This design comes from an exercise in tuning for small area and a short achievable clock period on the open sky130 flow, not from production work. Where RTL was checked, it was by simulation tests only, not by an equivalence proof against the original. Not every run is shown, and edits may drop behaviour that the tests do not exercise. The RTL of runs 1 to 11 was laid out without a check of its function.

**Run 1: placement by cell class**

Drawn at 2 px/um.
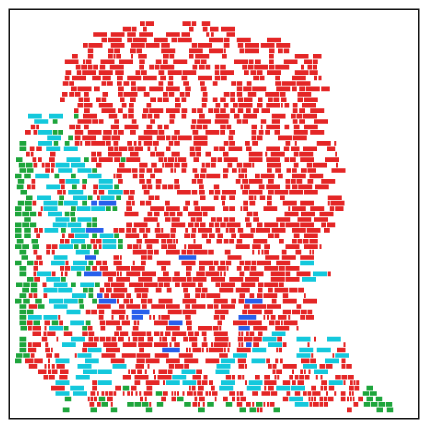
**Run 1: routed clock nets over the placement**

Drawn at 2 px/um.
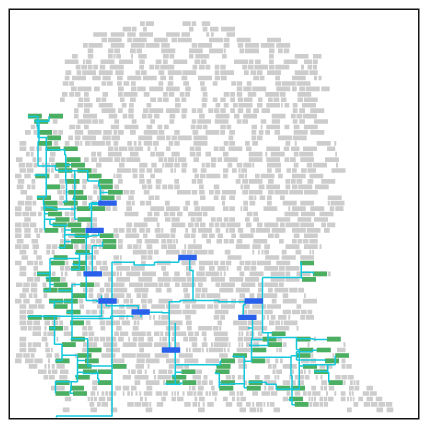
**Run 1: routed metal per tile**

Drawn at 2 px/um. 20 x 20 tiles, from white (low) to dark blue (high), scaled to the fullest tile. Values are wire area over tile area, all layers added.
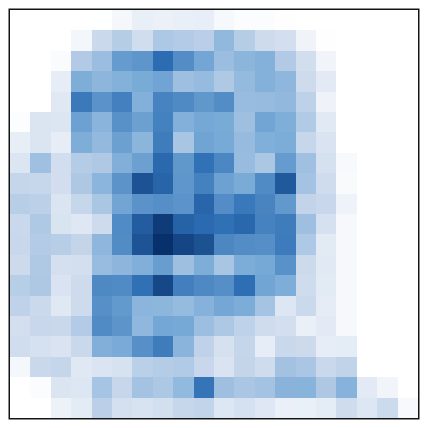
==> flow/design.v, too long to show whole: its modules and the start of the top module <==
// module IEEE754_Mult: 1184 lines
// module fa: 4 lines
module IEEE754_Mult
(
	input clock,
	input resetn,
	input [31:0] a,
	input [31:0] b,
	output [31:0] y
);
  // ...
==> flow/run.sh <==
#!/bin/bash
# synth_recipe.tcl (not shown) runs the flow's synth.tcl, then flattens the netlist and writes it again
# the make line also repeats each setting of config.mk as NAME=value (left out here)
make -C /OpenROAD-flow-scripts/flow DESIGN_CONFIG=/design/flow/config.mk WORK_HOME=/design/flow/orfs CLKGATE_MAP_FILE= SYNTH_SCRIPT=/design/flow/synth_recipe.tcl finish
==> flow/config.mk <==
export PLATFORM = sky130hd
export DESIGN_NAME = IEEE754_Mult
export DESIGN_NICKNAME = IEEE754_Mult
export VERILOG_FILES = /design/flow/design.v
export SDC_FILE = /design/flow/constraint.sdc
export NUM_CORES = 4
export LEC_CHECK = 0
export CAP_MARGIN = 20
export CORE_MARGIN = 2
export CORE_UTILIZATION = 40
export SETUP_SLACK_MARGIN = 5
export SLEW_MARGIN = 20
export SYNTH_HIERARCHICAL = 1
==> flow/constraint.sdc <==
create_clock -name core_clock -period 11.0 [get_ports {clock}]
set_input_delay 2.2000 -clock core_clock [delete_from_list [all_inputs] [get_ports {clock}]]
set_output_delay 2.2000 -clock core_clock [all_outputs]
set_load 0.01 [all_outputs]
==> summary.txt, run 1 <==
status no timing/DRC/antenna violations; layout cells sized above 1 5.11%; grt ovf 0; Slew @ Worst Pin 1.22 ns; clock root cell clkbuf_16; top cells by count, synth xnor2_1 (289), fa_1 (269), a22oi_1 (263); kind of critical path flop to output pin; Synth Instances 1,549; Placer Congestion 0.829; Compound-Gate Fraction of Synth Area 16.7%; Starting Density 40.4%; footprint of the multi-input gates 12,900 um^2; htree depth 3; EDFF count, synth 0; Buffers on Ports 97; Max-Cap Viols 0; number of nets still failing antenna checks after routing 0; XOR/XNOR Fraction of Synth Area 17.7%; post-synthesis adder-cell area fraction 41.1%; Final setup viols 0; asr flop ratio synth 0%; initial antenna violation count 1; WP data required 8.80 ns; Reg clk slew, reported paths 0.08 ns; Synth Area in Simple Gates 5.02%
## Picture notes: 'placement by cell class'
class	colour	cells	share of their area
combinational and other logic	red	1,289	77%
clock drivers and dummy loads	blue	16	1.9%
flops	cyan	112	13%
other buffers and delay cells	green	150	8.0%
fraction of area in registers: 12.6%
Core Area: 39,600 um^2
final core occ: 44.9%
row count: 73
Final Cell Area: 17,800 um^2

## Picture notes: 'routed clock nets over the placement'
[flip-flops] green | count: 112
[clock wires] cyan | length: 1,490 um
[clock drivers] blue | count: 9
routed clock nets	10
post-route clock skew: 0.0151 ns
clock latency on the worst-skew pair: 0.37 ns

## Picture notes: 'routed metal per tile'
fullest tile	0.65
nearly empty tiles	21%
densest ninth of the die	middle
emptiest ninth of the die	top right
Via Count: 12,400
WL/cell: 23.1 um
Tot GR Track Use: 23.6%
Routed WL: 48.3 mm

[run 1: worst max-delay path: cells and delay by family, from the launching register on]
kind / cells / cell delay (ns)
flip-flops: 1 / 0.41
AO/OA/AOI/OAI: 3 / 0.84
buffers and inverters: 1 / 0.55
AND/OR/NAND/NOR: 4 / 1.52
[run 1: kinds of logic after synthesis]
family                     count (synthesis)
buffers and inverters                    229
AOI/OAI and AO/OA                        370
adders and majority gates                364
xor gates and xnor gates                 324
DFF                                      112
and+or+nand+nor                          150
[run 1: layout by cell type, fill, tap and decap left out, drive strengths merged, types with 3 or more instances in the layout]
master         instances
nor2                  27
xor2                  35
nand3b                10
a22oi                263
o31ai                  4
nor4                  17
nand3                  7
o21a                   3
ha                    95
a211oi                15
inv                   85
or4                    4
dfxtp                112
o21ai                 15
clkinv                 3
clkdlybuf4s50         97
and3                   6
clkbuf                 9
nand4                 10
nor2b                  4
xnor2                289
buf                   53
fa                   269
nand2b                12
nor3                  15
a21o                  21
nand2                 32
a21oi                 29
a31oi                  8
[run 1: layout make-up]
cell class,count,area share [%]
multi-input cells,1208,72.5
flip-flops and latches,112,12.6
repair buffers,150,7.69
well taps,525,3.69
inverters,81,1.71
clock buffers,9,1.27
clock inverters,7,0.534
[run 1: routing by layer]
| metal | track usage (%) | vias to the layer above | share of wire [%] |
|---|---|---|---|
| li1 | - | 5336 | - |
| met2 | 38.1 | 673 | 46 |
| met4 | 5.90 | 2 | 1.9 |
| met1 | 32.9 | 6335 | 43 |
| met3 | 4.05 | 97 | 8.7 |
| met5 | 0 | - | 0.027 |
[run 1: what timing repair did]
action                                  in CTS  in global routing
pin swaps                                    0                  1
endpoints found under the setup margin       1                  1
buffers inserted                             0                  0
gates resized for setup                      1                  2
[run 1: metrics by stage]
stage,std cells,util (%),instance area [um^2],hold slack [ns]
final,2092,44.9,17800,0.333
after CTS,2092,44.9,17800,0.334
after detailed placement,2076,44.0,17500,0.313
after global routing,2092,44.9,17800,0.339
after global placement,2076,44.0,17500,0.311
after floorplan,1549,-,16000,0.310
**Run 1: critical path on the layout**

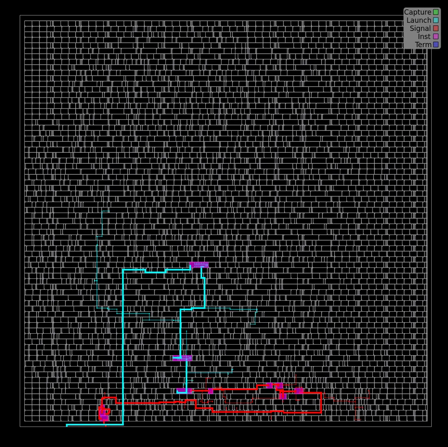

--- run 2 (diff from run 1) ---
--- a/flow/design.v
+++ b/flow/design.v
@@ -1033,6 +1033,6 @@
 	wire l1_ones = &l1_p;
-	wire [3:0] b0_x = {c863, c861, c859, c857};
-	wire [3:0] b0_y = {s864, s862, s860, s858};
-	wire [3:0] b0_g = b0_x & b0_y;
-	wire [3:0] b0_p = b0_x ^ b0_y;
+	wire [5:0] b0_x = {c867, c865, c863, c861, c859, c857};
+	wire [5:0] b0_y = {s868, s866, s864, s862, s860, s858};
+	wire [5:0] b0_g = b0_x & b0_y;
+	wire [5:0] b0_p = b0_x ^ b0_y;
 	wire b0G982 = b0_g[1] | (b0_p[1] & b0_g[0]);
@@ -1041,70 +1041,70 @@
 	wire b0P985 = b0_p[3] & b0_p[2];
-	wire b0G986 = b0_g[2] | (b0_p[2] & b0G982);
-	wire b0P987 = b0_p[2] & b0P983;
-	wire b0G988 = b0G984 | (b0P985 & b0G982);
-	wire b0P989 = b0P985 & b0P983;
-	wire [3:0] b1_x = {c871, c869, c867, c865};
-	wire [3:0] b1_y = {s872, s870, s868, s866};
-	wire [3:0] b1_g = b1_x & b1_y;
-	wire [3:0] b1_p = b1_x ^ b1_y;
-	wire b1G990 = b1_g[1] | (b1_p[1] & b1_g[0]);
-	wire b1P991 = b1_p[1] & b1_p[0];
-	wire b1G992 = b1_g[3] | (b1_p[3] & b1_g[2]);
-	wire b1P993 = b1_p[3] & b1_p[2];
-	wire b1G994 = b1_g[2] | (b1_p[2] & b1G990);
-	wire b1P995 = b1_p[2] & b1P991;
-	wire b1G996 = b1G992 | (b1P993 & b1G990);
-	wire b1P997 = b1P993 & b1P991;
-	wire [3:0] b2_x = {c879, c877, c875, c873};
-	wire [3:0] b2_y = {s880, s878, s876, s874};
-	wire [3:0] b2_g = b2_x & b2_y;
-	wire [3:0] b2_p = b2_x ^ b2_y;
-	wire b2G998 = b2_g[1] | (b2_p[1] & b2_g[0]);
-	wire b2P999 = b2_p[1] & b2_p[0];
-	wire b2G1000 = b2_g[3] | (b2_p[3] & b2_g[2]);
-	wire b2P1001 = b2_p[3] & b2_p[2];
-	wire b2G1002 = b2_g[2] | (b2_p[2] & b2G998);
-	wire b2P1003 = b2_p[2] & b2P999;
-	wire b2G1004 = b2G1000 | (b2P1001 & b2G998);
-	wire b2P1005 = b2P1001 & b2P999;
-	wire [3:0] b3_x = {c887, c885, c883, c881};
-	wire [3:0] b3_y = {s888, s886, s884, s882};
-	wire [3:0] b3_g = b3_x & b3_y;
-	wire [3:0] b3_p = b3_x ^ b3_y;
-	wire b3G1006 = b3_g[1] | (b3_p[1] & b3_g[0]);
-	wire b3P1007 = b3_p[1] & b3_p[0];
-	wire b3G1008 = b3_g[3] | (b3_p[3] & b3_g[2]);
-	wire b3P1009 = b3_p[3] & b3_p[2];
-	wire b3G1010 = b3_g[2] | (b3_p[2] & b3G1006);
-	wire b3P1011 = b3_p[2] & b3P1007;
-	wire b3G1012 = b3G1008 | (b3P1009 & b3G1006);
-	wire b3P1013 = b3P1009 & b3P1007;
-	wire [3:0] b4_x = {c895, c893, c891, c889};
-	wire [3:0] b4_y = {s896, s894, s892, s890};
-	wire [3:0] b4_g = b4_x & b4_y;
-	wire [3:0] b4_p = b4_x ^ b4_y;
-	wire b4G1014 = b4_g[1] | (b4_p[1] & b4_g[0]);
-	wire b4P1015 = b4_p[1] & b4_p[0];
-	wire b4G1016 = b4_g[3] | (b4_p[3] & b4_g[2]);
-	wire b4P1017 = b4_p[3] & b4_p[2];
-	wire b4G1018 = b4_g[2] | (b4_p[2] & b4G1014);
-	wire b4P1019 = b4_p[2] & b4P1015;
-	wire b4G1020 = b4G1016 | (b4P1017 & b4G1014);
-	wire b4P1021 = b4P1017 & b4P1015;
-	wire [3:0] b5_x = {c903, c901, c899, c897};
-	wire [3:0] b5_y = {s904, s902, s900, s898};
-	wire [3:0] b5_g = b5_x & b5_y;
-	wire [3:0] b5_p = b5_x ^ b5_y;
-	wire b5G1022 = b5_g[1] | (b5_p[1] & b5_g[0]);
-	wire b5P1023 = b5_p[1] & b5_p[0];
-	wire b5G1024 = b5_g[3] | (b5_p[3] & b5_g[2]);
-	wire b5P1025 = b5_p[3] & b5_p[2];
-	wire b5G1026 = b5_g[2] | (b5_p[2] & b5G1022);
-	wire b5P1027 = b5_p[2] & b5P1023;
-	wire b5G1028 = b5G1024 | (b5P1025 & b5G1022);
-	wire b5P1029 = b5P1025 & b5P1023;
-	wire [0:0] b6_x = {c905};
-	wire [0:0] b6_y = {s906};
-	wire [0:0] b6_g = b6_x & b6_y;
-	wire [0:0] b6_p = b6_x ^ b6_y;
+	wire b0G986 = b0_g[5] | (b0_p[5] & b0_g[4]);
+	wire b0P987 = b0_p[5] & b0_p[4];
+	wire b0G988 = b0_g[2] | (b0_p[2] & b0G982);
+	wire b0P989 = b0_p[2] & b0P983;
+	wire b0G990 = b0G984 | (b0P985 & b0G982);
+	wire b0P991 = b0P985 & b0P983;
+	wire b0G992 = b0_g[4] | (b0_p[4] & b0G990);
+	wire b0P993 = b0_p[4] & b0P991;
+	wire b0G994 = b0G986 | (b0P987 & b0G990);
+	wire b0P995 = b0P987 & b0P991;
+	wire [5:0] b1_x = {c879, c877, c875, c873, c871, c869};
+	wire [5:0] b1_y = {s880, s878, s876, s874, s872, s870};
+	wire [5:0] b1_g = b1_x & b1_y;
+	wire [5:0] b1_p = b1_x ^ b1_y;
+	wire b1G996 = b1_g[1] | (b1_p[1] & b1_g[0]);
+	wire b1P997 = b1_p[1] & b1_p[0];
+	wire b1G998 = b1_g[3] | (b1_p[3] & b1_g[2]);
+	wire b1P999 = b1_p[3] & b1_p[2];
+	wire b1G1000 = b1_g[5] | (b1_p[5] & b1_g[4]);
+	wire b1P1001 = b1_p[5] & b1_p[4];
+	wire b1G1002 = b1_g[2] | (b1_p[2] & b1G996);
+	wire b1P1003 = b1_p[2] & b1P997;
+	wire b1G1004 = b1G998 | (b1P999 & b1G996);
+	wire b1P1005 = b1P999 & b1P997;
+	wire b1G1006 = b1_g[4] | (b1_p[4] & b1G1004);
+	wire b1P1007 = b1_p[4] & b1P1005;
+	wire b1G1008 = b1G1000 | (b1P1001 & b1G1004);
+	wire b1P1009 = b1P1001 & b1P1005;
+	wire [5:0] b2_x = {c891, c889, c887, c885, c883, c881};
+	wire [5:0] b2_y = {s892, s890, s888, s886, s884, s882};
+	wire [5:0] b2_g = b2_x & b2_y;
+	wire [5:0] b2_p = b2_x ^ b2_y;
+	wire b2G1010 = b2_g[1] | (b2_p[1] & b2_g[0]);
+	wire b2P1011 = b2_p[1] & b2_p[0];
+	wire b2G1012 = b2_g[3] | (b2_p[3] & b2_g[2]);
+	wire b2P1013 = b2_p[3] & b2_p[2];
+	wire b2G1014 = b2_g[5] | (b2_p[5] & b2_g[4]);
+	wire b2P1015 = b2_p[5] & b2_p[4];
+	wire b2G1016 = b2_g[2] | (b2_p[2] & b2G1010);
+	wire b2P1017 = b2_p[2] & b2P1011;
+	wire b2G1018 = b2G1012 | (b2P1013 & b2G1010);
+	wire b2P1019 = b2P1013 & b2P1011;
+	wire b2G1020 = b2_g[4] | (b2_p[4] & b2G1018);
+	wire b2P1021 = b2_p[4] & b2P1019;
+	wire b2G1022 = b2G1014 | (b2P1015 & b2G1018);
+	wire b2P1023 = b2P1015 & b2P1019;
+	wire [5:0] b3_x = {c903, c901, c899, c897, c895, c893};
+	wire [5:0] b3_y = {s904, s902, s900, s898, s896, s894};
+	wire [5:0] b3_g = b3_x & b3_y;
+	wire [5:0] b3_p = b3_x ^ b3_y;
+	wire b3G1024 = b3_g[1] | (b3_p[1] & b3_g[0]);
+	wire b3P1025 = b3_p[1] & b3_p[0];
+	wire b3G1026 = b3_g[3] | (b3_p[3] & b3_g[2]);
+	wire b3P1027 = b3_p[3] & b3_p[2];
+	wire b3G1028 = b3_g[5] | (b3_p[5] & b3_g[4]);
+	wire b3P1029 = b3_p[5] & b3_p[4];
+	wire b3G1030 = b3_g[2] | (b3_p[2] & b3G1024);
+	wire b3P1031 = b3_p[2] & b3P1025;
+	wire b3G1032 = b3G1026 | (b3P1027 & b3G1024);
+	wire b3P1033 = b3P1027 & b3P1025;
+	wire b3G1034 = b3_g[4] | (b3_p[4] & b3G1032);
+	wire b3P1035 = b3_p[4] & b3P1033;
+	wire b3G1036 = b3G1028 | (b3P1029 & b3G1032);
+	wire b3P1037 = b3P1029 & b3P1033;
+	wire [0:0] b4_x = {c905};
+	wire [0:0] b4_y = {s906};
+	wire [0:0] b4_g = b4_x & b4_y;
+	wire [0:0] b4_p = b4_x ^ b4_y;
 	reg        z2, s2;
@@ -1112,15 +1112,11 @@
 	reg lg0, lg1, lp1;
-	reg [3:0] bs0;
+	reg [5:0] bs0;
 	reg bg0;
-	reg [3:0] bs1;
+	reg [5:0] bs1;
 	reg bg1;
-	reg [3:0] bs2;
+	reg [5:0] bs2;
 	reg bg2;
-	reg [3:0] bs3;
+	reg [5:0] bs3;
 	reg bg3;
-	reg [3:0] bs4;
-	reg bg4;
-	reg [3:0] bs5;
-	reg bg5;
-	reg [0:0] bs6;
+	reg [0:0] bs4;
 	always @(posedge clock) begin
@@ -1132,15 +1128,11 @@
 		lp1 <= l1_ones;
-		bs0 <= {(b0_p[3] ^ b0G986), (b0_p[2] ^ b0G982), (b0_p[1] ^ b0_g[0]), (b0_p[0])};
-		bg0 <= b0G988;
-		bs1 <= {(b1_p[3] ^ b1G994), (b1_p[2] ^ b1G990), (b1_p[1] ^ b1_g[0]), (b1_p[0])};
-		bg1 <= b1G996;
-		bs2 <= {(b2_p[3] ^ b2G1002), (b2_p[2] ^ b2G998), (b2_p[1] ^ b2_g[0]), (b2_p[0])};
-		bg2 <= b2G1004;
-		bs3 <= {(b3_p[3] ^ b3G1010), (b3_p[2] ^ b3G1006), (b3_p[1] ^ b3_g[0]), (b3_p[0])};
-		bg3 <= b3G1012;
-		bs4 <= {(b4_p[3] ^ b4G1018), (b4_p[2] ^ b4G1014), (b4_p[1] ^ b4_g[0]), (b4_p[0])};
-		bg4 <= b4G1020;
-		bs5 <= {(b5_p[3] ^ b5G1026), (b5_p[2] ^ b5G1022), (b5_p[1] ^ b5_g[0]), (b5_p[0])};
-		bg5 <= b5G1028;
-		bs6 <= {(b6_p[0])};
+		bs0 <= {(b0_p[5] ^ b0G992), (b0_p[4] ^ b0G990), (b0_p[3] ^ b0G988), (b0_p[2] ^ b0G982), (b0_p[1] ^ b0_g[0]), (b0_p[0])};
+		bg0 <= b0G994;
+		bs1 <= {(b1_p[5] ^ b1G1006), (b1_p[4] ^ b1G1004), (b1_p[3] ^ b1G1002), (b1_p[2] ^ b1G996), (b1_p[1] ^ b1_g[0]), (b1_p[0])};
+		bg1 <= b1G1008;
+		bs2 <= {(b2_p[5] ^ b2G1020), (b2_p[4] ^ b2G1018), (b2_p[3] ^ b2G1016), (b2_p[2] ^ b2G1010), (b2_p[1] ^ b2_g[0]), (b2_p[0])};
+		bg2 <= b2G1022;
+		bs3 <= {(b3_p[5] ^ b3G1034), (b3_p[4] ^ b3G1032), (b3_p[3] ^ b3G1030), (b3_p[2] ^ b3G1024), (b3_p[1] ^ b3_g[0]), (b3_p[0])};
+		bg3 <= b3G1036;
+		bs4 <= {(b4_p[0])};
 	end
@@ -1151,2 +1143,4 @@
 	wire r0_3 = bs0[3] ^ (cb0 & (&bs0[2:0]));
+	wire r0_4 = bs0[4] ^ (cb0 & (&bs0[3:0]));
+	wire r0_5 = bs0[5] ^ (cb0 & (&bs0[4:0]));
 	wire cb1 = bg0 | (cb0 & (&bs0));
@@ -1156,2 +1150,4 @@
 	wire r1_3 = bs1[3] ^ (cb1 & (&bs1[2:0]));
+	wire r1_4 = bs1[4] ^ (cb1 & (&bs1[3:0]));
+	wire r1_5 = bs1[5] ^ (cb1 & (&bs1[4:0]));
 	wire cb2 = bg1 | (cb1 & (&bs1));
@@ -1161,2 +1157,4 @@
 	wire r2_3 = bs2[3] ^ (cb2 & (&bs2[2:0]));
+	wire r2_4 = bs2[4] ^ (cb2 & (&bs2[3:0]));
+	wire r2_5 = bs2[5] ^ (cb2 & (&bs2[4:0]));
 	wire cb3 = bg2 | (cb2 & (&bs2));
@@ -1166,15 +1164,7 @@
 	wire r3_3 = bs3[3] ^ (cb3 & (&bs3[2:0]));
+	wire r3_4 = bs3[4] ^ (cb3 & (&bs3[3:0]));
+	wire r3_5 = bs3[5] ^ (cb3 & (&bs3[4:0]));
 	wire cb4 = bg3 | (cb3 & (&bs3));
 	wire r4_0 = bs4[0] ^ cb4;
-	wire r4_1 = bs4[1] ^ (cb4 & (&bs4[0:0]));
-	wire r4_2 = bs4[2] ^ (cb4 & (&bs4[1:0]));
-	wire r4_3 = bs4[3] ^ (cb4 & (&bs4[2:0]));
-	wire cb5 = bg4 | (cb4 & (&bs4));
-	wire r5_0 = bs5[0] ^ cb5;
-	wire r5_1 = bs5[1] ^ (cb5 & (&bs5[0:0]));
-	wire r5_2 = bs5[2] ^ (cb5 & (&bs5[1:0]));
-	wire r5_3 = bs5[3] ^ (cb5 & (&bs5[2:0]));
-	wire cb6 = bg5 | (cb5 & (&bs5));
-	wire r6_0 = bs6[0] ^ cb6;
-	wire [24:0] m2 = {r6_0, r5_3, r5_2, r5_1, r5_0, r4_3, r4_2, r4_1, r4_0, r3_3, r3_2, r3_1, r3_0, r2_3, r2_2, r2_1, r2_0, r1_3, r1_2, r1_1, r1_0, r0_3, r0_2, r0_1, r0_0};
+	wire [24:0] m2 = {r4_0, r3_5, r3_4, r3_3, r3_2, r3_1, r3_0, r2_5, r2_4, r2_3, r2_2, r2_1, r2_0, r1_5, r1_4, r1_3, r1_2, r1_1, r1_0, r0_5, r0_4, r0_3, r0_2, r0_1, r0_0};
 	wire [7:0]  e2p1 = e2 + 8'd1;
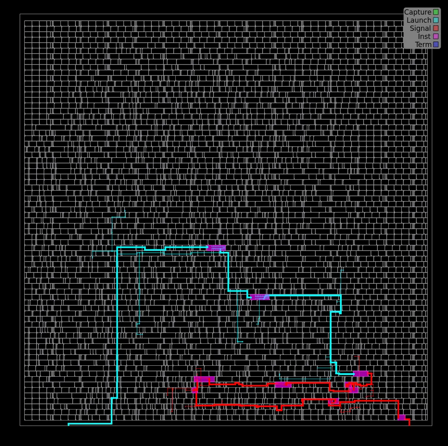
**Above:** run 2 (critical path on the layout).
minimum clock period: 5.74 ns
Final TNS setup: 0 ns
fin cells: 2,093
final core occ: 45.0%

==> summary.txt, run 2 <==
Tot GR Track Use 23.0%; Compound-Gate Fraction of Synth Area 17.6%; Buffers on Ports 97; Crit path depth 8; Reg clk slew, reported paths 0.08 ns; row count 73; initial antenna violation count 0; clock root cell clkbuf_16; most frequent cells in the layout xnor2_1 (282), fa_1 (269), a22oi_1 (263); post-synthesis adder-cell area fraction 40.8%; grt ovf 0; WP data required 8.80 ns; Slew @ Worst Pin 1.10 ns; htree depth 3; layout cells sized above 1 5.48%; Starting Density 40.5%; Synth Instances 1,555; Routed WL 47.2 mm; Max-Cap Viols 0; clock latency on the worst-skew pair 0.37 ns; Placer Congestion 0.856; top cells by count, synth xnor2_1 (282), fa_1 (269), a22oi_1 (263); Synth Area in Simple Gates 5.03%; status no timing/DRC/antenna violations; delay-heaviest family, CP simple AND/OR/NAND/NOR gates; Inst Count DP 2,077; Final setup viols 0; WL/cell 22.5 um; EDFF count, synth 0; setup bufs post-CTS 0; asr flop ratio synth 0%; most common cell after layout, fill and taps aside xnor2_1
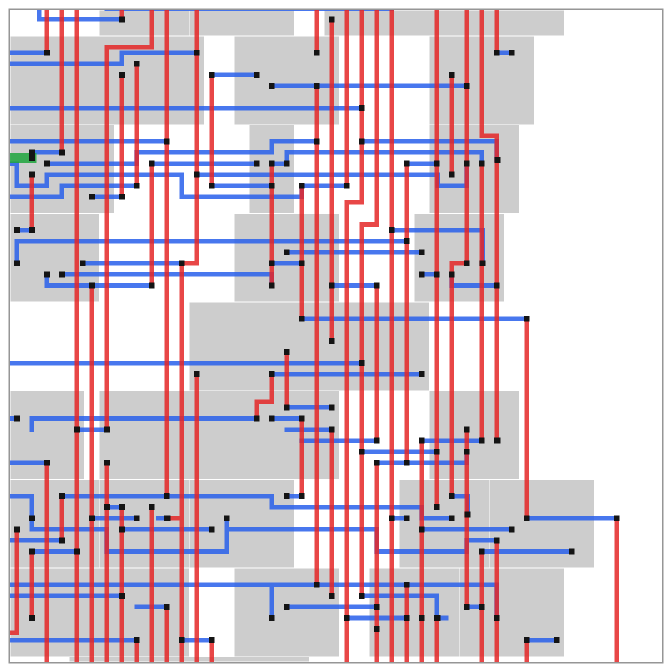
**Above:** run 2 (zoomed window).
Window x 144 to 164, y 144 to 164 um. Cells in grey, sequential cells in the stronger grey; small squares are vias.
layer	colour
metal 2	red
metal 1	blue
metal 3	green
cells with their middle in the window	21
sequential cells in the window	0
most frequent	xnor2_1 (9), a22oi_1 (7), fa_1 (4)

[run 2: metal layers]
layer | GRT usage (%) | routed length, um | part of all wire [%]
met1 | 32.0 | 20400 | 43
met2 | 36.4 | 21800 | 46
met3 | 3.39 | 3740 | 7.9
met4 | 7.71 | 1210 | 2.6
met5 | 0 | 0 | 0
[run 2: metrics by stage]
stage	instance area (um^2)	hold slack, ns	worst slack (ns)	utilization (%)
finish	17900	0.327	5.26	45.0
global route	17900	0.334	5.03	45.0
CTS	17900	0.326	5.24	45.0
detailed placement	17500	0.312	5.37	44.1
global placement	17500	0.312	5.52	44.1
floorplan	16100	0.310	6.00	-
[run 2: cell families (layout without fill, tap and decap cells)]
| group | Yosys count | in the layout |
|---|---|---|
| DFF | 110 | 110 |
| AOI/OAI and AO/OA | 388 | 388 |
| and+or+nand+nor | 146 | 146 |
| buffers and inverters | 226 | 239 |
| muxes | 6 | 6 |
| xor gates and xnor gates | 315 | 315 |
| adders and majority gates | 364 | 364 |
[run 2: area by class of cell]
class	count	area [um^2]	area share, %
sequential	110	2200	12.3
clock buffer	9	225	1.26
tap	525	657	3.68
clock inverter	7	96.3	0.539
multi-input combinational	1219	13000	73.0
inverter	73	274	1.53
timing repair buffer	150	1370	7.66
**Run 2: routed metal per tile**

Drawn at 2 px/um. 20 x 20 tiles, from white (low) to dark blue (high), scaled to the fullest tile. Values are wire area over tile area, all layers added.
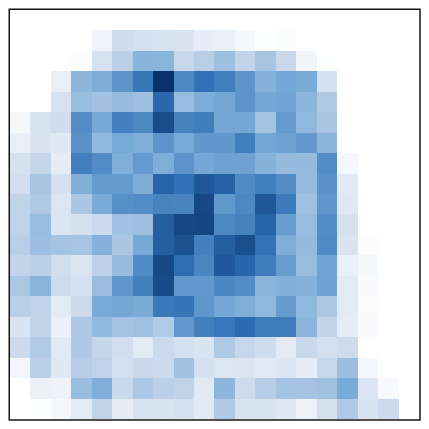

--- run 3 (diff from run 2) ---
==> flow/flow/run.sh (new file) <==
#!/bin/bash
set -euo pipefail
bash standard.sh SETUP_SLACK_MARGIN=7 finish > standard.log 2>&1
==> flow/standard.sh (new file) <==
#!/bin/bash
# synth_recipe.tcl (not shown) runs the flow's synth.tcl, then flattens the netlist and writes it again
# the make line also repeats each setting of config.mk as NAME=value (left out here)
make -C /OpenROAD-flow-scripts/flow DESIGN_CONFIG=/design/flow/config.mk WORK_HOME=/design/flow/orfs CLKGATE_MAP_FILE= SYNTH_SCRIPT=/design/flow/synth_recipe.tcl "${@:-finish}"
removed: flow/run.sh
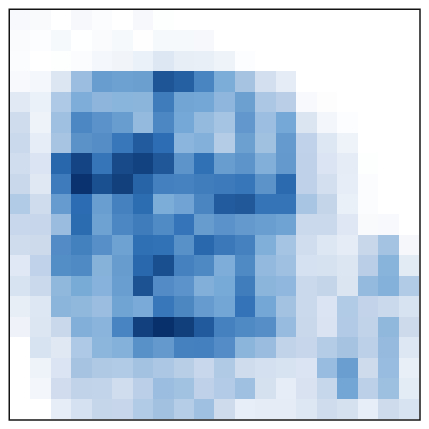
**Above:** run 3 (routed metal per tile).
Drawn at 2 px/um. 20 x 20 tiles, from white (low) to dark blue (high), scaled to the fullest tile. Values are wire area over tile area, all layers added.
densest ninth of the die	middle
emptiest ninth of the die	top right
mean over tiles	0.24
WL/cell: 26.9 um
Via Count: 13,500
Tot GR Track Use: 28.2%

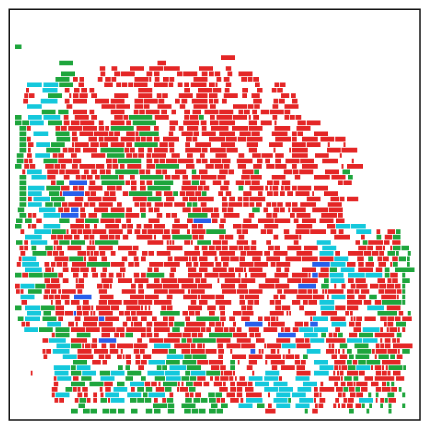
**Above:** run 3 (placement by cell class).
Drawn at 2 px/um.
class	colour	cells	share of their area
clock drivers and dummy loads	blue	16	1.5%
flops	cyan	110	11%
other buffers and delay cells	green	256	17%
combinational and other logic	red	1,293	70%

==> summary.txt, run 3 <==
status no timing/DRC/antenna violations; row count 73; Core Area 39,700 um^2; number of nets still failing antenna checks after routing 0; Final setup viols 0; most frequent cells in the layout xnor2_1 (256), a22oi_1 (199), fa_1 (188); minimum clock period 5.05 ns; Inst Count DP 2,075; grt ovf 0; post-route clock skew 0.0128 ns; most common cell after layout, fill and taps aside xnor2_1; Max-Cap Viols 0; htree depth 3; layout cells sized above 1 31.9%; final core occ 54.0%; Synth Instances 1,555; Starting Density 40.5%; EDFF count, synth 0; WHS 0.334 ns; clock latency on the worst-skew pair 0.38 ns; kind of critical path flop to output pin; top cells by count, synth xnor2_1 (282), fa_1 (269), a22oi_1 (263); Buffers on Ports 97; fin cells 2,200; CP endpoint kind output pin; clock root cell clkbuf_16; Final TNS setup 0 ns; slew margin rel. 37.0%; Placer Congestion 0.883; Slew @ Worst Pin 0.936 ns; Reg clk slew, reported paths 0.08 ns
run 3: cell counts after synthesis:
No cell type changed its count.
run 3: kinds of logic (layout without fill, tap and decap cells):
group,Yosys count,count (layout),synth area share (%)
AO/OA/AOI/OAI,388,388,17.6
adder cells (fa/ha/maj),364,364,40.8
XOR/XNOR,315,315,17.1
buffers and inverters,226,345,5.39
AND/OR/NAND/NOR,146,147,5.03
flip-flops,110,110,13.7
multiplexers,6,6,0.396
run 3: final cells by class:
class	count	area, um^2
fillers	3335	18300
multi-input cells	1220	14400
repair buffers	256	3510
flip-flops and latches	110	2330
well taps	525	657
inverters	73	274
clock buffers	10	229
clock inverters	6	77.6
run 3: worst max-delay path, cell delays in order, from the launching register on:
cell and delay (ns):
dfxtp_2 0.34, and4_4 0.22, a41o_4 0.22, nand4_4 0.14
a2111oi_4 0.36, buf_4 0.19, nor3_4 0.06, buf_12 0.14
buf_4 0.13, mux2i_2 0.16, a2111oi_4 0.32, buf_2 0.19
run 3: stage by stage:
stage	worst slack [ns]	instance area (um^2)
final	5.95	21500
after global routing	5.81	21500
after CTS	5.94	20900
after detailed placement	5.58	18100
after global placement	5.64	18100
after floorplan	6.49	17200
run 3: layer usage:
metal / wire, um / vias up / GRT usage [%] / part of all wire [%]
li1: - / 5614 / - / -
met1: 23100 / 6876 / 36.1 / 39
met2: 27500 / 816 / 45.4 / 46
met3: 6250 / 184 / 7.45 / 11
met4: 2290 / 4 / 10.9 / 3.9
met5: 26 / - / 0 / 0.044
run 3: repair_timing:
action	CTS	global route
buffers inserted	56	22
setup endpoints to repair	59	56
pin swaps	116	88
gates cloned	28	3
gates resized for setup	448	79
**Run 3: critical path on the layout**

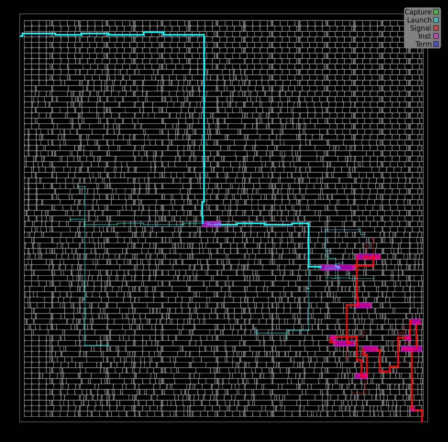

--- run 4 (diff from run 3) ---
==> flow/flow/run.sh (replaced) <==
#!/bin/bash
set -euo pipefail
bash standard.sh SETUP_SLACK_MARGIN=6 TNS_END_PERCENT=5 finish > standard.log 2>&1
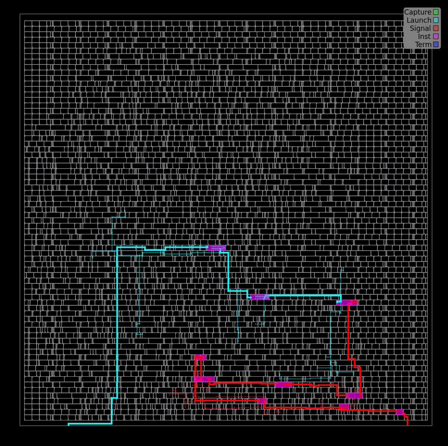
**Above:** run 4 (critical path on the layout).
final setup margin: 5.75 ns
fin cells: 2,103
final core occ: 45.4%

==> summary.txt, run 4 <==
status no timing/DRC/antenna violations; most common cell after layout, fill and taps aside xnor2_1; antenna fix cells 0; Hold Path Depth 0; Final setup viols 0; Tot GR Track Use 23.3%; DR vias/cell 5.89; CTS tree yes; Max-Cap Viols 0; asr flop ratio synth 0%; Clock Tree Buf Depth 2; Starting Density 40.5%; Reg clk slew, reported paths 0.08 ns; CP endpoint kind output pin; critical path peak fanout 13; Hold WC Path Type flop to flop; top-count cell post-synth xnor2_1; row count 73; Fin. Hold Viols 0; Slew @ Worst Pin 0.761 ns; layout cells sized above 1 7.79%; clock latency on the worst-skew pair 0.37 ns; htree depth 3; total iterations of the first detailed-routing run 6; EDFF count, synth 0; Final TNS setup 0 ns; slew margin rel. 48.8%; R2R Setup Slk 5.77 ns; WP data required 8.80 ns; initial antenna violation count 0; kind of critical path flop to output pin; FILL cells 3,750; Synth Instances 1,555; most frequent cells in the layout xnor2_1 (282), fa_1 (269), a22oi_1 (263); top cells by count, synth xnor2_1 (282), fa_1 (269), a22oi_1 (263); Routed WL 47.9 mm; Placer Congestion 0.856; grt ovf 0; Core Area 39,700 um^2; minimum clock period 5.25 ns; WL/cell 22.8 um; post-route clock skew 0.0233 ns; clock root cell clkbuf_16; Via Count 12,400; Buffers on Ports 97; number of nets still failing antenna checks after routing 0; top-area cell type share of the netlist area 33.4%; Critical Path Start Type flop
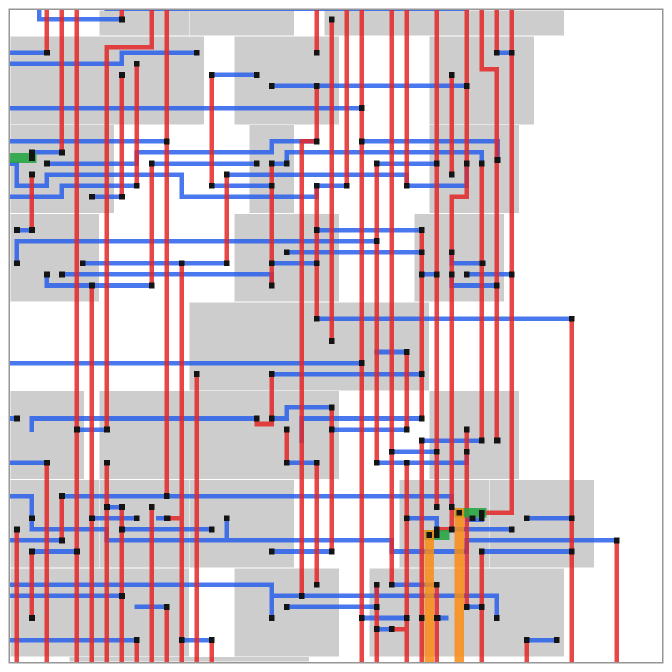
**Above:** run 4 (zoomed window).
Window x 144 to 164, y 144 to 164 um. Cells in grey, sequential cells in the stronger grey; small squares are vias.
layer	colour
metal 2	red
metal 1	blue
metal 3	green
metal 4	orange
most frequent	xnor2_1 (9), a22oi_1 (7), fa_1 (4)
sequential cells in the window	0
cells with their middle in the window	21

[run 4: cell counts after synthesis]
Identical to the previous run, type by type.
[run 4: worst max-delay path, cell delays in order, from the launching register on]
cell and delay, ns:
dfxtp_1 0.31, a21o_1 0.22, a41o_4 0.32, nand4_4 0.13, a2111oi_4 0.09, buf_4 0.17
buf_4 0.14, or3_4 0.46, a211oi_2 0.26, clkdlybuf4s50_1 0.58
[run 4: final cells by class]
class	count	area (um^2)	share of cell area, %
Timing Repair Buffer	158	1420	7.90
Clock inverter	7	96.3	0.535
Clock buffer	9	225	1.25
Multi-Input combinational cell	1221	13100	72.8
Sequential cell	110	2230	12.4
Inverter	73	274	1.52
Tap cell	525	657	3.65
[run 4: through the flow]
stage	area [um^2]	hold slack, ns	cells	worst slack, ns
4_1_cts	18000	0.326	2103	5.74
2_1_floorplan	16100	0.310	1555	6.00
5_1_grt	18000	0.334	2103	5.64
3_3_place_gp	17500	0.312	2077	5.52
6_report	18000	0.324	2103	5.75
3_5_place_dp	17500	0.312	2077	5.37
[run 4: logic make-up (layout without fill, tap and decap cells)]
logic type | after synthesis | after routing | share of synthesized area [%]
XOR/XNOR | 315 | 315 | 17.1
flip-flops | 110 | 110 | 13.7
AND/OR/NAND/NOR | 146 | 148 | 5.03
adder cells (fa/ha/maj) | 364 | 364 | 40.8
AO/OA/AOI/OAI | 388 | 388 | 17.6
multiplexers | 6 | 6 | 0.396
buffers and inverters | 226 | 247 | 5.39
[run 4: metal layers]
metal | global-route usage, % | vias up | routed length (um)
met4 | 7.71 | 0 | 1290
met2 | 36.8 | 606 | 22100
li1 | - | 5403 | -
met3 | 3.56 | 79 | 3940
met1 | 32.5 | 6309 | 20700
met5 | 0 | - | 0
[run 4: timing repair]
item,CTS,global route
setup buffers,8,0
endpoints found under the setup margin,46,47
gates resized for setup,42,16
pin swaps,5,3
gates cloned,2,0
**Run 4: routed clock nets over the placement**

Drawn at 2 px/um.
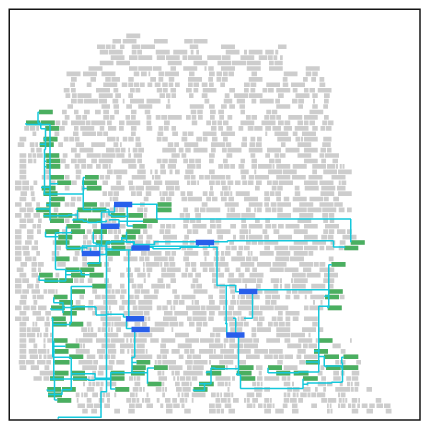

--- run 5 (diff from run 4) ---
==> flow/flow/run.sh (replaced) <==
#!/bin/bash
set -euo pipefail
bash standard.sh SETUP_SLACK_MARGIN=6.5 TNS_END_PERCENT=1 finish > standard.log 2>&1
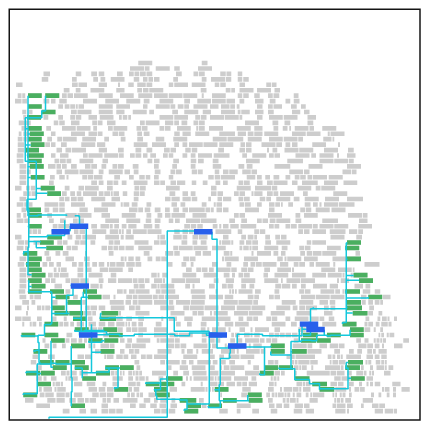
**Above:** run 5 (routed clock nets over the placement).
Drawn at 2 px/um.
[clock drivers] blue | count: 9
[clock wires] cyan | length: 1,540 um
[flip-flops] green | count: 110
routed clock nets	10

==> summary.txt, run 5 <==
Final TNS setup 0 ns; R2R Setup Slk 6.05 ns; number of nets still failing antenna checks after routing 0; Hold WC Path Type flop to flop; Synth Instances 1,555; worst r2r path cells 15; FILL cells 3,753; clock latency on the worst-skew pair 0.38 ns; Final setup viols 0; top-area cell type share of the netlist area 33.4%; delay-heaviest family, CP simple AND/OR/NAND/NOR gates; clock root cell clkbuf_16; Cell Chain, Critical Path and4_4 > a41o_4 > nand4_4 > a2111oi_4 > buf_4 > buf_4 > or3_4 > buf_4 > a21oi_1 > o211a_1 > clkdlybuf4s15_1; most common cell after layout, fill and taps aside xnor2_1; Worst path slowest cell or3_4; kind of critical path flop to output pin; row count 73; total iterations of the first detailed-routing run 7; Max-Cap Viols 0; DR vias/cell 5.96; Crit path depth 11; minimum clock period 5.07 ns; layout cells sized above 1 11.1%; Fin. Hold Viols 0; CTS buffer count 9; Core Area 39,700 um^2; Slew @ Worst Pin 0.635 ns; most frequent cells in the layout xnor2_1 (282), fa_1 (254), a22oi_1 (246); Via Count 12,600; Critical Path Max Stage Delay 0.45 ns; Reg clk slew, reported paths 0.08 ns; number of flip-flops in the largest register 23; post-route clock skew 0.0171 ns; Starting Density 40.5%; CP endpoint kind output pin; Buf+Inv Stages, Crit Path 4; CP most frequent cell buf_4; CTS tree yes; top-count cell post-synth xnor2_1; Critical Path Start Type flop; asr flop ratio synth 0%; critical path peak fanout 9; initial antenna violation count 1; WP data required 8.80 ns; Hold Path Depth 0; top cells by count, synth xnor2_1 (282), fa_1 (269), a22oi_1 (263); detailed placer's ending HPWL 33.8 mm; WP data arrival 2.87 ns; Routed WL 51.0 mm; grt ovf 0; WL/cell 24.2 um; Placer Congestion 0.862; status no timing/DRC/antenna violations
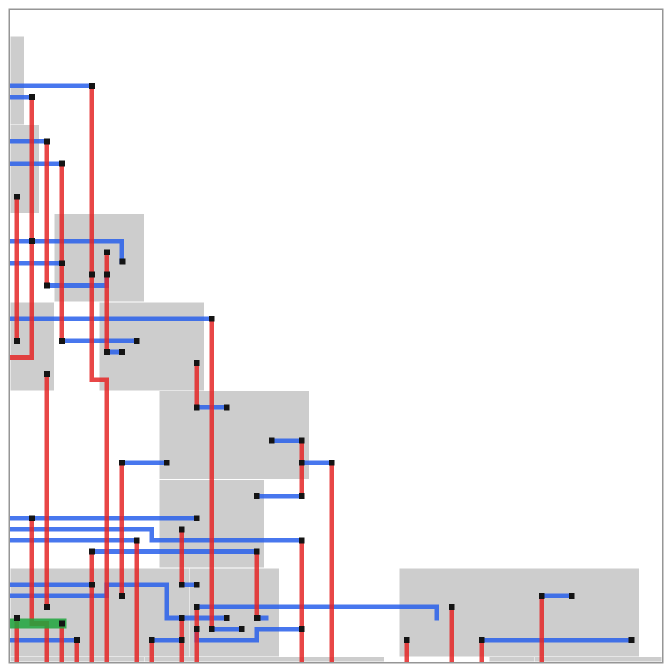
**Above:** run 5 (zoomed window).
Window x 144 to 164, y 144 to 164 um. Cells in grey, sequential cells in the stronger grey; small squares are vias.
layer	colour
metal 3	green
metal 2	red
metal 1	blue
cells with their middle in the window	7
most frequent	a22oi_1 (2), xnor2_1 (2), fa_1 (2)
sequential cells in the window	0

-- run 5: cell counts after synthesis --
No cell type changed its count.
-- run 5: repair_timing --
item                       in CTS  in global routing
gates resized for setup        69                 51
setup endpoints to repair      50                 52
buffers inserted                7                  4
pin swaps                       5                  7
gates cloned                    3                  0
-- run 5: area by class of cell --
type                            instances  area (um^2)  share of cell area, %
Tap cell                              525          657                   3.60
Clock buffer                            9          225                   1.23
Antenna cell                            1         2.50                 0.0137
Inverter                               73          274                   1.50
Sequential cell                       110         2240                   12.3
Multi-Input combinational cell       1221        13300                   72.7
Clock inverter                          7         96.3                  0.527
Timing Repair Buffer                  162         1490                   8.14
-- run 5: per-layer routing --
layer / up-vias / track usage [%] / part of all wire, %
met1: 6424 / 33.8 / 42
li1: 5412 / - / -
met2: 638 / 40.0 / 47
met3: 87 / 5.47 / 8.3
met4: 0 / 6.88 / 2.0
met5: - / 0 / 0
-- run 5: kinds of logic after synthesis --
kind of cell | count (synthesis) | share of synthesized area, %
compound gates | 388 | 17.6
fa+ha+maj | 364 | 40.8
mux | 6 | 0.396
buf+inv | 226 | 5.39
xor+xnor | 315 | 17.1
flops | 110 | 13.7
simple gates | 146 | 5.03
-- run 5: worst reg2reg max path: stages, from the launching register on --
cell and delay, ns:
dfxtp_1 0.32, buf_4 0.38, a22oi_1 0.20, xnor2_1 0.18, fa_1 0.51, fa_2 0.43, fa_1 0.48, fa_1 0.47
fa_1 0.50, ha_1 0.13, inv_1 0.04, fa_1 0.36, inv_1 0.10, a21o_1 0.12, a21o_1 0.16, fa_1 0.44
-- run 5: metrics by stage --
stage | instance area, um^2 | cells | worst slack [ns] | utilization, % | hold slack, ns
6_report | 18300 | 2108 | 5.93 | 46.0 | 0.332
2_1_floorplan | 16600 | 1555 | 6.48 | - | 0.310
4_1_cts | 18100 | 2103 | 5.82 | 45.6 | 0.334
5_1_grt | 18300 | 2108 | 5.83 | 46.0 | 0.344
3_5_place_dp | 17700 | 2077 | 5.31 | 44.5 | 0.312
3_3_place_gp | 17700 | 2077 | 5.34 | 44.5 | 0.311
--- run 6 (diff from run 5) ---
==> flow/flow/run.sh (replaced) <==
#!/bin/bash
set -euo pipefail
bash standard.sh SETUP_SLACK_MARGIN=7 TNS_END_PERCENT=0 finish > standard.log 2>&1
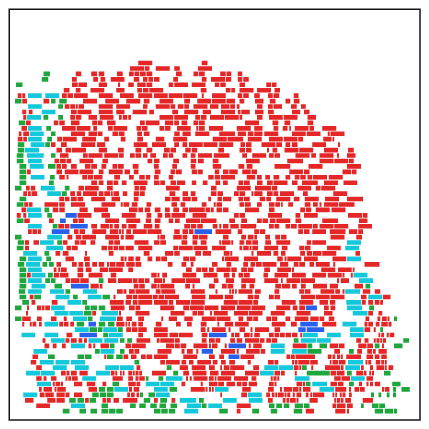
**Above:** run 6 (placement by cell class).
Drawn at 2 px/um.
class	colour	cells	share of their area
other buffers and delay cells	green	162	8.4%
flops	cyan	110	13%
combinational and other logic	red	1,294	77%
clock drivers and dummy loads	blue	16	1.8%
Core Area: 39,700 um^2
fraction of area in registers: 12.3%
final core occ: 46.0%

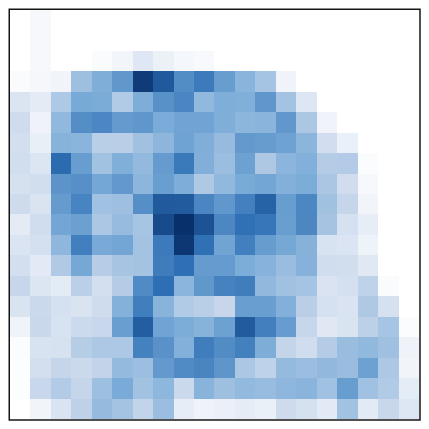
**Above:** run 6 (routed metal per tile).
Drawn at 2 px/um. 20 x 20 tiles, from white (low) to dark blue (high), scaled to the fullest tile. Values are wire area over tile area, all layers added.
emptiest ninth of the die	top right
densest ninth of the die	middle
tiles over half the peak	23%
nearly empty tiles	22%
mean over tiles	0.20

==> summary.txt, run 6 <==
top-count cell post-synth xnor2_1; Fin. Hold Viols 0; DR vias/cell 5.96; Inst Count DP 2,077; Placer Congestion 0.862; Synth Instances 1,555; Crit path depth 11; row count 73; Slew @ Worst Pin 0.635 ns; Routed WL 51.0 mm; Final setup viols 0; grt ovf 0; number of flip-flops in the largest register 23; R2R Setup Slk 6.05 ns; top-area cell type share of the netlist area 33.4%; number of nets still failing antenna checks after routing 0; Critical Path Start Type flop; Via Count 12,600; kind of critical path flop to output pin; status no timing/DRC/antenna violations; CP most frequent cell buf_4; initial antenna violation count 1; htree depth 3; clock root cell clkbuf_16; Buffers on Ports 97; clock latency on the worst-skew pair 0.38 ns; most common cell after layout, fill and taps aside xnor2_1; worst r2r path cells 15; Critical Path Max Stage Delay 0.45 ns; WP data required 8.80 ns; post-route clock skew 0.0171 ns; minimum clock period 5.07 ns; Reg clk slew, reported paths 0.08 ns; detailed placer's ending HPWL 33.8 mm; Tot GR Track Use 24.9%; most frequent cells in the layout xnor2_1 (282), fa_1 (254), a22oi_1 (246); CTS tree yes; EDFF count, synth 0
run 6: cell counts in the layout (fill, tap and decap cells not counted):
Identical to the previous run, type by type.
run 6: timing repair:
action / CTS / global route
setup buffers: 7 / 4
hold buffers: 0 / 0
pin swaps: 5 / 7
hold endpoints to repair: 0 / 0
cloned: 3 / 0
gates resized for setup: 69 / 51
endpoints found under the setup margin: 60 / 60
run 6: worst reg2reg max path: stages, from the launching register on:
cell,delay (ns)
dfxtp_1,0.32
buf_4,0.38
a22oi_1,0.20
xnor2_1,0.18
fa_1,0.51
fa_2,0.43
fa_1,0.48
fa_1,0.47
fa_1,0.50
ha_1,0.13
inv_1,0.04
fa_1,0.36
inv_1,0.10
a21o_1,0.12
a21o_1,0.16
fa_1,0.44
run 6: cells by family (layout without fill, tap and decap cells):
kind of cell	Yosys count	in the layout	share of synthesized area (%)
compound gates	388	388	17.6
xor+xnor	315	315	17.1
fa+ha+maj	364	364	40.8
buf+inv	226	251	5.39
flops	110	110	13.7
mux	6	6	0.396
other cells	0	1	0
simple gates	146	148	5.03
run 6: final cells by class:
cell class,instances,area [um^2]
fill,3753,21500
antenna,1,2.50
multi-input combinational,1221,13300
clock buffer,9,225
timing repair buffer,162,1490
clock inverter,7,96.3
inverter,73,274
tap,525,657
sequential,110,2240
run 6: through the flow:
step / cell area [um^2] / setup slack, ns
2_1_floorplan: 16600 / 6.48
3_3_place_gp: 17700 / 5.34
3_5_place_dp: 17700 / 5.31
4_1_cts: 18100 / 5.82
5_1_grt: 18300 / 5.83
6_report: 18300 / 5.93
run 6: metal layers:
layer  routed length [um]  track usage, %  vias to the layer above
met1                21600            33.8                     6424
met2                24100            40.0                      638
met5                    0               0                        -
met4                 1020            6.88                        0
met3                 4260            5.47                       87
li1                     -               -                     5412
--- run 7 (diff from run 6) ---
==> flow/flow/run.sh (replaced) <==
#!/bin/bash
set -euo pipefail
bash standard.sh SETUP_SLACK_MARGIN=8 TNS_END_PERCENT=1 finish > standard.log 2>&1
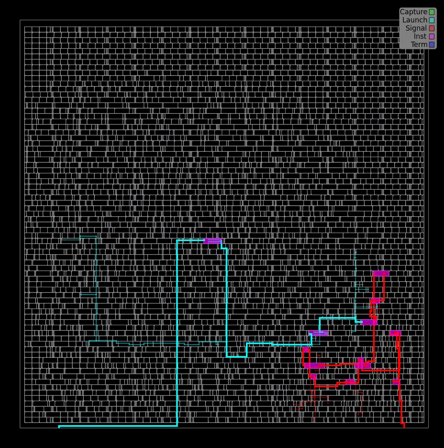
**Above:** run 7 (critical path on the layout).
minimum clock period: 5.07 ns
fin cells: 2,108
final setup margin: 5.93 ns

==> summary.txt, run 7 <==
clock latency on the worst-skew pair 0.38 ns; Critical Path Max Stage Delay 0.45 ns; Clock Tree Buf Depth 2; Routed WL 51.0 mm; Worst path slowest cell or3_4; WL/cell 24.2 um; Buffers on Ports 97; EDFF count, synth 0; CTS tree yes; Fin. Hold Viols 0; status no timing/DRC/antenna violations; number of flip-flops in the largest register 23; Final setup viols 0; Max-Cap Viols 0; FILL cells 3,753; DR vias/cell 5.96; met3 usage in global routing 5.47%; CTS buffer count 9; Reg clk slew, reported paths 0.08 ns; row count 73; most frequent cells in the layout xnor2_1 (282), fa_1 (254), a22oi_1 (246); Final TNS setup 0 ns; Synth Instances 1,555; asr flop ratio synth 0%; layout cells sized above 1 11.1%; clock root cell clkbuf_16; Hold Path Depth 0; post-route clock skew 0.0171 ns; CP endpoint kind output pin; GRT busiest layer met2; critical path peak fanout 9; DP Area 17,700 um^2; Tot GR Track Use 24.9%; worst r2r path cells 15; Final Cell Area 18,300 um^2; htree depth 3; grt ovf 0; Slew @ Worst Pin 0.635 ns; number of nets still failing antenna checks after routing 0; R2R Setup Slk 6.05 ns; Starting Density 40.5%; total iterations of the first detailed-routing run 7; top-count cell post-synth xnor2_1; Critical Path Start Type flop; top cells by count, synth xnor2_1 (282), fa_1 (269), a22oi_1 (263); Via Count 12,600; WP data required 8.80 ns; Core Area 39,700 um^2; CTS hold repair buffers 0; most common cell after layout, fill and taps aside xnor2_1; initial antenna violation count 1; Inst Count DP 2,077; WHS 0.332 ns; dpl ws 5.31 ns; Hold WC Path Type flop to flop
run 7: cell counts in the layout (fill, tap and decap cells not counted):
No cell type changed its count.
run 7: logic make-up (layout without fill, tap and decap cells):
family,Yosys count,after routing,share of synthesized area [%]
simple gates,146,148,5.03
fa+ha+maj,364,364,40.8
xor+xnor,315,315,17.1
other cells,0,1,0
buf+inv,226,251,5.39
compound gates,388,388,17.6
flops,110,110,13.7
mux,6,6,0.396
run 7: area by class of cell:
type                    count  share of cell area (%)
diodes                      1                  0.0137
repair buffers            162                    8.14
clock inverters             7                   0.527
well taps                 525                    3.60
flip-flops and latches    110                    12.3
inverters                  73                    1.50
multi-input cells        1221                    72.7
clock buffers               9                    1.23
run 7: per-layer routing:
metal  part of all wire, %  routed length [um]  vias to the layer above
li1                      -                   -                     5412
met5                     0                   0                        -
met4                   2.0                1020                        0
met3                   8.3                4260                       87
met2                    47               24100                      638
met1                    42               21600                     6424
run 7: metrics by stage:
step           utilization, %
4_1_cts                  45.6
5_1_grt                  46.0
6_report                 46.0
3_3_place_gp             44.5
2_1_floorplan               -
3_5_place_dp             44.5
run 7: timing repair:
action / CTS / global route
setup endpoints to repair: 70 / 70
pin swaps: 5 / 7
gates cloned: 3 / 0
gates resized for setup: 69 / 51
setup buffers: 7 / 4
run 7: critical path, delay by kind of cell (launching register included):
family	cells	cell delay [ns]
flops	1	0.33
compound gates	4	0.65
buf+inv	4	0.74
simple gates	3	0.77
--- run 8 (diff from run 7) ---
--- a/flow/design.v
+++ b/flow/design.v
@@ -950,161 +950,10 @@
 	wire s906 = ~c815;
-	wire [11:0] l0_x = {c833, c831, c829, c827, c825, c823, c821, c819, c817, s816, pp2, bo[0]};
-	wire [11:0] l0_y = {s834, s832, s830, s828, s826, s824, s822, s820, s818, pp27, 1'b0, pp1};
-	wire [11:0] l0_g = l0_x & l0_y;
-	wire [11:0] l0_p = l0_x ^ l0_y;
-	wire l0G908 = l0_g[1] | (l0_p[1] & l0_g[0]);
-	wire l0P909 = l0_p[1] & l0_p[0];
-	wire l0G910 = l0_g[3] | (l0_p[3] & l0_g[2]);
-	wire l0P911 = l0_p[3] & l0_p[2];
-	wire l0G912 = l0_g[5] | (l0_p[5] & l0_g[4]);
-	wire l0P913 = l0_p[5] & l0_p[4];
-	wire l0G914 = l0_g[7] | (l0_p[7] & l0_g[6]);
-	wire l0P915 = l0_p[7] & l0_p[6];
-	wire l0G916 = l0_g[9] | (l0_p[9] & l0_g[8]);
-	wire l0P917 = l0_p[9] & l0_p[8];
-	wire l0G918 = l0_g[11] | (l0_p[11] & l0_g[10]);
-	wire l0P919 = l0_p[11] & l0_p[10];
-	wire l0G920 = l0_g[2] | (l0_p[2] & l0G908);
-	wire l0P921 = l0_p[2] & l0P909;
-	wire l0G922 = l0G910 | (l0P911 & l0G908);
-	wire l0P923 = l0P911 & l0P909;
-	wire l0G924 = l0_g[6] | (l0_p[6] & l0G912);
-	wire l0P925 = l0_p[6] & l0P913;
-	wire l0G926 = l0G914 | (l0P915 & l0G912);
-	wire l0P927 = l0P915 & l0P913;
-	wire l0G928 = l0_g[10] | (l0_p[10] & l0G916);
-	wire l0P929 = l0_p[10] & l0P917;
-	wire l0G930 = l0G918 | (l0P919 & l0G916);
-	wire l0P931 = l0P919 & l0P917;
-	wire l0G932 = l0_g[4] | (l0_p[4] & l0G922);
-	wire l0P933 = l0_p[4] & l0P923;
-	wire l0G934 = l0G912 | (l0P913 & l0G922);
-	wire l0P935 = l0P913 & l0P923;
-	wire l0G936 = l0G924 | (l0P925 & l0G922);
-	wire l0P937 = l0P925 & l0P923;
-	wire l0G938 = l0G926 | (l0P927 & l0G922);
-	wire l0P939 = l0P927 & l0P923;
-	wire l0G940 = l0_g[8] | (l0_p[8] & l0G938);
-	wire l0P941 = l0_p[8] & l0P939;
-	wire l0G942 = l0G916 | (l0P917 & l0G938);
-	wire l0P943 = l0P917 & l0P939;
-	wire l0G944 = l0G928 | (l0P929 & l0G938);
-	wire l0P945 = l0P929 & l0P939;
-	wire l0G946 = l0G930 | (l0P931 & l0G938);
-	wire l0P947 = l0P931 & l0P939;
-	wire [10:0] l1_x = {c855, c853, c851, c849, c847, c845, c843, c841, c839, c837, c835};
-	wire [10:0] l1_y = {s856, s854, s852, s850, s848, s846, s844, s842, s840, s838, s836};
-	wire [10:0] l1_g = l1_x & l1_y;
-	wire [10:0] l1_p = l1_x ^ l1_y;
-	wire l1G948 = l1_g[1] | (l1_p[1] & l1_g[0]);
-	wire l1P949 = l1_p[1] & l1_p[0];
-	wire l1G950 = l1_g[3] | (l1_p[3] & l1_g[2]);
-	wire l1P951 = l1_p[3] & l1_p[2];
-	wire l1G952 = l1_g[5] | (l1_p[5] & l1_g[4]);
-	wire l1P953 = l1_p[5] & l1_p[4];
-	wire l1G954 = l1_g[7] | (l1_p[7] & l1_g[6]);
-	wire l1P955 = l1_p[7] & l1_p[6];
-	wire l1G956 = l1_g[9] | (l1_p[9] & l1_g[8]);
-	wire l1P957 = l1_p[9] & l1_p[8];
-	wire l1G958 = l1_g[2] | (l1_p[2] & l1G948);
-	wire l1P959 = l1_p[2] & l1P949;
-	wire l1G960 = l1G950 | (l1P951 & l1G948);
-	wire l1P961 = l1P951 & l1P949;
-	wire l1G962 = l1_g[6] | (l1_p[6] & l1G952);
-	wire l1P963 = l1_p[6] & l1P953;
-	wire l1G964 = l1G954 | (l1P955 & l1G952);
-	wire l1P965 = l1P955 & l1P953;
-	wire l1G966 = l1_g[10] | (l1_p[10] & l1G956);
-	wire l1P967 = l1_p[10] & l1P957;
-	wire l1G968 = l1_g[4] | (l1_p[4] & l1G960);
-	wire l1P969 = l1_p[4] & l1P961;
-	wire l1G970 = l1G952 | (l1P953 & l1G960);
-	wire l1P971 = l1P953 & l1P961;
-	wire l1G972 = l1G962 | (l1P963 & l1G960);
-	wire l1P973 = l1P963 & l1P961;
-	wire l1G974 = l1G964 | (l1P965 & l1G960);
-	wire l1P975 = l1P965 & l1P961;
-	wire l1G976 = l1_g[8] | (l1_p[8] & l1G974);
-	wire l1P977 = l1_p[8] & l1P975;
-	wire l1G978 = l1G956 | (l1P957 & l1G974);
-	wire l1P979 = l1P957 & l1P975;
-	wire l1G980 = l1G966 | (l1P967 & l1G974);
-	wire l1P981 = l1P967 & l1P975;
-	wire l1_ones = &l1_p;
-	wire [5:0] b0_x = {c867, c865, c863, c861, c859, c857};
-	wire [5:0] b0_y = {s868, s866, s864, s862, s860, s858};
-	wire [5:0] b0_g = b0_x & b0_y;
-	wire [5:0] b0_p = b0_x ^ b0_y;
-	wire b0G982 = b0_g[1] | (b0_p[1] & b0_g[0]);
-	wire b0P983 = b0_p[1] & b0_p[0];
-	wire b0G984 = b0_g[3] | (b0_p[3] & b0_g[2]);
-	wire b0P985 = b0_p[3] & b0_p[2];
-	wire b0G986 = b0_g[5] | (b0_p[5] & b0_g[4]);
-	wire b0P987 = b0_p[5] & b0_p[4];
-	wire b0G988 = b0_g[2] | (b0_p[2] & b0G982);
-	wire b0P989 = b0_p[2] & b0P983;
-	wire b0G990 = b0G984 | (b0P985 & b0G982);
-	wire b0P991 = b0P985 & b0P983;
-	wire b0G992 = b0_g[4] | (b0_p[4] & b0G990);
-	wire b0P993 = b0_p[4] & b0P991;
-	wire b0G994 = b0G986 | (b0P987 & b0G990);
-	wire b0P995 = b0P987 & b0P991;
-	wire [5:0] b1_x = {c879, c877, c875, c873, c871, c869};
-	wire [5:0] b1_y = {s880, s878, s876, s874, s872, s870};
-	wire [5:0] b1_g = b1_x & b1_y;
-	wire [5:0] b1_p = b1_x ^ b1_y;
-	wire b1G996 = b1_g[1] | (b1_p[1] & b1_g[0]);
-	wire b1P997 = b1_p[1] & b1_p[0];
-	wire b1G998 = b1_g[3] | (b1_p[3] & b1_g[2]);
-	wire b1P999 = b1_p[3] & b1_p[2];
-	wire b1G1000 = b1_g[5] | (b1_p[5] & b1_g[4]);
-	wire b1P1001 = b1_p[5] & b1_p[4];
-	wire b1G1002 = b1_g[2] | (b1_p[2] & b1G996);
-	wire b1P1003 = b1_p[2] & b1P997;
-	wire b1G1004 = b1G998 | (b1P999 & b1G996);
-	wire b1P1005 = b1P999 & b1P997;
-	wire b1G1006 = b1_g[4] | (b1_p[4] & b1G1004);
-	wire b1P1007 = b1_p[4] & b1P1005;
-	wire b1G1008 = b1G1000 | (b1P1001 & b1G1004);
-	wire b1P1009 = b1P1001 & b1P1005;
-	wire [5:0] b2_x = {c891, c889, c887, c885, c883, c881};
-	wire [5:0] b2_y = {s892, s890, s888, s886, s884, s882};
-	wire [5:0] b2_g = b2_x & b2_y;
-	wire [5:0] b2_p = b2_x ^ b2_y;
-	wire b2G1010 = b2_g[1] | (b2_p[1] & b2_g[0]);
-	wire b2P1011 = b2_p[1] & b2_p[0];
-	wire b2G1012 = b2_g[3] | (b2_p[3] & b2_g[2]);
-	wire b2P1013 = b2_p[3] & b2_p[2];
-	wire b2G1014 = b2_g[5] | (b2_p[5] & b2_g[4]);
-	wire b2P1015 = b2_p[5] & b2_p[4];
-	wire b2G1016 = b2_g[2] | (b2_p[2] & b2G1010);
-	wire b2P1017 = b2_p[2] & b2P1011;
-	wire b2G1018 = b2G1012 | (b2P1013 & b2G1010);
-	wire b2P1019 = b2P1013 & b2P1011;
-	wire b2G1020 = b2_g[4] | (b2_p[4] & b2G1018);
-	wire b2P1021 = b2_p[4] & b2P1019;
-	wire b2G1022 = b2G1014 | (b2P1015 & b2G1018);
-	wire b2P1023 = b2P1015 & b2P1019;
-	wire [5:0] b3_x = {c903, c901, c899, c897, c895, c893};
-	wire [5:0] b3_y = {s904, s902, s900, s898, s896, s894};
-	wire [5:0] b3_g = b3_x & b3_y;
-	wire [5:0] b3_p = b3_x ^ b3_y;
-	wire b3G1024 = b3_g[1] | (b3_p[1] & b3_g[0]);
-	wire b3P1025 = b3_p[1] & b3_p[0];
-	wire b3G1026 = b3_g[3] | (b3_p[3] & b3_g[2]);
-	wire b3P1027 = b3_p[3] & b3_p[2];
-	wire b3G1028 = b3_g[5] | (b3_p[5] & b3_g[4]);
-	wire b3P1029 = b3_p[5] & b3_p[4];
-	wire b3G1030 = b3_g[2] | (b3_p[2] & b3G1024);
-	wire b3P1031 = b3_p[2] & b3P1025;
-	wire b3G1032 = b3G1026 | (b3P1027 & b3G1024);
-	wire b3P1033 = b3P1027 & b3P1025;
-	wire b3G1034 = b3_g[4] | (b3_p[4] & b3G1032);
-	wire b3P1035 = b3_p[4] & b3P1033;
-	wire b3G1036 = b3G1028 | (b3P1029 & b3G1032);
-	wire b3P1037 = b3P1029 & b3P1033;
-	wire [0:0] b4_x = {c905};
-	wire [0:0] b4_y = {s906};
-	wire [0:0] b4_g = b4_x & b4_y;
-	wire [0:0] b4_p = b4_x ^ b4_y;
+	wire [12:0] l0_s = {1'b0, c833, c831, c829, c827, c825, c823, c821, c819, c817, s816, pp2, bo[0]} + {1'b0, s834, s832, s830, s828, s826, s824, s822, s820, s818, pp27, 1'b0, pp1};
+	wire [11:0] l1_s = {1'b0, c855, c853, c851, c849, c847, c845, c843, c841, c839, c837, c835} + {1'b0, s856, s854, s852, s850, s848, s846, s844, s842, s840, s838, s836};
+	wire l1_ones = &({c855, c853, c851, c849, c847, c845, c843, c841, c839, c837, c835} ^ {s856, s854, s852, s850, s848, s846, s844, s842, s840, s838, s836});
+	wire [5:0] b0_s = {1'b0, c865, c863, c861, c859, c857} + {1'b0, s866, s864, s862, s860, s858};
+	wire [5:0] b1_s = {1'b0, c875, c873, c871, c869, c867} + {1'b0, s876, s874, s872, s870, s868};
+	wire [5:0] b2_s = {1'b0, c885, c883, c881, c879, c877} + {1'b0, s886, s884, s882, s880, s878};
+	wire [5:0] b3_s = {1'b0, c895, c893, c891, c889, c887} + {1'b0, s896, s894, s892, s890, s888};
+	wire [5:0] b4_s = {1'b0, c905, c903, c901, c899, c897} + {1'b0, s906, s904, s902, s900, s898};
 	reg        z2, s2;
@@ -1112,11 +961,15 @@
 	reg lg0, lg1, lp1;
-	reg [5:0] bs0;
+	reg [4:0] bs0;
 	reg bg0;
-	reg [5:0] bs1;
+	reg bp0;
+	reg [4:0] bs1;
 	reg bg1;
-	reg [5:0] bs2;
+	reg bp1;
+	reg [4:0] bs2;
 	reg bg2;
-	reg [5:0] bs3;
+	reg bp2;
+	reg [4:0] bs3;
 	reg bg3;
-	reg [0:0] bs4;
+	reg bp3;
+	reg [4:0] bs4;
 	always @(posedge clock) begin
@@ -1125,14 +978,18 @@
 		e2 <= e1;
-		lg0 <= l0G946;
-		lg1 <= l1G980;
+		lg0 <= l0_s[12];
+		lg1 <= l1_s[11];
 		lp1 <= l1_ones;
-		bs0 <= {(b0_p[5] ^ b0G992), (b0_p[4] ^ b0G990), (b0_p[3] ^ b0G988), (b0_p[2] ^ b0G982), (b0_p[1] ^ b0_g[0]), (b0_p[0])};
-		bg0 <= b0G994;
-		bs1 <= {(b1_p[5] ^ b1G1006), (b1_p[4] ^ b1G1004), (b1_p[3] ^ b1G1002), (b1_p[2] ^ b1G996), (b1_p[1] ^ b1_g[0]), (b1_p[0])};
-		bg1 <= b1G1008;
-		bs2 <= {(b2_p[5] ^ b2G1020), (b2_p[4] ^ b2G1018), (b2_p[3] ^ b2G1016), (b2_p[2] ^ b2G1010), (b2_p[1] ^ b2_g[0]), (b2_p[0])};
-		bg2 <= b2G1022;
-		bs3 <= {(b3_p[5] ^ b3G1034), (b3_p[4] ^ b3G1032), (b3_p[3] ^ b3G1030), (b3_p[2] ^ b3G1024), (b3_p[1] ^ b3_g[0]), (b3_p[0])};
-		bg3 <= b3G1036;
-		bs4 <= {(b4_p[0])};
+		bs0 <= b0_s[4:0];
+		bg0 <= b0_s[5];
+		bp0 <= &({c865, c863, c861, c859, c857} ^ {s866, s864, s862, s860, s858});
+		bs1 <= b1_s[4:0];
+		bg1 <= b1_s[5];
+		bp1 <= &({c875, c873, c871, c869, c867} ^ {s876, s874, s872, s870, s868});
+		bs2 <= b2_s[4:0];
+		bg2 <= b2_s[5];
+		bp2 <= &({c885, c883, c881, c879, c877} ^ {s886, s884, s882, s880, s878});
+		bs3 <= b3_s[4:0];
+		bg3 <= b3_s[5];
+		bp3 <= &({c895, c893, c891, c889, c887} ^ {s896, s894, s892, s890, s888});
+		bs4 <= b4_s[4:0];
 	end
@@ -1144,4 +1001,3 @@
 	wire r0_4 = bs0[4] ^ (cb0 & (&bs0[3:0]));
-	wire r0_5 = bs0[5] ^ (cb0 & (&bs0[4:0]));
-	wire cb1 = bg0 | (cb0 & (&bs0));
+	wire cb1 = bg0 | (cb0 & bp0);
 	wire r1_0 = bs1[0] ^ cb1;
@@ -1151,4 +1007,3 @@
 	wire r1_4 = bs1[4] ^ (cb1 & (&bs1[3:0]));
-	wire r1_5 = bs1[5] ^ (cb1 & (&bs1[4:0]));
-	wire cb2 = bg1 | (cb1 & (&bs1));
+	wire cb2 = bg1 | (cb1 & bp1);
 	wire r2_0 = bs2[0] ^ cb2;
@@ -1158,4 +1013,3 @@
 	wire r2_4 = bs2[4] ^ (cb2 & (&bs2[3:0]));
-	wire r2_5 = bs2[5] ^ (cb2 & (&bs2[4:0]));
-	wire cb3 = bg2 | (cb2 & (&bs2));
+	wire cb3 = bg2 | (cb2 & bp2);
 	wire r3_0 = bs3[0] ^ cb3;
@@ -1165,6 +1019,9 @@
 	wire r3_4 = bs3[4] ^ (cb3 & (&bs3[3:0]));
-	wire r3_5 = bs3[5] ^ (cb3 & (&bs3[4:0]));
-	wire cb4 = bg3 | (cb3 & (&bs3));
+	wire cb4 = bg3 | (cb3 & bp3);
 	wire r4_0 = bs4[0] ^ cb4;
-	wire [24:0] m2 = {r4_0, r3_5, r3_4, r3_3, r3_2, r3_1, r3_0, r2_5, r2_4, r2_3, r2_2, r2_1, r2_0, r1_5, r1_4, r1_3, r1_2, r1_1, r1_0, r0_5, r0_4, r0_3, r0_2, r0_1, r0_0};
+	wire r4_1 = bs4[1] ^ (cb4 & (&bs4[0:0]));
+	wire r4_2 = bs4[2] ^ (cb4 & (&bs4[1:0]));
+	wire r4_3 = bs4[3] ^ (cb4 & (&bs4[2:0]));
+	wire r4_4 = bs4[4] ^ (cb4 & (&bs4[3:0]));
+	wire [24:0] m2 = {r4_4, r4_3, r4_2, r4_1, r4_0, r3_4, r3_3, r3_2, r3_1, r3_0, r2_4, r2_3, r2_2, r2_1, r2_0, r1_4, r1_3, r1_2, r1_1, r1_0, r0_4, r0_3, r0_2, r0_1, r0_0};
 	wire [7:0]  e2p1 = e2 + 8'd1;
==> flow/flow/run.sh (replaced) <==
#!/bin/bash
set -euo pipefail
bash standard.sh SETUP_SLACK_MARGIN=7 TNS_END_PERCENT=1 finish > standard.log 2>&1
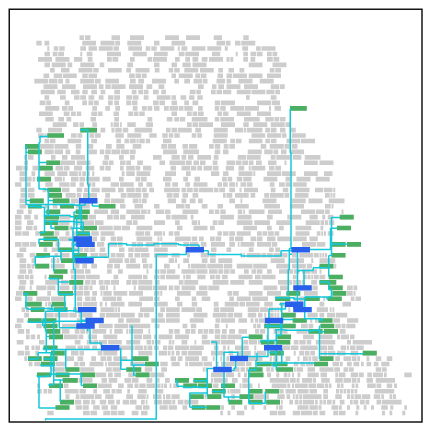
**Above:** run 8 (routed clock nets over the placement).
Drawn at 2 px/um.
[clock wires] cyan | length: 1,950 um
[flip-flops] green | count: 114
[clock drivers] blue | count: 17
routed clock nets	18
clock latency on the worst-skew pair: 0.42 ns

==> summary.txt, run 8 <==
WP data required 8.80 ns; Buffers on Ports 97; top-count cell post-synth xnor2_1; CP endpoint kind output pin; CTS tree yes; WL/cell 24.4 um; WP data arrival 2.31 ns; detailed placer's ending HPWL 34.9 mm; FILL cells 3,516; htree depth 4; clock root cell clkbuf_16; initial antenna violation count 1; final setup margin 6.49 ns; Final TNS setup 0 ns; Cell Chain, Critical Path a211oi_4 > o21a_4 > nor3_4 > buf_6 > buf_4 > o21ai_0 > a21oi_1 > clkdlybuf4s15_1; layout cells sized above 1 17.8%; DR vias/cell 5.95; Synth Instances 1,586; grt ovf 0; post-route clock skew 0.0108 ns; top cells by count, synth xnor2_1 (295), a22oi_1 (264), fa_1 (262); Fin. Hold Viols 0; kind of critical path flop to output pin; Slew @ Worst Pin 0.675 ns; Inst Count DP 2,109; Routed WL 53.2 mm; number of flip-flops in the largest register 23; top-area cell type share of the netlist area 32.3%; Max-Cap Viols 0; final core occ 49.4%; status no timing/DRC/antenna violations; critical path peak fanout 6; CTS hold repair buffers 0; Reg clk slew, reported paths 0.06 ns; most frequent cells in the layout xnor2_1 (289), fa_1 (237), a22oi_1 (232); Tot GR Track Use 25.6%; Clock Tree Buf Depth 2; Starting Density 40.7%; dpl ws 5.74 ns; Hold WC Path Type flop to flop; total iterations of the first detailed-routing run 6; most common cell after layout, fill and taps aside xnor2_1; R2R Setup Slk 6.55 ns; Placer Congestion 0.838; number of nets still failing antenna checks after routing 0; worst r2r path cells 15; footprint of the multi-input gates 13,800 um^2; row count 73; asr flop ratio synth 0%; Critical Path Start Type flop; Via Count 13,000
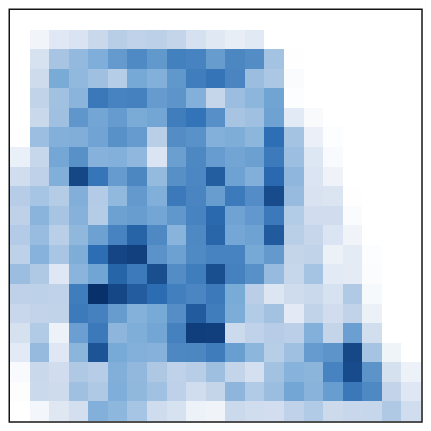
**Above:** run 8 (routed metal per tile).
Drawn at 2 px/um. 21 x 21 tiles, from white (low) to dark blue (high), scaled to the fullest tile. Values are wire area over tile area, all layers added.
tiles over half the peak	30%
emptiest ninth of the die	top right
fullest tile	0.61
densest ninth of the die	middle
nearly empty tiles	22%

run 8: cell types whose count changed in the layout (fill, tap and decap cells not counted), sizes merged, moves of 7 or more:
cell | previous run | this run
buf | 71 | 112
xnor2 | 282 | 295
xor2 | 33 | 26
dlymetal6s2s | 8 | 0
a21o | 28 | 21
nand2 | 33 | 24
clkbuf | 13 | 27
nor3 | 14 | 27
o21ai | 18 | 25
a21oi | 39 | 46
fa | 269 | 262
nor2b | 6 | 13
run 8: final cells by class:
cell class,count,share of cell area (%)
Clock inverter,9,0.539
Inverter,72,1.37
Tap cell,525,3.33
Clock buffer,21,2.44
Sequential cell,114,11.8
Multi-Input combinational cell,1249,70.1
Timing Repair Buffer,191,10.3
Antenna cell,1,0.0127
run 8: logic make-up after synthesis:
| group | share of synthesized area, % |
|---|---|
| xor+xnor | 17.3 |
| flops | 14.0 |
| buf+inv | 5.32 |
| mux | 0.416 |
| simple gates | 5.27 |
| fa+ha+maj | 39.9 |
| compound gates | 17.8 |
run 8: what timing repair did:
item,in CTS,in global routing
buffers inserted,28,9
pin swaps,33,17
endpoints found under the setup margin,58,59
cloned,4,1
resized for setup,262,79
run 8: routing by layer:
layer  track usage, %  part of all wire [%]
met5                0                     0
met4             8.76                   2.1
met3             6.26                   9.4
met2             40.0                    47
met1             34.5                    42
run 8: per-stage QoR:
stage	area, um^2	hold slack (ns)
floorplan	16900	0.310
global placement	17900	0.312
detailed placement	17900	0.312
CTS	19300	0.325
global route	19700	0.332
finish	19700	0.325
**Run 8: placement by cell class**

Drawn at 2 px/um.
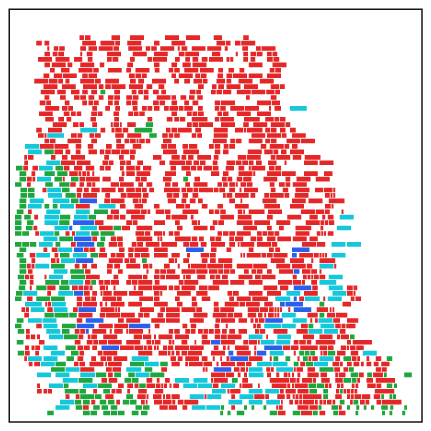

--- run 9 (diff from run 8) ---
--- a/flow/config.mk
+++ b/flow/config.mk
@@ -10,2 +10,3 @@
 export CORE_UTILIZATION = 40
+export CTS_BUF_LIST = sky130_fd_sc_hd__clkbuf_4 sky130_fd_sc_hd__clkbuf_8
 export SETUP_SLACK_MARGIN = 5
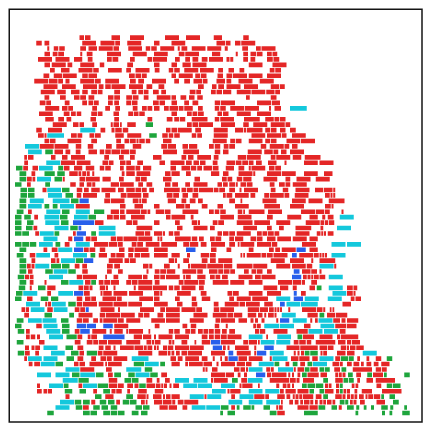
**Above:** run 9 (placement by cell class).
Drawn at 2 px/um.
class	colour	cells	share of their area
clock drivers and dummy loads	blue	30	2.1%
combinational and other logic	red	1,321	76%
other buffers and delay cells	green	182	9.5%
flops	cyan	114	13%

==> summary.txt, run 9 <==
Buffers on Ports 97; most common cell after layout, fill and taps aside xnor2_1; DP Area 17,900 um^2; Via Count 13,000; Synth Area in Simple Gates 5.27%; Starting Density 40.7%; CTS tree yes; Core Area 39,900 um^2; EDFF count, synth 0; status no timing/DRC/antenna violations; Fin. Hold Viols 0; antenna fix cells 0; Worst path slowest cell dfxtp_4; Critical Path Max Stage Delay 0.37 ns; final core occ 47.9%; top-count cell post-synth xnor2_1; WP data arrival 2.37 ns; slew margin rel. 56.0%; clock root cell clkbuf_8; post-synthesis mux area share 0.416%; CP endpoint kind output pin; clock latency on the worst-skew pair 0.45 ns; grt ovf 0; Compound-Gate Fraction of Synth Area 17.8%; kind of critical path flop to output pin
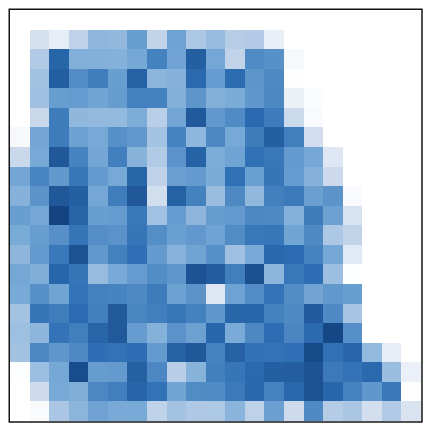
**Above:** run 9 (local utilization).
Drawn at 2 px/um. 21 x 21 tiles, from white (low) to dark blue (high), 0 to 100% covered.
emptiest ninth of the die	top right
mean over tiles	44%
nearly empty tiles	22%
fullest tile	92%
tiles over 75% full	13%

[run 9: cell counts after synthesis]
No cell type changed its count.
[run 9: cell type report]
type	count	area [um^2]
Inverter	72	270
Timing Repair Buffer	182	1750
Fill cell	3586	20800
Clock inverter	9	106
Sequential cell	114	2320
Tap cell	525	657
Clock buffer	21	289
Multi-Input combinational cell	1249	13700
[run 9: kinds of logic (layout without fill, tap and decap cells)]
group                    after synthesis  count (layout)
AO/OA/AOI/OAI                        401             402
adder cells (fa/ha/maj)              361             361
XOR/XNOR                             321             321
buffers and inverters                226             284
AND/OR/NAND/NOR                      157             159
flip-flops                           114             114
multiplexers                           6               6
[run 9: stage by stage]
step | setup WS (ns)
final | 6.43
after global placement | 5.87
after detailed placement | 5.74
after CTS | 6.43
after global routing | 6.33
after floorplan | 6.87
[run 9: worst max-delay path: cells and delay by family, from the launching register on]
family	cells	cell delay (ns)
compound gates	4	0.79
buf+inv	3	0.44
flops	1	0.37
mux	1	0.31
[run 9: routing by layer]
metal,vias up,track usage (%),routed length (um)
met5,-,0,0
met4,0,6.42,1050
met3,81,4.91,4130
met2,655,39.9,24100
met1,6647,34.9,22700
li1,5594,-,-
[run 9: timing repair]
| item | CTS | global route |
|---|---|---|
| pin swaps | 18 | 16 |
| setup endpoints to repair | 58 | 60 |
| resized for setup | 174 | 65 |
| gates cloned | 6 | 0 |
| hold buffers | 0 | 0 |
| setup buffers | 22 | 5 |
**Run 9: routed clock nets over the placement**

Drawn at 2 px/um.
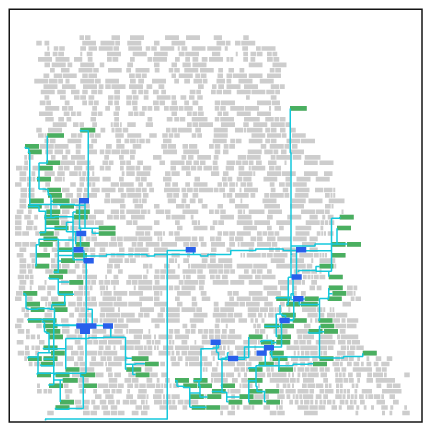

--- run 10 (diff from run 9) ---
==> flow/flow/run.sh (replaced) <==
#!/bin/bash
set -euo pipefail
bash standard.sh SETUP_SLACK_MARGIN=6.5 TNS_END_PERCENT=3 finish > standard.log 2>&1
--- a/flow/config.mk
+++ b/flow/config.mk
@@ -10,3 +10,2 @@
 export CORE_UTILIZATION = 40
-export CTS_BUF_LIST = sky130_fd_sc_hd__clkbuf_4 sky130_fd_sc_hd__clkbuf_8
 export SETUP_SLACK_MARGIN = 5
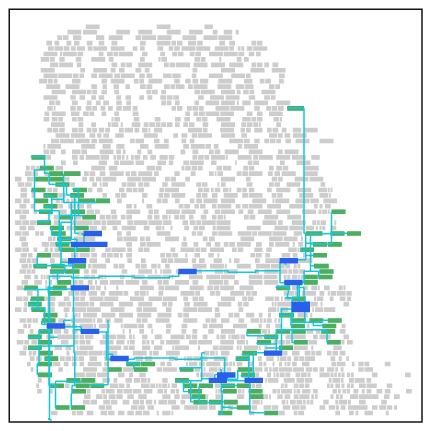
**Above:** run 10 (routed clock nets over the placement).
Drawn at 2 px/um.
[clock drivers] blue | count: 17
[clock wires] cyan | length: 1,820 um
[flip-flops] green | count: 114
routed clock nets	18

==> summary.txt, run 10 <==
largest family of logic cells by synthesized area adder cells; post-synthesis mux area share 0.416%; Critical Path Start Type flop; DR vias/cell 5.93; most frequent cells in the layout xnor2_1 (295), a22oi_1 (264), fa_1 (262); minimum clock period 4.71 ns; most common cell after layout, fill and taps aside xnor2_1; Buf+Inv Stages, Crit Path 3; Hold Path Depth 0; Cell Chain, Critical Path and4_4 > o21ai_4 > or3_4 > clkbuf_4 > buf_4 > o211a_1 > a2111oi_4 > buf_2; antenna fix cells 0; delay-heaviest family, CP simple AND/OR/NAND/NOR gates; CTS buffer count 17; Final TNS setup 0 ns; asr flop ratio synth 0%; Tot GR Track Use 25.3%; slew margin rel. 53.5%; kind of critical path flop to output pin; status no timing/DRC/antenna violations; detailed placer's ending HPWL 34.6 mm; Core Area 39,900 um^2; CP endpoint kind output pin; post-synthesis adder-cell area fraction 39.9%; total iterations of the first detailed-routing run 7; critical path peak fanout 5; top-count cell post-synth xnor2_1; Final setup viols 0; footprint of the multi-input gates 13,300 um^2; fin cells 2,166; Synth Instances 1,586; initial antenna violation count 0; worst r2r path cells 13; FILL cells 3,608; Clock Tree Buf Depth 2; Slew @ Worst Pin 0.697 ns; layout cells sized above 1 10.4%; R2R Setup Slk 6.38 ns; row count 73
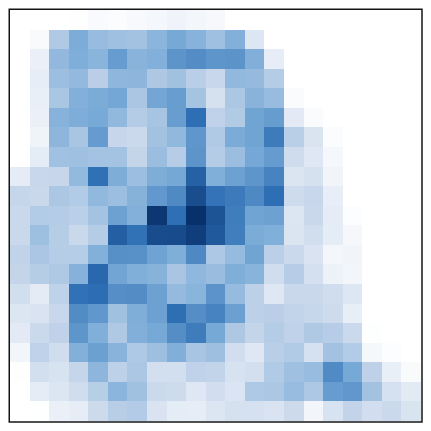
**Above:** run 10 (routed metal per tile).
Drawn at 2 px/um. 21 x 21 tiles, from white (low) to dark blue (high), scaled to the fullest tile. Values are wire area over tile area, all layers added.
nearly empty tiles	23%
emptiest ninth of the die	top right
fullest tile	0.72
tiles over half the peak	18%
Routed WL: 52.1 mm
Via Count: 12,800
WL/cell: 24.1 um

run 10: cell types whose count changed in the layout (fill, tap and decap cells not counted), moves of 11 or more:
cell / previous run / this run
fa_2: 22 / 0
clkbuf_16: 0 / 17
fa_1: 240 / 262
dlygate4sd2_1: 6 / 22
a22oi_1: 234 / 264
buf_2: 13 / 2
a22oi_2: 30 / 0
clkbuf_8: 21 / 0
run 10: logic make-up after synthesis:
group           Yosys count
mux                       6
fa+ha+maj               361
simple gates            157
flops                   114
compound gates          401
buf+inv                 226
xor+xnor                321
run 10: stage by stage:
step	utilization, %	worst slack [ns]	cell area [um^2]
global route	47.4	6.22	18900
finish	47.4	6.29	18900
global placement	44.4	5.76	17700
CTS	46.5	6.25	18600
detailed placement	44.4	5.66	17700
floorplan	-	6.46	16300
run 10: repair_timing:
action,4_1_cts,5_1_grt
pin swaps,5,7
setup buffers,11,9
setup endpoints to repair,45,44
resized for setup,72,83
hold buffers,0,0
cloned,1,2
run 10: layout make-up:
type	instances	area share, %
Clock buffer	17	2.25
Clock inverter	15	1.09
Multi-Input combinational cell	1247	70.5
Tap cell	525	3.47
Inverter	72	1.43
Timing Repair Buffer	176	9.06
Sequential cell	114	12.2
run 10: layer usage:
metal	share of wire, %	vias up	GRT usage (%)
li1	-	5586	-
met1	43	6483	34.1
met2	46	690	39.8
met3	9.0	90	6.37
met4	2.7	0	8.45
met5	0	-	0
**Run 10: critical path on the layout**

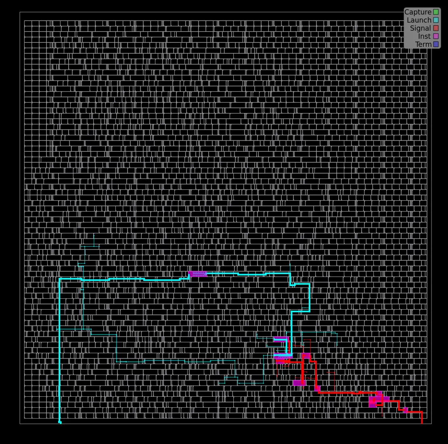

--- run 11 (diff from run 10) ---
==> flow/flow/run.sh (replaced) <==
#!/bin/bash
set -euo pipefail
bash standard.sh SETUP_SLACK_MARGIN=7 TNS_END_PERCENT=1 "BUFFER_PORTS_ARGS=-buffer_cell sky130_fd_sc_hd__buf_2" finish > standard.log 2>&1
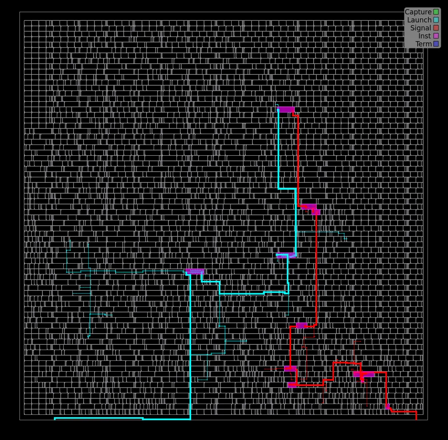
**Above:** run 11 (critical path on the layout).
final core occ: 48.4%
minimum clock period: 4.51 ns
fin cells: 2,178
final setup margin: 6.49 ns

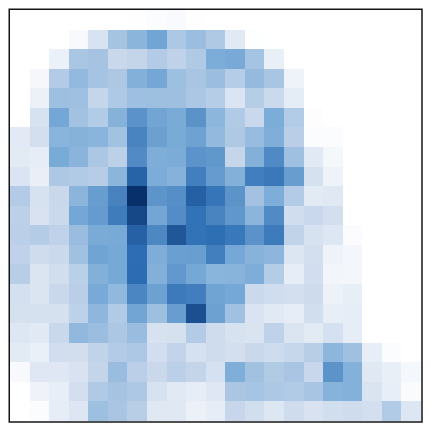
**Above:** run 11 (routed metal per tile).
Drawn at 2 px/um. 21 x 21 tiles, from white (low) to dark blue (high), scaled to the fullest tile. Values are wire area over tile area, all layers added.
nearly empty tiles	24%
emptiest ninth of the die	top right
densest ninth of the die	middle
fullest tile	0.82
tiles over half the peak	15%
mean over tiles	0.21
Via Count: 13,100
Routed WL: 54.2 mm
Tot GR Track Use: 25.4%
WL/cell: 24.9 um

==> summary.txt, run 11 <==
status no timing/DRC/antenna violations; critical path peak fanout 6; asr flop ratio synth 0%; WP data required 8.80 ns; Cell Chain, Critical Path a211oi_4 > buf_6 > o21a_4 > o21ai_4 > buf_6 > nand2_1 > a2111oi_4 > buf_2; Core Area 39,900 um^2; post-route clock skew 0.0123 ns; WP data arrival 2.31 ns; total iterations of the first detailed-routing run 6; Final TNS setup 0 ns; FF+latch area 2360 um^2; slew margin rel. 59.4%; top-area cell type share of the netlist area 32.3%; post-synthesis adder-cell area fraction 39.9%; CTS tree yes; row count 73; EDFF count, synth 0; Compound-Gate Fraction of Synth Area 17.8%; CP most frequent cell buf_6; worst r2r path cells 15; most common cell after layout, fill and taps aside xnor2_1; R2R Setup Slk 6.56 ns; top-count cell post-synth xnor2_1; CP endpoint kind output pin; grt ovf 0; Max-Cap Viols 0; htree depth 4; layout cells sized above 1 21.8%; detailed placer's ending HPWL 34.8 mm; post-synthesis mux area share 0.416%; Slew @ Worst Pin 0.608 ns; Critical Path Start Type flop; CTS buffer count 17; DR vias/cell 6.01
[run 11: cell counts after synthesis]
No cell type changed its count.
[run 11: timing repair]
item | in CTS | in global routing
buffers inserted | 8 | 19
endpoints found under the hold margin | 0 | 0
pin swaps | 14 | 24
endpoints found under the setup margin | 55 | 55
gates cloned | 4 | 9
resized for setup | 76 | 135
[run 11: final cells by class]
class                   count  share of cell area [%]
multi-input cells        1249                    71.1
clock inverters            11                   0.544
clock buffers              21                    2.44
repair buffers            186                    8.92
well taps                 525                    3.40
inverters                  72                    1.40
flip-flops and latches    114                    12.2
[run 11: per-stage QoR]
step / hold slack (ns) / setup WS [ns] / area (um^2) / cells / utilization [%]
after floorplan: 0.310 / 6.87 / 16900 / 1586 / -
after global placement: 0.312 / 6.09 / 17400 / 2106 / 43.7
after detailed placement: 0.315 / 6.05 / 17400 / 2106 / 43.7
after CTS: 0.328 / 6.48 / 18400 / 2150 / 46.1
after global routing: 0.333 / 6.43 / 19300 / 2178 / 48.4
final: 0.329 / 6.49 / 19300 / 2178 / 48.4
[run 11: cells by family after synthesis]
family                   after synthesis
AND/OR/NAND/NOR                      157
XOR/XNOR                             321
multiplexers                           6
adder cells (fa/ha/maj)              361
flip-flops                           114
buffers and inverters                226
AO/OA/AOI/OAI                        401
[run 11: critical path, delay by kind of cell, from the launching register on]
| kind | cells | cell delay (ns) |
|---|---|---|
| buf+inv | 3 | 0.50 |
| compound gates | 4 | 0.86 |
| flops | 1 | 0.38 |
| simple gates | 1 | 0.15 |
[run 11: routing by layer]
metal | track usage [%] | share of wire [%]
met1 | 34.6 | 41
met5 | 0 | 0
met2 | 39.7 | 46
met3 | 6.65 | 10
met4 | 7.45 | 2.9
**Run 11: routed clock nets over the placement**

Drawn at 2 px/um.
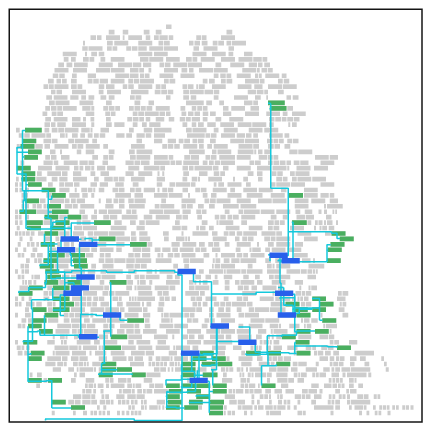

--- run 12 (diff from run 11) ---
--- a/flow/design.v
+++ b/flow/design.v
@@ -16,3 +16,3 @@
 		s1 <= a[31] ^ b[31];
-		e1 <= a[30:23] + b[30:23] + 8'h81;
+		e1 <= (a[30:23] + b[30:23] + 8'd1) ^ 8'h80;
 		ma <= a[22:0];
==> flow/flow/run.sh (replaced) <==
#!/bin/bash
set -euo pipefail
bash standard.sh SETUP_SLACK_MARGIN=7 TNS_END_PERCENT=1 "BUFFER_PORTS_ARGS=-buffer_cell sky130_fd_sc_hd__buf_2"  finish > standard.log 2>&1
--- a/flow/config.mk
+++ b/flow/config.mk
@@ -9,3 +9,4 @@
 export CORE_MARGIN = 2
-export CORE_UTILIZATION = 40
+export CORE_UTILIZATION = 60
+export CTS_BUF_LIST = sky130_fd_sc_hd__clkbuf_4 sky130_fd_sc_hd__clkbuf_8
 export SETUP_SLACK_MARGIN = 5
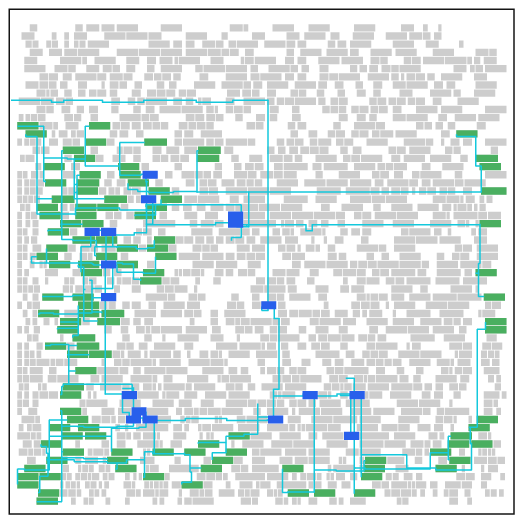
**Above:** run 12 (routed clock nets over the placement).
Drawn at 3 px/um.
[clock wires] cyan | length: 2,040 um
[clock drivers] blue | count: 17
[flip-flops] green | count: 114
routed clock nets	18

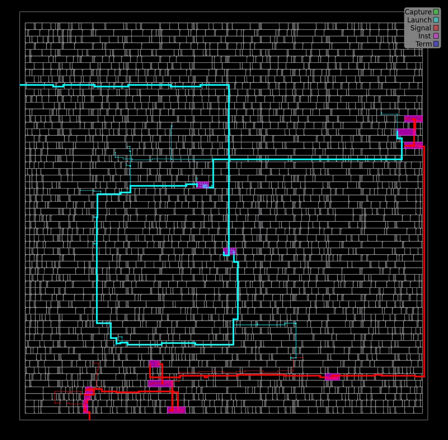
**Above:** run 12 (critical path on the layout).
final core occ: 67.8%
final setup margin: 6.18 ns
fin cells: 1,940
minimum clock period: 4.82 ns

==> summary.txt, run 12 <==
status no timing/DRC/antenna violations; CP endpoint kind output pin; most common cell after layout, fill and taps aside xnor2_1; CP most frequent cell buf_12; wl on met1 19.7 mm; dpl ws 6.16 ns; clock root cell clkbuf_8; highest metal used met5; Final TNS setup 0 ns; asr flop ratio synth 0%; top cells by count, synth xnor2_1 (303), a22oi_1 (264), fa_1 (262); WL/cell 24.7 um; top-area cell type share of the netlist area 32.6%; CTS tree yes; most frequent cells in the layout xnor2_1 (303), fa_1 (240), a22oi_1 (232); Core Area 26,200 um^2; Max-Cap Viols 0; total iterations of the first detailed-routing run 6; number of nets still failing antenna checks after routing 0; CTS buffer count 17; WP data arrival 2.62 ns; WP data required 8.80 ns; row count 59; Via Count 12,600; routed wire length on met2 21.7 mm; Final setup viols 0; Synth Instances 1,558; R2R Setup Slk 6.23 ns; CTS hold repair buffers 0; Worst path slowest cell dfxtp_2; clock latency on the worst-skew pair 0.46 ns; worst r2r path cells 14; detailed placer's ending HPWL 31.7 mm; Buffers on Ports 97; Reg clk slew, reported paths 0.11 ns; antenna fix cells 0; Routed WL 47.9 mm; initial antenna violation count 1; Hold WC Path Type flop to flop; Critical Path Start Type flop; htree depth 4; Hold Path Depth 0; Clock Tree Buf Depth 2; Placer Congestion 0.880; Cell Chain, Critical Path a211oi_4 > buf_12 > o21ai_4 > and3_4 > xnor2_4 > buf_12 > buf_4 > or3_1 > a21oi_1 > buf_2; critical path peak fanout 5; layout cells sized above 1 17.6%
## run 12: changes by cell type after synthesis, sizes merged, moves of 5 or more
cell / delta
a21oi: -5
xnor2: +9
mux2i: +10
buf: -7
ha: -6
a211oi: -7
inv: +5
nor3: -18
mux2: -6
## run 12: cell type report
| cell class | count | area [um^2] |
|---|---|---|
| Tap cell | 335 | 419 |
| Sequential cell | 114 | 2300 |
| Multi-Input combinational cell | 1221 | 13200 |
| Fill cell | 2108 | 8440 |
| Inverter | 77 | 289 |
| Clock buffer | 19 | 262 |
| Timing Repair Buffer | 161 | 1090 |
| Clock inverter | 13 | 173 |
## run 12: cell families (layout without fill, tap and decap cells)
kind of cell,Yosys count,after routing,share of synthesized area (%)
AO/OA/AOI/OAI,382,382,17.1
XOR/XNOR,327,327,17.9
adder cells (fa/ha/maj),355,355,39.8
buffers and inverters,223,270,5.29
flip-flops,114,114,14.2
multiplexers,10,10,0.622
AND/OR/NAND/NOR,147,147,5.11
## run 12: routing by layer
metal / global-route usage, % / up-vias
li1: - / 5434
met1: 47.5 / 6290
met2: 54.0 / 766
met3: 9.31 / 123
met4: 11.2 / 2
met5: 0 / -
## run 12: worst max-delay path: cells and delay by family (launching register included)
kind | cells | cell delay [ns]
xor gates and xnor gates | 1 | 0.19
buffers and inverters | 4 | 0.59
AOI/OAI and AO/OA | 3 | 0.48
DFF | 1 | 0.35
and+or+nand+nor | 2 | 0.53
## run 12: through the flow
| step | utilization, % | std cells | hold slack (ns) |
|---|---|---|---|
| 2_1_floorplan | - | 1558 | 0.310 |
| 3_3_place_gp | 65.1 | 1894 | 0.310 |
| 3_5_place_dp | 65.1 | 1894 | 0.313 |
| 4_1_cts | 67.6 | 1937 | 0.325 |
| 5_1_grt | 67.8 | 1940 | 0.338 |
| 6_report | 67.8 | 1940 | 0.321 |
## run 12: what timing repair did
action	in CTS	in global routing
setup buffers	8	2
gates cloned	3	1
endpoints found under the hold margin	0	0
setup endpoints to repair	60	60
pin swaps	8	3
resized for setup	17	8
**Run 12: placement by cell class**

Drawn at 2 px/um.
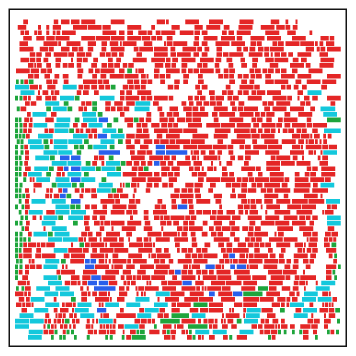

--- run 13 (diff from run 12) ---
--- a/flow/config.mk
+++ b/flow/config.mk
@@ -9,3 +9,3 @@
 export CORE_MARGIN = 2
-export CORE_UTILIZATION = 60
+export CORE_UTILIZATION = 40
 export CTS_BUF_LIST = sky130_fd_sc_hd__clkbuf_4 sky130_fd_sc_hd__clkbuf_8
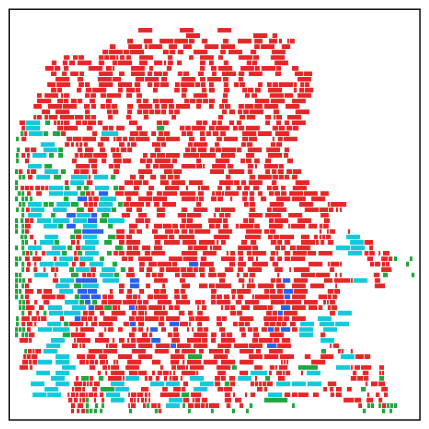
**Above:** run 13 (placement by cell class).
Drawn at 2 px/um.
class	colour	cells	share of their area
combinational and other logic	red	1,298	78%
flops	cyan	114	13%
clock drivers and dummy loads	blue	32	2.4%
other buffers and delay cells	green	162	6.4%

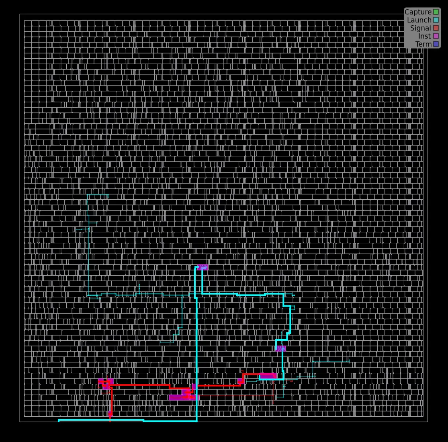
**Above:** run 13 (critical path on the layout).
final core occ: 45.5%
final setup margin: 6.34 ns
fin cells: 2,132
minimum clock period: 4.66 ns

==> summary.txt, run 13 <==
most frequent cells in the layout xnor2_1 (303), fa_1 (240), a22oi_1 (232); Core Area 39,700 um^2; Final setup viols 0; Slew @ Worst Pin 0.771 ns; number of nets still failing antenna checks after routing 0; Via Count 12,500; Fin. Hold Viols 0; CTS buffer count 17; Reg clk slew, reported paths 0.09 ns; Routed WL 48.7 mm; WL/cell 22.8 um; WP data arrival 2.46 ns; Buffers on Ports 97; Hold Path Depth 0; Clock Tree Buf Depth 2; asr flop ratio synth 0%; Placer Congestion 0.867; WP data required 8.80 ns; Final Cell Area 18,100 um^2; Starting Density 40.5%; R2R Setup Slk 6.36 ns; CP endpoint kind output pin; Netlist cell types 49; Critical Path Start Type flop; total iterations of the first detailed-routing run 6; initial antenna violation count 2; Synth Instances 1,558; number of flip-flops in the largest register 23; CTS tree yes; slew margin rel. 48.6%; Tot GR Track Use 23.7%; grt ovf 0; Max-Cap Viols 0; clock latency on the worst-skew pair 0.45 ns; Final TNS setup 0 ns; WHS 0.331 ns; clock root cell clkbuf_8; DR vias/cell 5.86; row count 73; top-area cell type share of the netlist area 32.6%; top cells by count, synth xnor2_1 (303), a22oi_1 (264), fa_1 (262); top-count cell post-synth xnor2_1; detailed placer's ending HPWL 32.1 mm; status no timing/DRC/antenna violations; kind of critical path flop to output pin; Hold WC Path Type flop to flop; worst r2r path cells 13
run 13: cell count changes in the layout (fill, tap and decap cells not counted), moves of 3 or more:
cell	previous run	this run
clkinvlp_4	4	1
buf_4	56	43
dfxtp_2	13	1
buf_6	0	18
clkinv_4	1	4
dfxtp_4	1	10
dfxtp_1	100	103
run 13: repair_timing:
action / CTS / global route
gates resized for setup: 29 / 22
setup endpoints to repair: 57 / 58
gates cloned: 2 / 0
pin swaps: 15 / 9
setup buffers: 10 / 1
run 13: cell type report:
cell class                      count  area, um^2
Fill cell                        3785       21700
Multi-Input combinational cell   1221       13300
Inverter                           77         289
Clock buffer                       18         248
Sequential cell                   114        2320
Tap cell                          525         657
Clock inverter                     14         169
Antenna cell                        1        2.50
Timing Repair Buffer              162        1110
run 13: per-layer routing:
metal  vias up  part of all wire (%)  GRT usage, %
li1       5441                     -             -
met1      6322                    42          31.6
met2       650                    47          37.9
met3        76                   9.9          6.38
met4         0                   1.4          6.60
met5         -                     0             0
run 13: kinds of logic after synthesis:
| kind of cell | count (synthesis) | share of synthesized area, % |
|---|---|---|
| flops | 114 | 14.2 |
| compound gates | 382 | 17.1 |
| xor+xnor | 327 | 17.9 |
| fa+ha+maj | 355 | 39.8 |
| buf+inv | 223 | 5.29 |
| mux | 10 | 0.622 |
| simple gates | 147 | 5.11 |
run 13: per-stage QoR:
| step | utilization (%) | cells | setup WS, ns |
|---|---|---|---|
| 6_report | 45.5 | 2132 | 6.34 |
| 5_1_grt | 45.4 | 2131 | 6.25 |
| 4_1_cts | 45.2 | 2130 | 6.31 |
| 3_5_place_dp | 43.6 | 2086 | 5.87 |
| 3_3_place_gp | 43.6 | 2086 | 5.88 |
| 2_1_floorplan | - | 1558 | 6.87 |
run 13: critical path: stages (launching register included):
cell,delay [ns]
dfxtp_4,0.37
or2_4,0.23
a21o_1,0.18
and3_4,0.19
xnor2_4,0.16
buf_6,0.16
buf_4,0.13
or3_1,0.31
a21oi_2,0.13
buf_2,0.14
**Run 13: routed metal per tile**

Drawn at 2 px/um. 20 x 20 tiles, from white (low) to dark blue (high), scaled to the fullest tile. Values are wire area over tile area, all layers added.
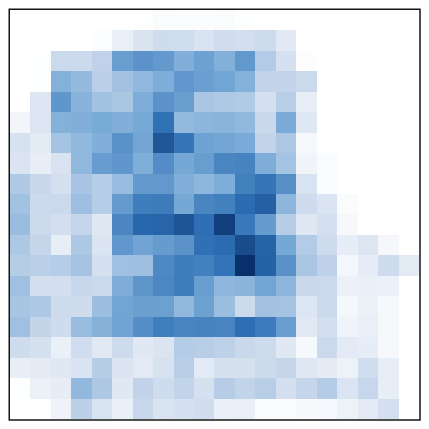

--- run 14 (diff from run 13) ---
--- a/flow/config.mk
+++ b/flow/config.mk
@@ -12,3 +12,3 @@
 export SETUP_SLACK_MARGIN = 5
-export SLEW_MARGIN = 20
+export SLEW_MARGIN = 75
 export SYNTH_HIERARCHICAL = 1
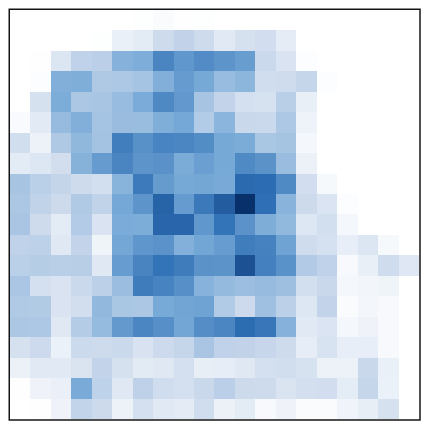
**Above:** run 14 (routed metal per tile).
Drawn at 2 px/um. 20 x 20 tiles, from white (low) to dark blue (high), scaled to the fullest tile. Values are wire area over tile area, all layers added.
fullest tile	0.75
mean over tiles	0.19
densest ninth of the die	middle
nearly empty tiles	22%

==> summary.txt, run 14 <==
WP data arrival 2.54 ns; Placer Congestion 0.867; Final TNS setup 0 ns; asr flop ratio synth 0%; Via Count 12,700; CP endpoint kind output pin; kind of critical path flop to output pin; clock root cell clkbuf_8; Critical Path Start Type flop; number of nets still failing antenna checks after routing 0; Clock Tree Buf Depth 2; WP data required 8.80 ns; number of flip-flops in the largest register 23; Tot GR Track Use 23.7%; Slew @ Worst Pin 0.392 ns; grt ovf 0; detailed placer's ending HPWL 33.1 mm; Final setup viols 0; layout cells sized above 1 18.9%; FILL cells 3,730; critical path peak fanout 6; delay-heaviest family, CP simple AND/OR/NAND/NOR gates; status no timing/DRC/antenna violations; Fin. Hold Viols 0; Reg clk slew, reported paths 0.08 ns; top cells by count, synth xnor2_1 (303), a22oi_1 (264), fa_1 (262); DR vias/cell 5.91; most frequent cells in the layout xnor2_1 (303), fa_1 (239), a22oi_1 (232); Buffers on Ports 97; worst r2r path cells 14; total iterations of the first detailed-routing run 6; EDFF count, synth 0; Netlist cell types 49; Max-Cap Viols 0; CTS tree yes; Hold WC Path Type flop to flop; Worst path slowest cell or3_1; slew margin rel. 73.9%; Core Area 39,700 um^2; Crit path depth 9; dpl ws 6.40 ns; post-route clock skew 0.0148 ns
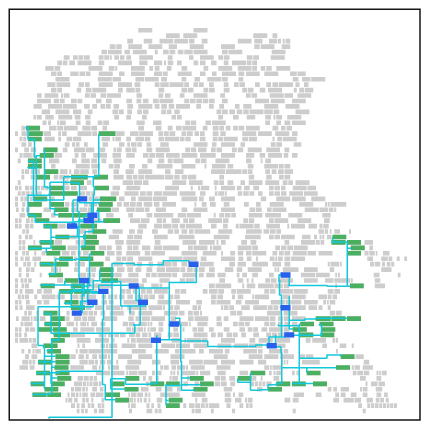
**Above:** run 14 (routed clock nets over the placement).
Drawn at 2 px/um.
[flip-flops] green | count: 114
[clock drivers] blue | count: 17
[clock wires] cyan | length: 1,890 um
routed clock nets	18
clock latency on the worst-skew pair: 0.45 ns

==> run 14: cell count changes in the layout (fill, tap and decap cells not counted), moves of 2 or more <==
cell / previous run / this run
buf_16: 1 / 4
buf_8: 0 / 15
nor4_2: 0 / 2
buf_4: 43 / 29
nor4_1: 16 / 14
buf_6: 18 / 30
==> run 14: metrics by stage <==
| stage | cells | hold slack (ns) | cell area, um^2 | utilization (%) |
|---|---|---|---|---|
| 5_1_grt | 2148 | 0.336 | 18400 | 46.2 |
| 6_report | 2148 | 0.326 | 18400 | 46.2 |
| 2_1_floorplan | 1558 | 0.310 | 16800 | - |
| 3_3_place_gp | 2086 | 0.312 | 17300 | 43.6 |
| 3_5_place_dp | 2100 | 0.312 | 17700 | 44.7 |
| 4_1_cts | 2136 | 0.332 | 18200 | 45.7 |
==> run 14: kinds of logic after synthesis <==
| family | after synthesis | synth area share [%] |
|---|---|---|
| AOI/OAI and AO/OA | 382 | 17.1 |
| xor gates and xnor gates | 327 | 17.9 |
| adders and majority gates | 355 | 39.8 |
| buffers and inverters | 223 | 5.29 |
| DFF | 114 | 14.2 |
| muxes | 10 | 0.622 |
| and+or+nand+nor | 147 | 5.11 |
==> run 14: timing repair <==
action / 4_1_cts / 5_1_grt
gates cloned: 0 / 1
pin swaps: 2 / 4
buffers inserted: 4 / 10
setup endpoints to repair: 51 / 54
resized for setup: 8 / 7
hold buffers: 0 / 0
==> run 14: cell type report <==
cell class,count,area share [%]
Sequential cell,114,12.6
Tap cell,525,3.58
Inverter,77,1.57
Clock buffer,17,1.27
Clock inverter,15,0.804
Multi-Input combinational cell,1221,72.3
Timing Repair Buffer,179,7.87
==> run 14: routing by layer <==
layer / share of wire [%] / GRT usage [%] / vias up
li1: - / - / 5467
met1: 42 / 31.7 / 6434
met2: 46 / 36.6 / 679
met3: 10 / 6.27 / 121
met4: 2.7 / 8.93 / 0
met5: 0 / 0 / -
**Run 14: local utilization**

Drawn at 2 px/um. 20 x 20 tiles, from white (low) to dark blue (high), 0 to 100% covered.
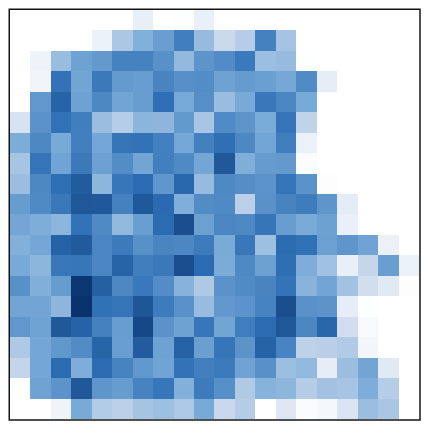

--- run 15 (diff from run 14) ---
==> flow/flow/run.sh (replaced) <==
#!/bin/bash
set -euo pipefail
bash standard.sh SETUP_SLACK_MARGIN=6.6 TNS_END_PERCENT=100 "BUFFER_PORTS_ARGS=-buffer_cell sky130_fd_sc_hd__buf_2"  finish > standard.log 2>&1
--- a/flow/config.mk
+++ b/flow/config.mk
@@ -12,3 +12,3 @@
 export SETUP_SLACK_MARGIN = 5
-export SLEW_MARGIN = 75
+export SLEW_MARGIN = 20
 export SYNTH_HIERARCHICAL = 1
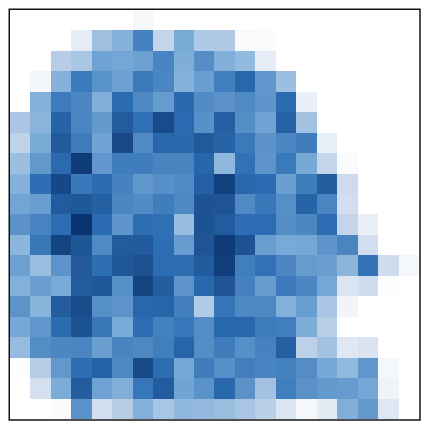
**Above:** run 15 (local utilization).
Drawn at 2 px/um. 20 x 20 tiles, from white (low) to dark blue (high), 0 to 100% covered.
fullest tile	99%
tiles over 75% full	19%
mean over tiles	45%
nearly empty tiles	23%
emptiest ninth of the die	top right
final core occ: 49.3%
Starting Density: 40.5%

==> summary.txt, run 15 <==
status no timing/DRC/antenna violations; most frequent cells in the layout xnor2_1 (297), fa_1 (229), a22oi_1 (227); final setup margin 6.29 ns; top-area cell type share of the netlist area 32.6%; Slew @ Worst Pin 0.490 ns; top-count cell post-synth xnor2_1; R2R Setup Slk 6.59 ns; Inst Count DP 2,086; FF+latch area 2390 um^2; antenna fix cells 0; initial antenna violation count 0; Via Count 13,400; Final TNS setup 0 ns; minimum clock period 4.71 ns; fin cells 2,185; Cell Chain, Critical Path a211oi_4 > buf_6 > o21ai_4 > and3_4 > xnor2_4 > buf_6 > buf_6 > or3_1 > a21oi_1 > buf_2; Critical Path Max Stage Delay 0.35 ns; Crit path depth 10; Routed WL 54.6 mm; top cells by count, synth xnor2_1 (303), a22oi_1 (264), fa_1 (262); htree depth 4; detailed placer's ending HPWL 32.5 mm; Tot GR Track Use 24.8%; Hold WC Path Type flop to flop; Buf+Inv Stages, Crit Path 4; Final setup viols 0; Synth Instances 1,558; DR vias/cell 6.12; Reg clk slew, reported paths 0.09 ns; kind of critical path flop to output pin; CTS tree yes; most common cell after layout, fill and taps aside xnor2_1; Hold Path Depth 0; clock latency on the worst-skew pair 0.48 ns; number of nets still failing antenna checks after routing 0; Buffers on Ports 97; dpl ws 5.79 ns
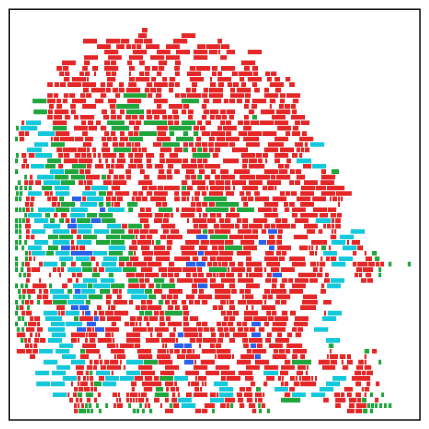
**Above:** run 15 (placement by cell class).
Drawn at 2 px/um.
class	colour	cells	share of their area
flops	cyan	114	13%
other buffers and delay cells	green	216	13%
clock drivers and dummy loads	blue	32	2.1%
combinational and other logic	red	1,298	73%

==> run 15: changes by cell type in the layout (fill, tap and decap cells not counted), sizes merged <==
cell           previous run  this run
clkdlybuf4s15             1         0
buf                     176       195
clkbuf                   19        31
clkinv                    4         2
bufbuf                    0         7
inv                      85        87
==> run 15: final cells by class <==
class	count	area share, %
multi-input combinational	1221	68.7
timing repair buffer	216	12.3
inverter	77	1.47
sequential	114	12.2
tap	525	3.35
clock buffer	17	1.19
clock inverter	15	0.843
==> run 15: layer usage <==
| layer | vias up | part of all wire, % | GRT usage, % |
|---|---|---|---|
| li1 | 5565 | - | - |
| met1 | 6662 | 39 | 33.7 |
| met2 | 956 | 44 | 39.0 |
| met3 | 182 | 12 | 5.41 |
| met4 | 0 | 4.3 | 8.70 |
| met5 | - | 0 | 0 |
==> run 15: worst register-to-register path, cell delays in order, from the launching register on <==
cell	delay, ns
dfxtp_4	0.40
buf_4	0.15
buf_6	0.16
a22oi_1	0.20
xnor2_1	0.17
fa_1	0.50
fa_1	0.44
fa_1	0.48
fa_1	0.43
fa_2	0.39
ha_1	0.22
inv_1	0.07
fa_2	0.20
inv_1	0.04
a21o_1	0.18
a21oi_2	0.16
xnor2_1	0.14
==> run 15: logic make-up after synthesis <==
| family | Yosys count | synth area share, % |
|---|---|---|
| compound gates | 382 | 17.1 |
| xor+xnor | 327 | 17.9 |
| fa+ha+maj | 355 | 39.8 |
| buf+inv | 223 | 5.29 |
| flops | 114 | 14.2 |
| mux | 10 | 0.622 |
| simple gates | 147 | 5.11 |
==> run 15: metrics by stage <==
step,instance area (um^2)
5_1_grt,19600
4_1_cts,18600
2_1_floorplan,16100
3_3_place_gp,17100
3_5_place_dp,17100
6_report,19600
==> run 15: what timing repair did <==
action,in CTS,in global routing
gates cloned,9,14
setup buffers,23,21
pin swaps,34,55
setup endpoints to repair,54,38
hold endpoints to repair,0,0
gates resized for setup,177,132
**Run 15: routed metal per tile**

Drawn at 2 px/um. 20 x 20 tiles, from white (low) to dark blue (high), scaled to the fullest tile. Values are wire area over tile area, all layers added.
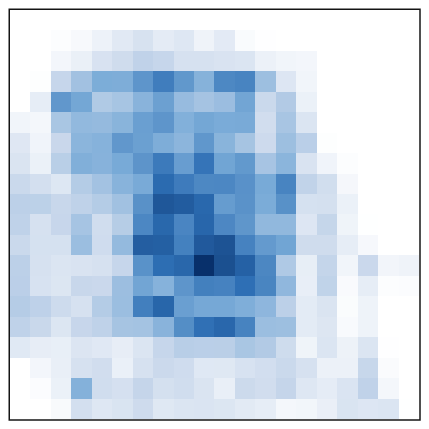

--- run 16 (diff from run 15) ---
==> flow/flow/run.sh (replaced) <==
#!/bin/bash
set -euo pipefail
bash standard.sh SETUP_SLACK_MARGIN=6.4 TNS_END_PERCENT=100 "BUFFER_PORTS_ARGS=-buffer_cell sky130_fd_sc_hd__buf_2"  finish > standard.log 2>&1
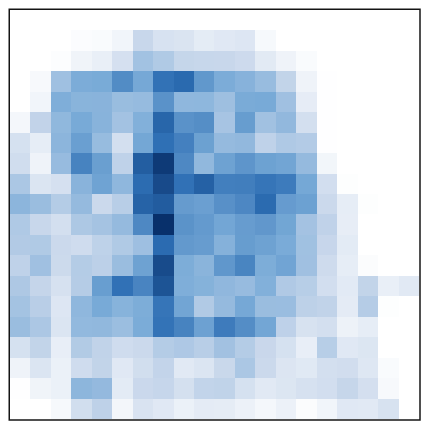
**Above:** run 16 (routed metal per tile).
Drawn at 2 px/um. 20 x 20 tiles, from white (low) to dark blue (high), scaled to the fullest tile. Values are wire area over tile area, all layers added.
nearly empty tiles	24%
mean over tiles	0.19
tiles over half the peak	19%
fullest tile	0.70
emptiest ninth of the die	top right
Tot GR Track Use: 23.4%
WL/cell: 23.0 um
Routed WL: 49.3 mm
Via Count: 12,600

==> summary.txt, run 16 <==
grt ovf 0; Critical Path Start Type flop; Worst path slowest cell dfxtp_4; layout cells sized above 1 17.0%; detailed placer's ending HPWL 32.6 mm; Critical Path Max Stage Delay 0.36 ns; initial antenna violation count 1; number of nets still failing antenna checks after routing 0; Cell Chain, Critical Path or2_4 > a21o_1 > and3_4 > xnor2_4 > buf_6 > clkbuf_16 > a221oi_1 > o31a_1 > buf_2; Starting Density 40.5%; htree depth 4; WP data arrival 2.42 ns; worst r2r path cells 14; FILL cells 3,733; Final TNS setup 0 ns; R2R Setup Slk 6.47 ns; top cells by count, synth xnor2_1 (303), a22oi_1 (264), fa_1 (262); Placer Congestion 0.927; Final setup viols 0; CTS buffer count 17; Core Area 39,700 um^2; Synth Instances 1,558; total iterations of the first detailed-routing run 6; most common cell after layout, fill and taps aside xnor2_1; Final Cell Area 18,400 um^2; clock latency on the worst-skew pair 0.46 ns; Fin. Hold Viols 0; kind of critical path flop to output pin; status no timing/DRC/antenna violations; post-route clock skew 0.0221 ns; critical path peak fanout 8; Buffers on Ports 97; clock root cell clkbuf_8
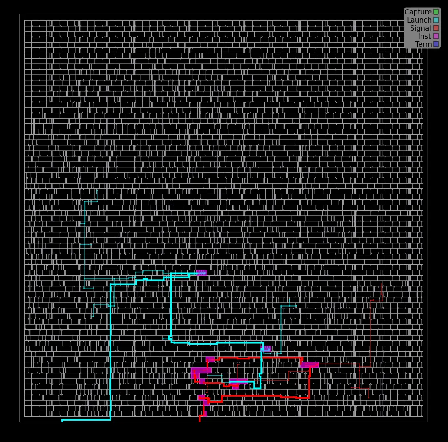
**Above:** run 16 (critical path on the layout).
final core occ: 46.3%
minimum clock period: 4.62 ns
fin cells: 2,146
final setup margin: 6.38 ns

[run 16: changes by cell type in the layout (fill, tap and decap cells not counted), moves of 6 or more]
cell       change
buf_4         -17
fa_1          +30
buf_12        -20
buf_6         +20
dfxtp_4        -9
buf_8          -6
dfxtp_1       +17
a22oi_1       +27
a22oi_2       -27
clkbuf_16      -8
dfxtp_2        -8
bufbuf_16      -7
fa_2          -30
[run 16: worst reg2reg max path, delay by kind of cell (launching register included)]
kind | cells | cell delay, ns
compound gates | 4 | 0.60
xor+xnor | 1 | 0.28
fa+ha+maj | 6 | 2.77
buf+inv | 1 | 0.20
flops | 1 | 0.37
simple gates | 2 | 0.17
[run 16: kinds of logic (layout without fill, tap and decap cells)]
kind of cell | after synthesis | in the layout | synth area share, %
compound gates | 382 | 382 | 17.1
fa+ha+maj | 355 | 355 | 39.8
xor+xnor | 327 | 327 | 17.9
buf+inv | 223 | 286 | 5.29
simple gates | 147 | 147 | 5.11
flops | 114 | 114 | 14.2
mux | 10 | 10 | 0.622
[run 16: layout make-up]
type / instances / area share (%)
flip-flops and latches: 114 / 12.8
well taps: 525 / 3.57
clock buffers: 17 / 1.27
inverters: 77 / 1.57
repair buffers: 177 / 8.41
clock inverters: 15 / 0.993
multi-input cells: 1221 / 71.4
[run 16: repair_timing]
action | 4_1_cts | 5_1_grt
gates cloned | 1 | 6
pin swaps | 15 | 25
setup buffers | 14 | 9
hold buffers | 0 | 0
resized for setup | 72 | 88
endpoints found under the setup margin | 47 | 33
[run 16: metrics by stage]
stage               hold slack [ns]  utilization [%]  setup WS [ns]
floorplan                     0.310                -           6.41
finish                        0.334             46.3           6.38
global placement              0.311             42.9           5.70
global route                  0.342             46.3           6.28
CTS                           0.338             44.9           6.33
detailed placement            0.314             42.9           5.70
[run 16: layer usage]
metal | up-vias | share of wire (%) | global-route usage (%)
met5 | - | 0 | 0
met4 | 0 | 2.3 | 6.11
met1 | 6420 | 43 | 32.4
met2 | 650 | 46 | 37.3
met3 | 93 | 8.9 | 4.55
li1 | 5464 | - | -
**Run 16: placement by cell class**

Drawn at 2 px/um.
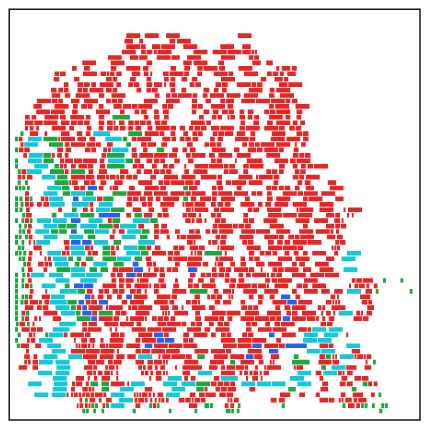

--- run 17 (diff from run 16) ---
==> flow/flow/run.sh (replaced) <==
#!/bin/bash
set -euo pipefail
bash standard.sh SETUP_SLACK_MARGIN=7 TNS_END_PERCENT=1 "BUFFER_PORTS_ARGS=-buffer_cell sky130_fd_sc_hd__buf_2"  finish > standard.log 2>&1
--- a/flow/config.mk
+++ b/flow/config.mk
@@ -10,3 +10,5 @@
 export CORE_UTILIZATION = 40
-export CTS_BUF_LIST = sky130_fd_sc_hd__clkbuf_4 sky130_fd_sc_hd__clkbuf_8
+export CTS_BUF_LIST = sky130_fd_sc_hd__clkbuf_16
+export CTS_CLUSTER_DIAMETER = 400
+export CTS_CLUSTER_SIZE = 60
 export SETUP_SLACK_MARGIN = 5
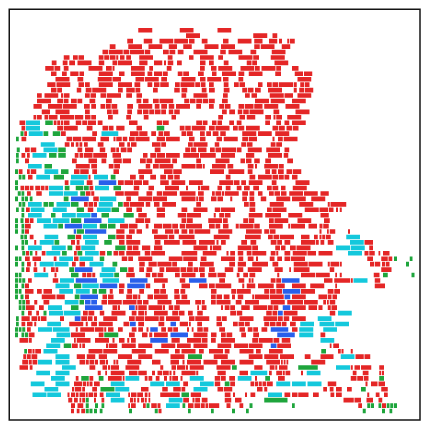
**Above:** run 17 (placement by cell class).
Drawn at 2 px/um.
class	colour	cells	share of their area
combinational and other logic	red	1,298	77%
clock drivers and dummy loads	blue	32	3.4%
other buffers and delay cells	green	165	6.9%
flops	cyan	114	13%

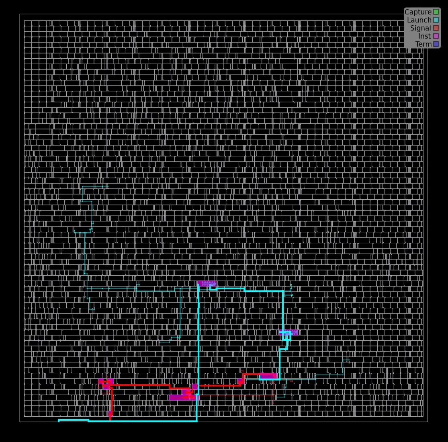
**Above:** run 17 (critical path on the layout).
final setup margin: 6.37 ns
fin cells: 2,134
final core occ: 46.2%
minimum clock period: 4.63 ns

==> summary.txt, run 17 <==
Hold WC Path Type flop to flop; Starting Density 40.5%; most frequent cells in the layout xnor2_1 (303), fa_1 (240), a22oi_1 (232); WL/cell 23.0 um; detailed placer's ending HPWL 32.1 mm; Worst path slowest cell dfxtp_4; DP Area 17,300 um^2; CP endpoint kind output pin; Reg clk slew, reported paths 0.06 ns; top cells by count, synth xnor2_1 (303), a22oi_1 (264), fa_1 (262); Routed WL 49.0 mm; layout cells sized above 1 18.0%; CTS buffer count 17; FILL cells 3,749; clock latency on the worst-skew pair 0.43 ns; worst r2r path cells 14; Crit path depth 9; status no timing/DRC/antenna violations; Fin. Hold Viols 0; Buf+Inv Stages, Crit Path 3; kind of critical path flop to output pin; DR vias/cell 5.88; routed wire length on met2 22.8 mm; Cell Chain, Critical Path or2_4 > a21o_1 > and3_4 > xnor2_4 > buf_6 > buf_4 > or3_1 > a21oi_2 > buf_2; CTS tree yes; Final setup viols 0; WP data arrival 2.43 ns
==> run 17: cell counts after synthesis <==
Identical to the previous run, type by type.
==> run 17: metal layers <==
metal / global-route usage [%] / up-vias
met3: 5.62 / 87
li1: - / 5450
met2: 38.1 / 652
met5: 0 / -
met4: 6.83 / 2
met1: 32.0 / 6347
==> run 17: cell families (layout without fill, tap and decap cells) <==
kind of cell               after synthesis  after routing  share of synthesized area, %
and+or+nand+nor                        147            147                          5.11
muxes                                   10             10                         0.622
DFF                                    114            114                          14.2
adders and majority gates              355            355                          39.8
buffers and inverters                  223            274                          5.29
xor gates and xnor gates               327            327                          17.9
AOI/OAI and AO/OA                      382            382                          17.1
==> run 17: layout make-up <==
cell class	count	area (um^2)	area share, %
Inverter	77	289	1.58
Clock buffer	17	425	2.32
Tap cell	525	657	3.58
Clock inverter	15	173	0.941
Timing Repair Buffer	165	1210	6.62
Multi-Input combinational cell	1221	13300	72.3
Sequential cell	114	2320	12.7
==> run 17: per-stage QoR <==
stage / utilization (%) / hold WS (ns) / cells
finish: 46.2 / 0.327 / 2134
global route: 46.2 / 0.328 / 2134
CTS: 45.7 / 0.325 / 2130
detailed placement: 43.6 / 0.312 / 2086
global placement: 43.6 / 0.312 / 2086
floorplan: - / 0.310 / 1558
==> run 17: timing repair <==
item / CTS / global route
setup buffers: 10 / 4
pin swaps: 15 / 9
gates cloned: 2 / 0
endpoints found under the setup margin: 57 / 57
gates resized for setup: 30 / 38

[afterwards: timing with drivers on the ports]
How much do the figures lean on ideal ports? The routed layouts below were timed once more, with nothing changed but the port constraints. Step 1 (the two cells are an assumption about what drives the block):
set clk [get_ports {clock}]
set_driving_cell -lib_cell sky130_fd_sc_hd__clkbuf_16 $clk
set_driving_cell -lib_cell sky130_fd_sc_hd__buf_2 [delete_from_list [all_inputs] $clk]
Step 2 moves the port delays by t, midway between the first and last clock arrival at a register: inputs arrive t later, outputs are due t later. That takes back most of the time a late clock gives input paths. Slacks: ideal / step 1 / step 2; pairs: ideal / step 1.
run | t (ns) | setup WS [ns] | worst hold slack (ns)
run 1 | 0.403 | 5.111 / 5.064 / 5.468 | 0.333 / 0.333 / 0.333
run 2 | 0.413 | 5.257 / 5.206 / 5.608 | 0.327 / 0.327 / 0.327
run 3 | 0.421 | 5.945 / 5.894 / 6.316 | 0.334 / 0.334 / 0.334
run 4 | 0.413 | 5.754 / 5.702 / 5.768 | 0.324 / 0.324 / 0.324
run 5 | 0.422 | 5.928 / 5.875 / 6.051 | 0.332 / 0.332 / 0.332
run 6 | 0.422 | 5.928 / 5.875 / 6.051 | 0.332 / 0.332 / 0.332
run 7 | 0.422 | 5.928 / 5.875 / 6.051 | 0.332 / 0.332 / 0.332
run 8 | 0.465 | 6.492 / 6.444 / 6.341 | 0.325 / 0.325 / 0.325
run 9 | 0.477 | 6.431 / 6.389 / 6.336 | 0.328 / 0.328 / 0.328
run 10 | 0.468 | 6.294 / 6.247 / 6.383 | 0.325 / 0.325 / 0.325
run 11 | 0.461 | 6.492 / 6.446 / 6.562 | 0.329 / 0.329 / 0.329
run 12 | 0.497 | 6.185 / 6.133 / 6.231 | 0.321 / 0.321 / 0.321
run 13 | 0.483 | 6.335 / 6.294 / 6.358 | 0.331 / 0.331 / 0.331
run 14 | 0.484 | 6.263 / 6.219 / 6.354 | 0.326 / 0.326 / 0.326
run 15 | 0.504 | 6.293 / 6.253 / 6.590 | 0.332 / 0.332 / 0.332
run 16 | 0.492 | 6.381 / 6.336 / 6.470 | 0.334 / 0.334 / 0.334
run 17 | 0.460 | 6.372 / 6.329 / 6.433 | 0.327 / 0.327 / 0.327
After both steps every run listed still meets setup and hold. The setup slack of run 8, which loses most, moves by -0.048 ns with the drivers and by -0.151 ns with both steps.
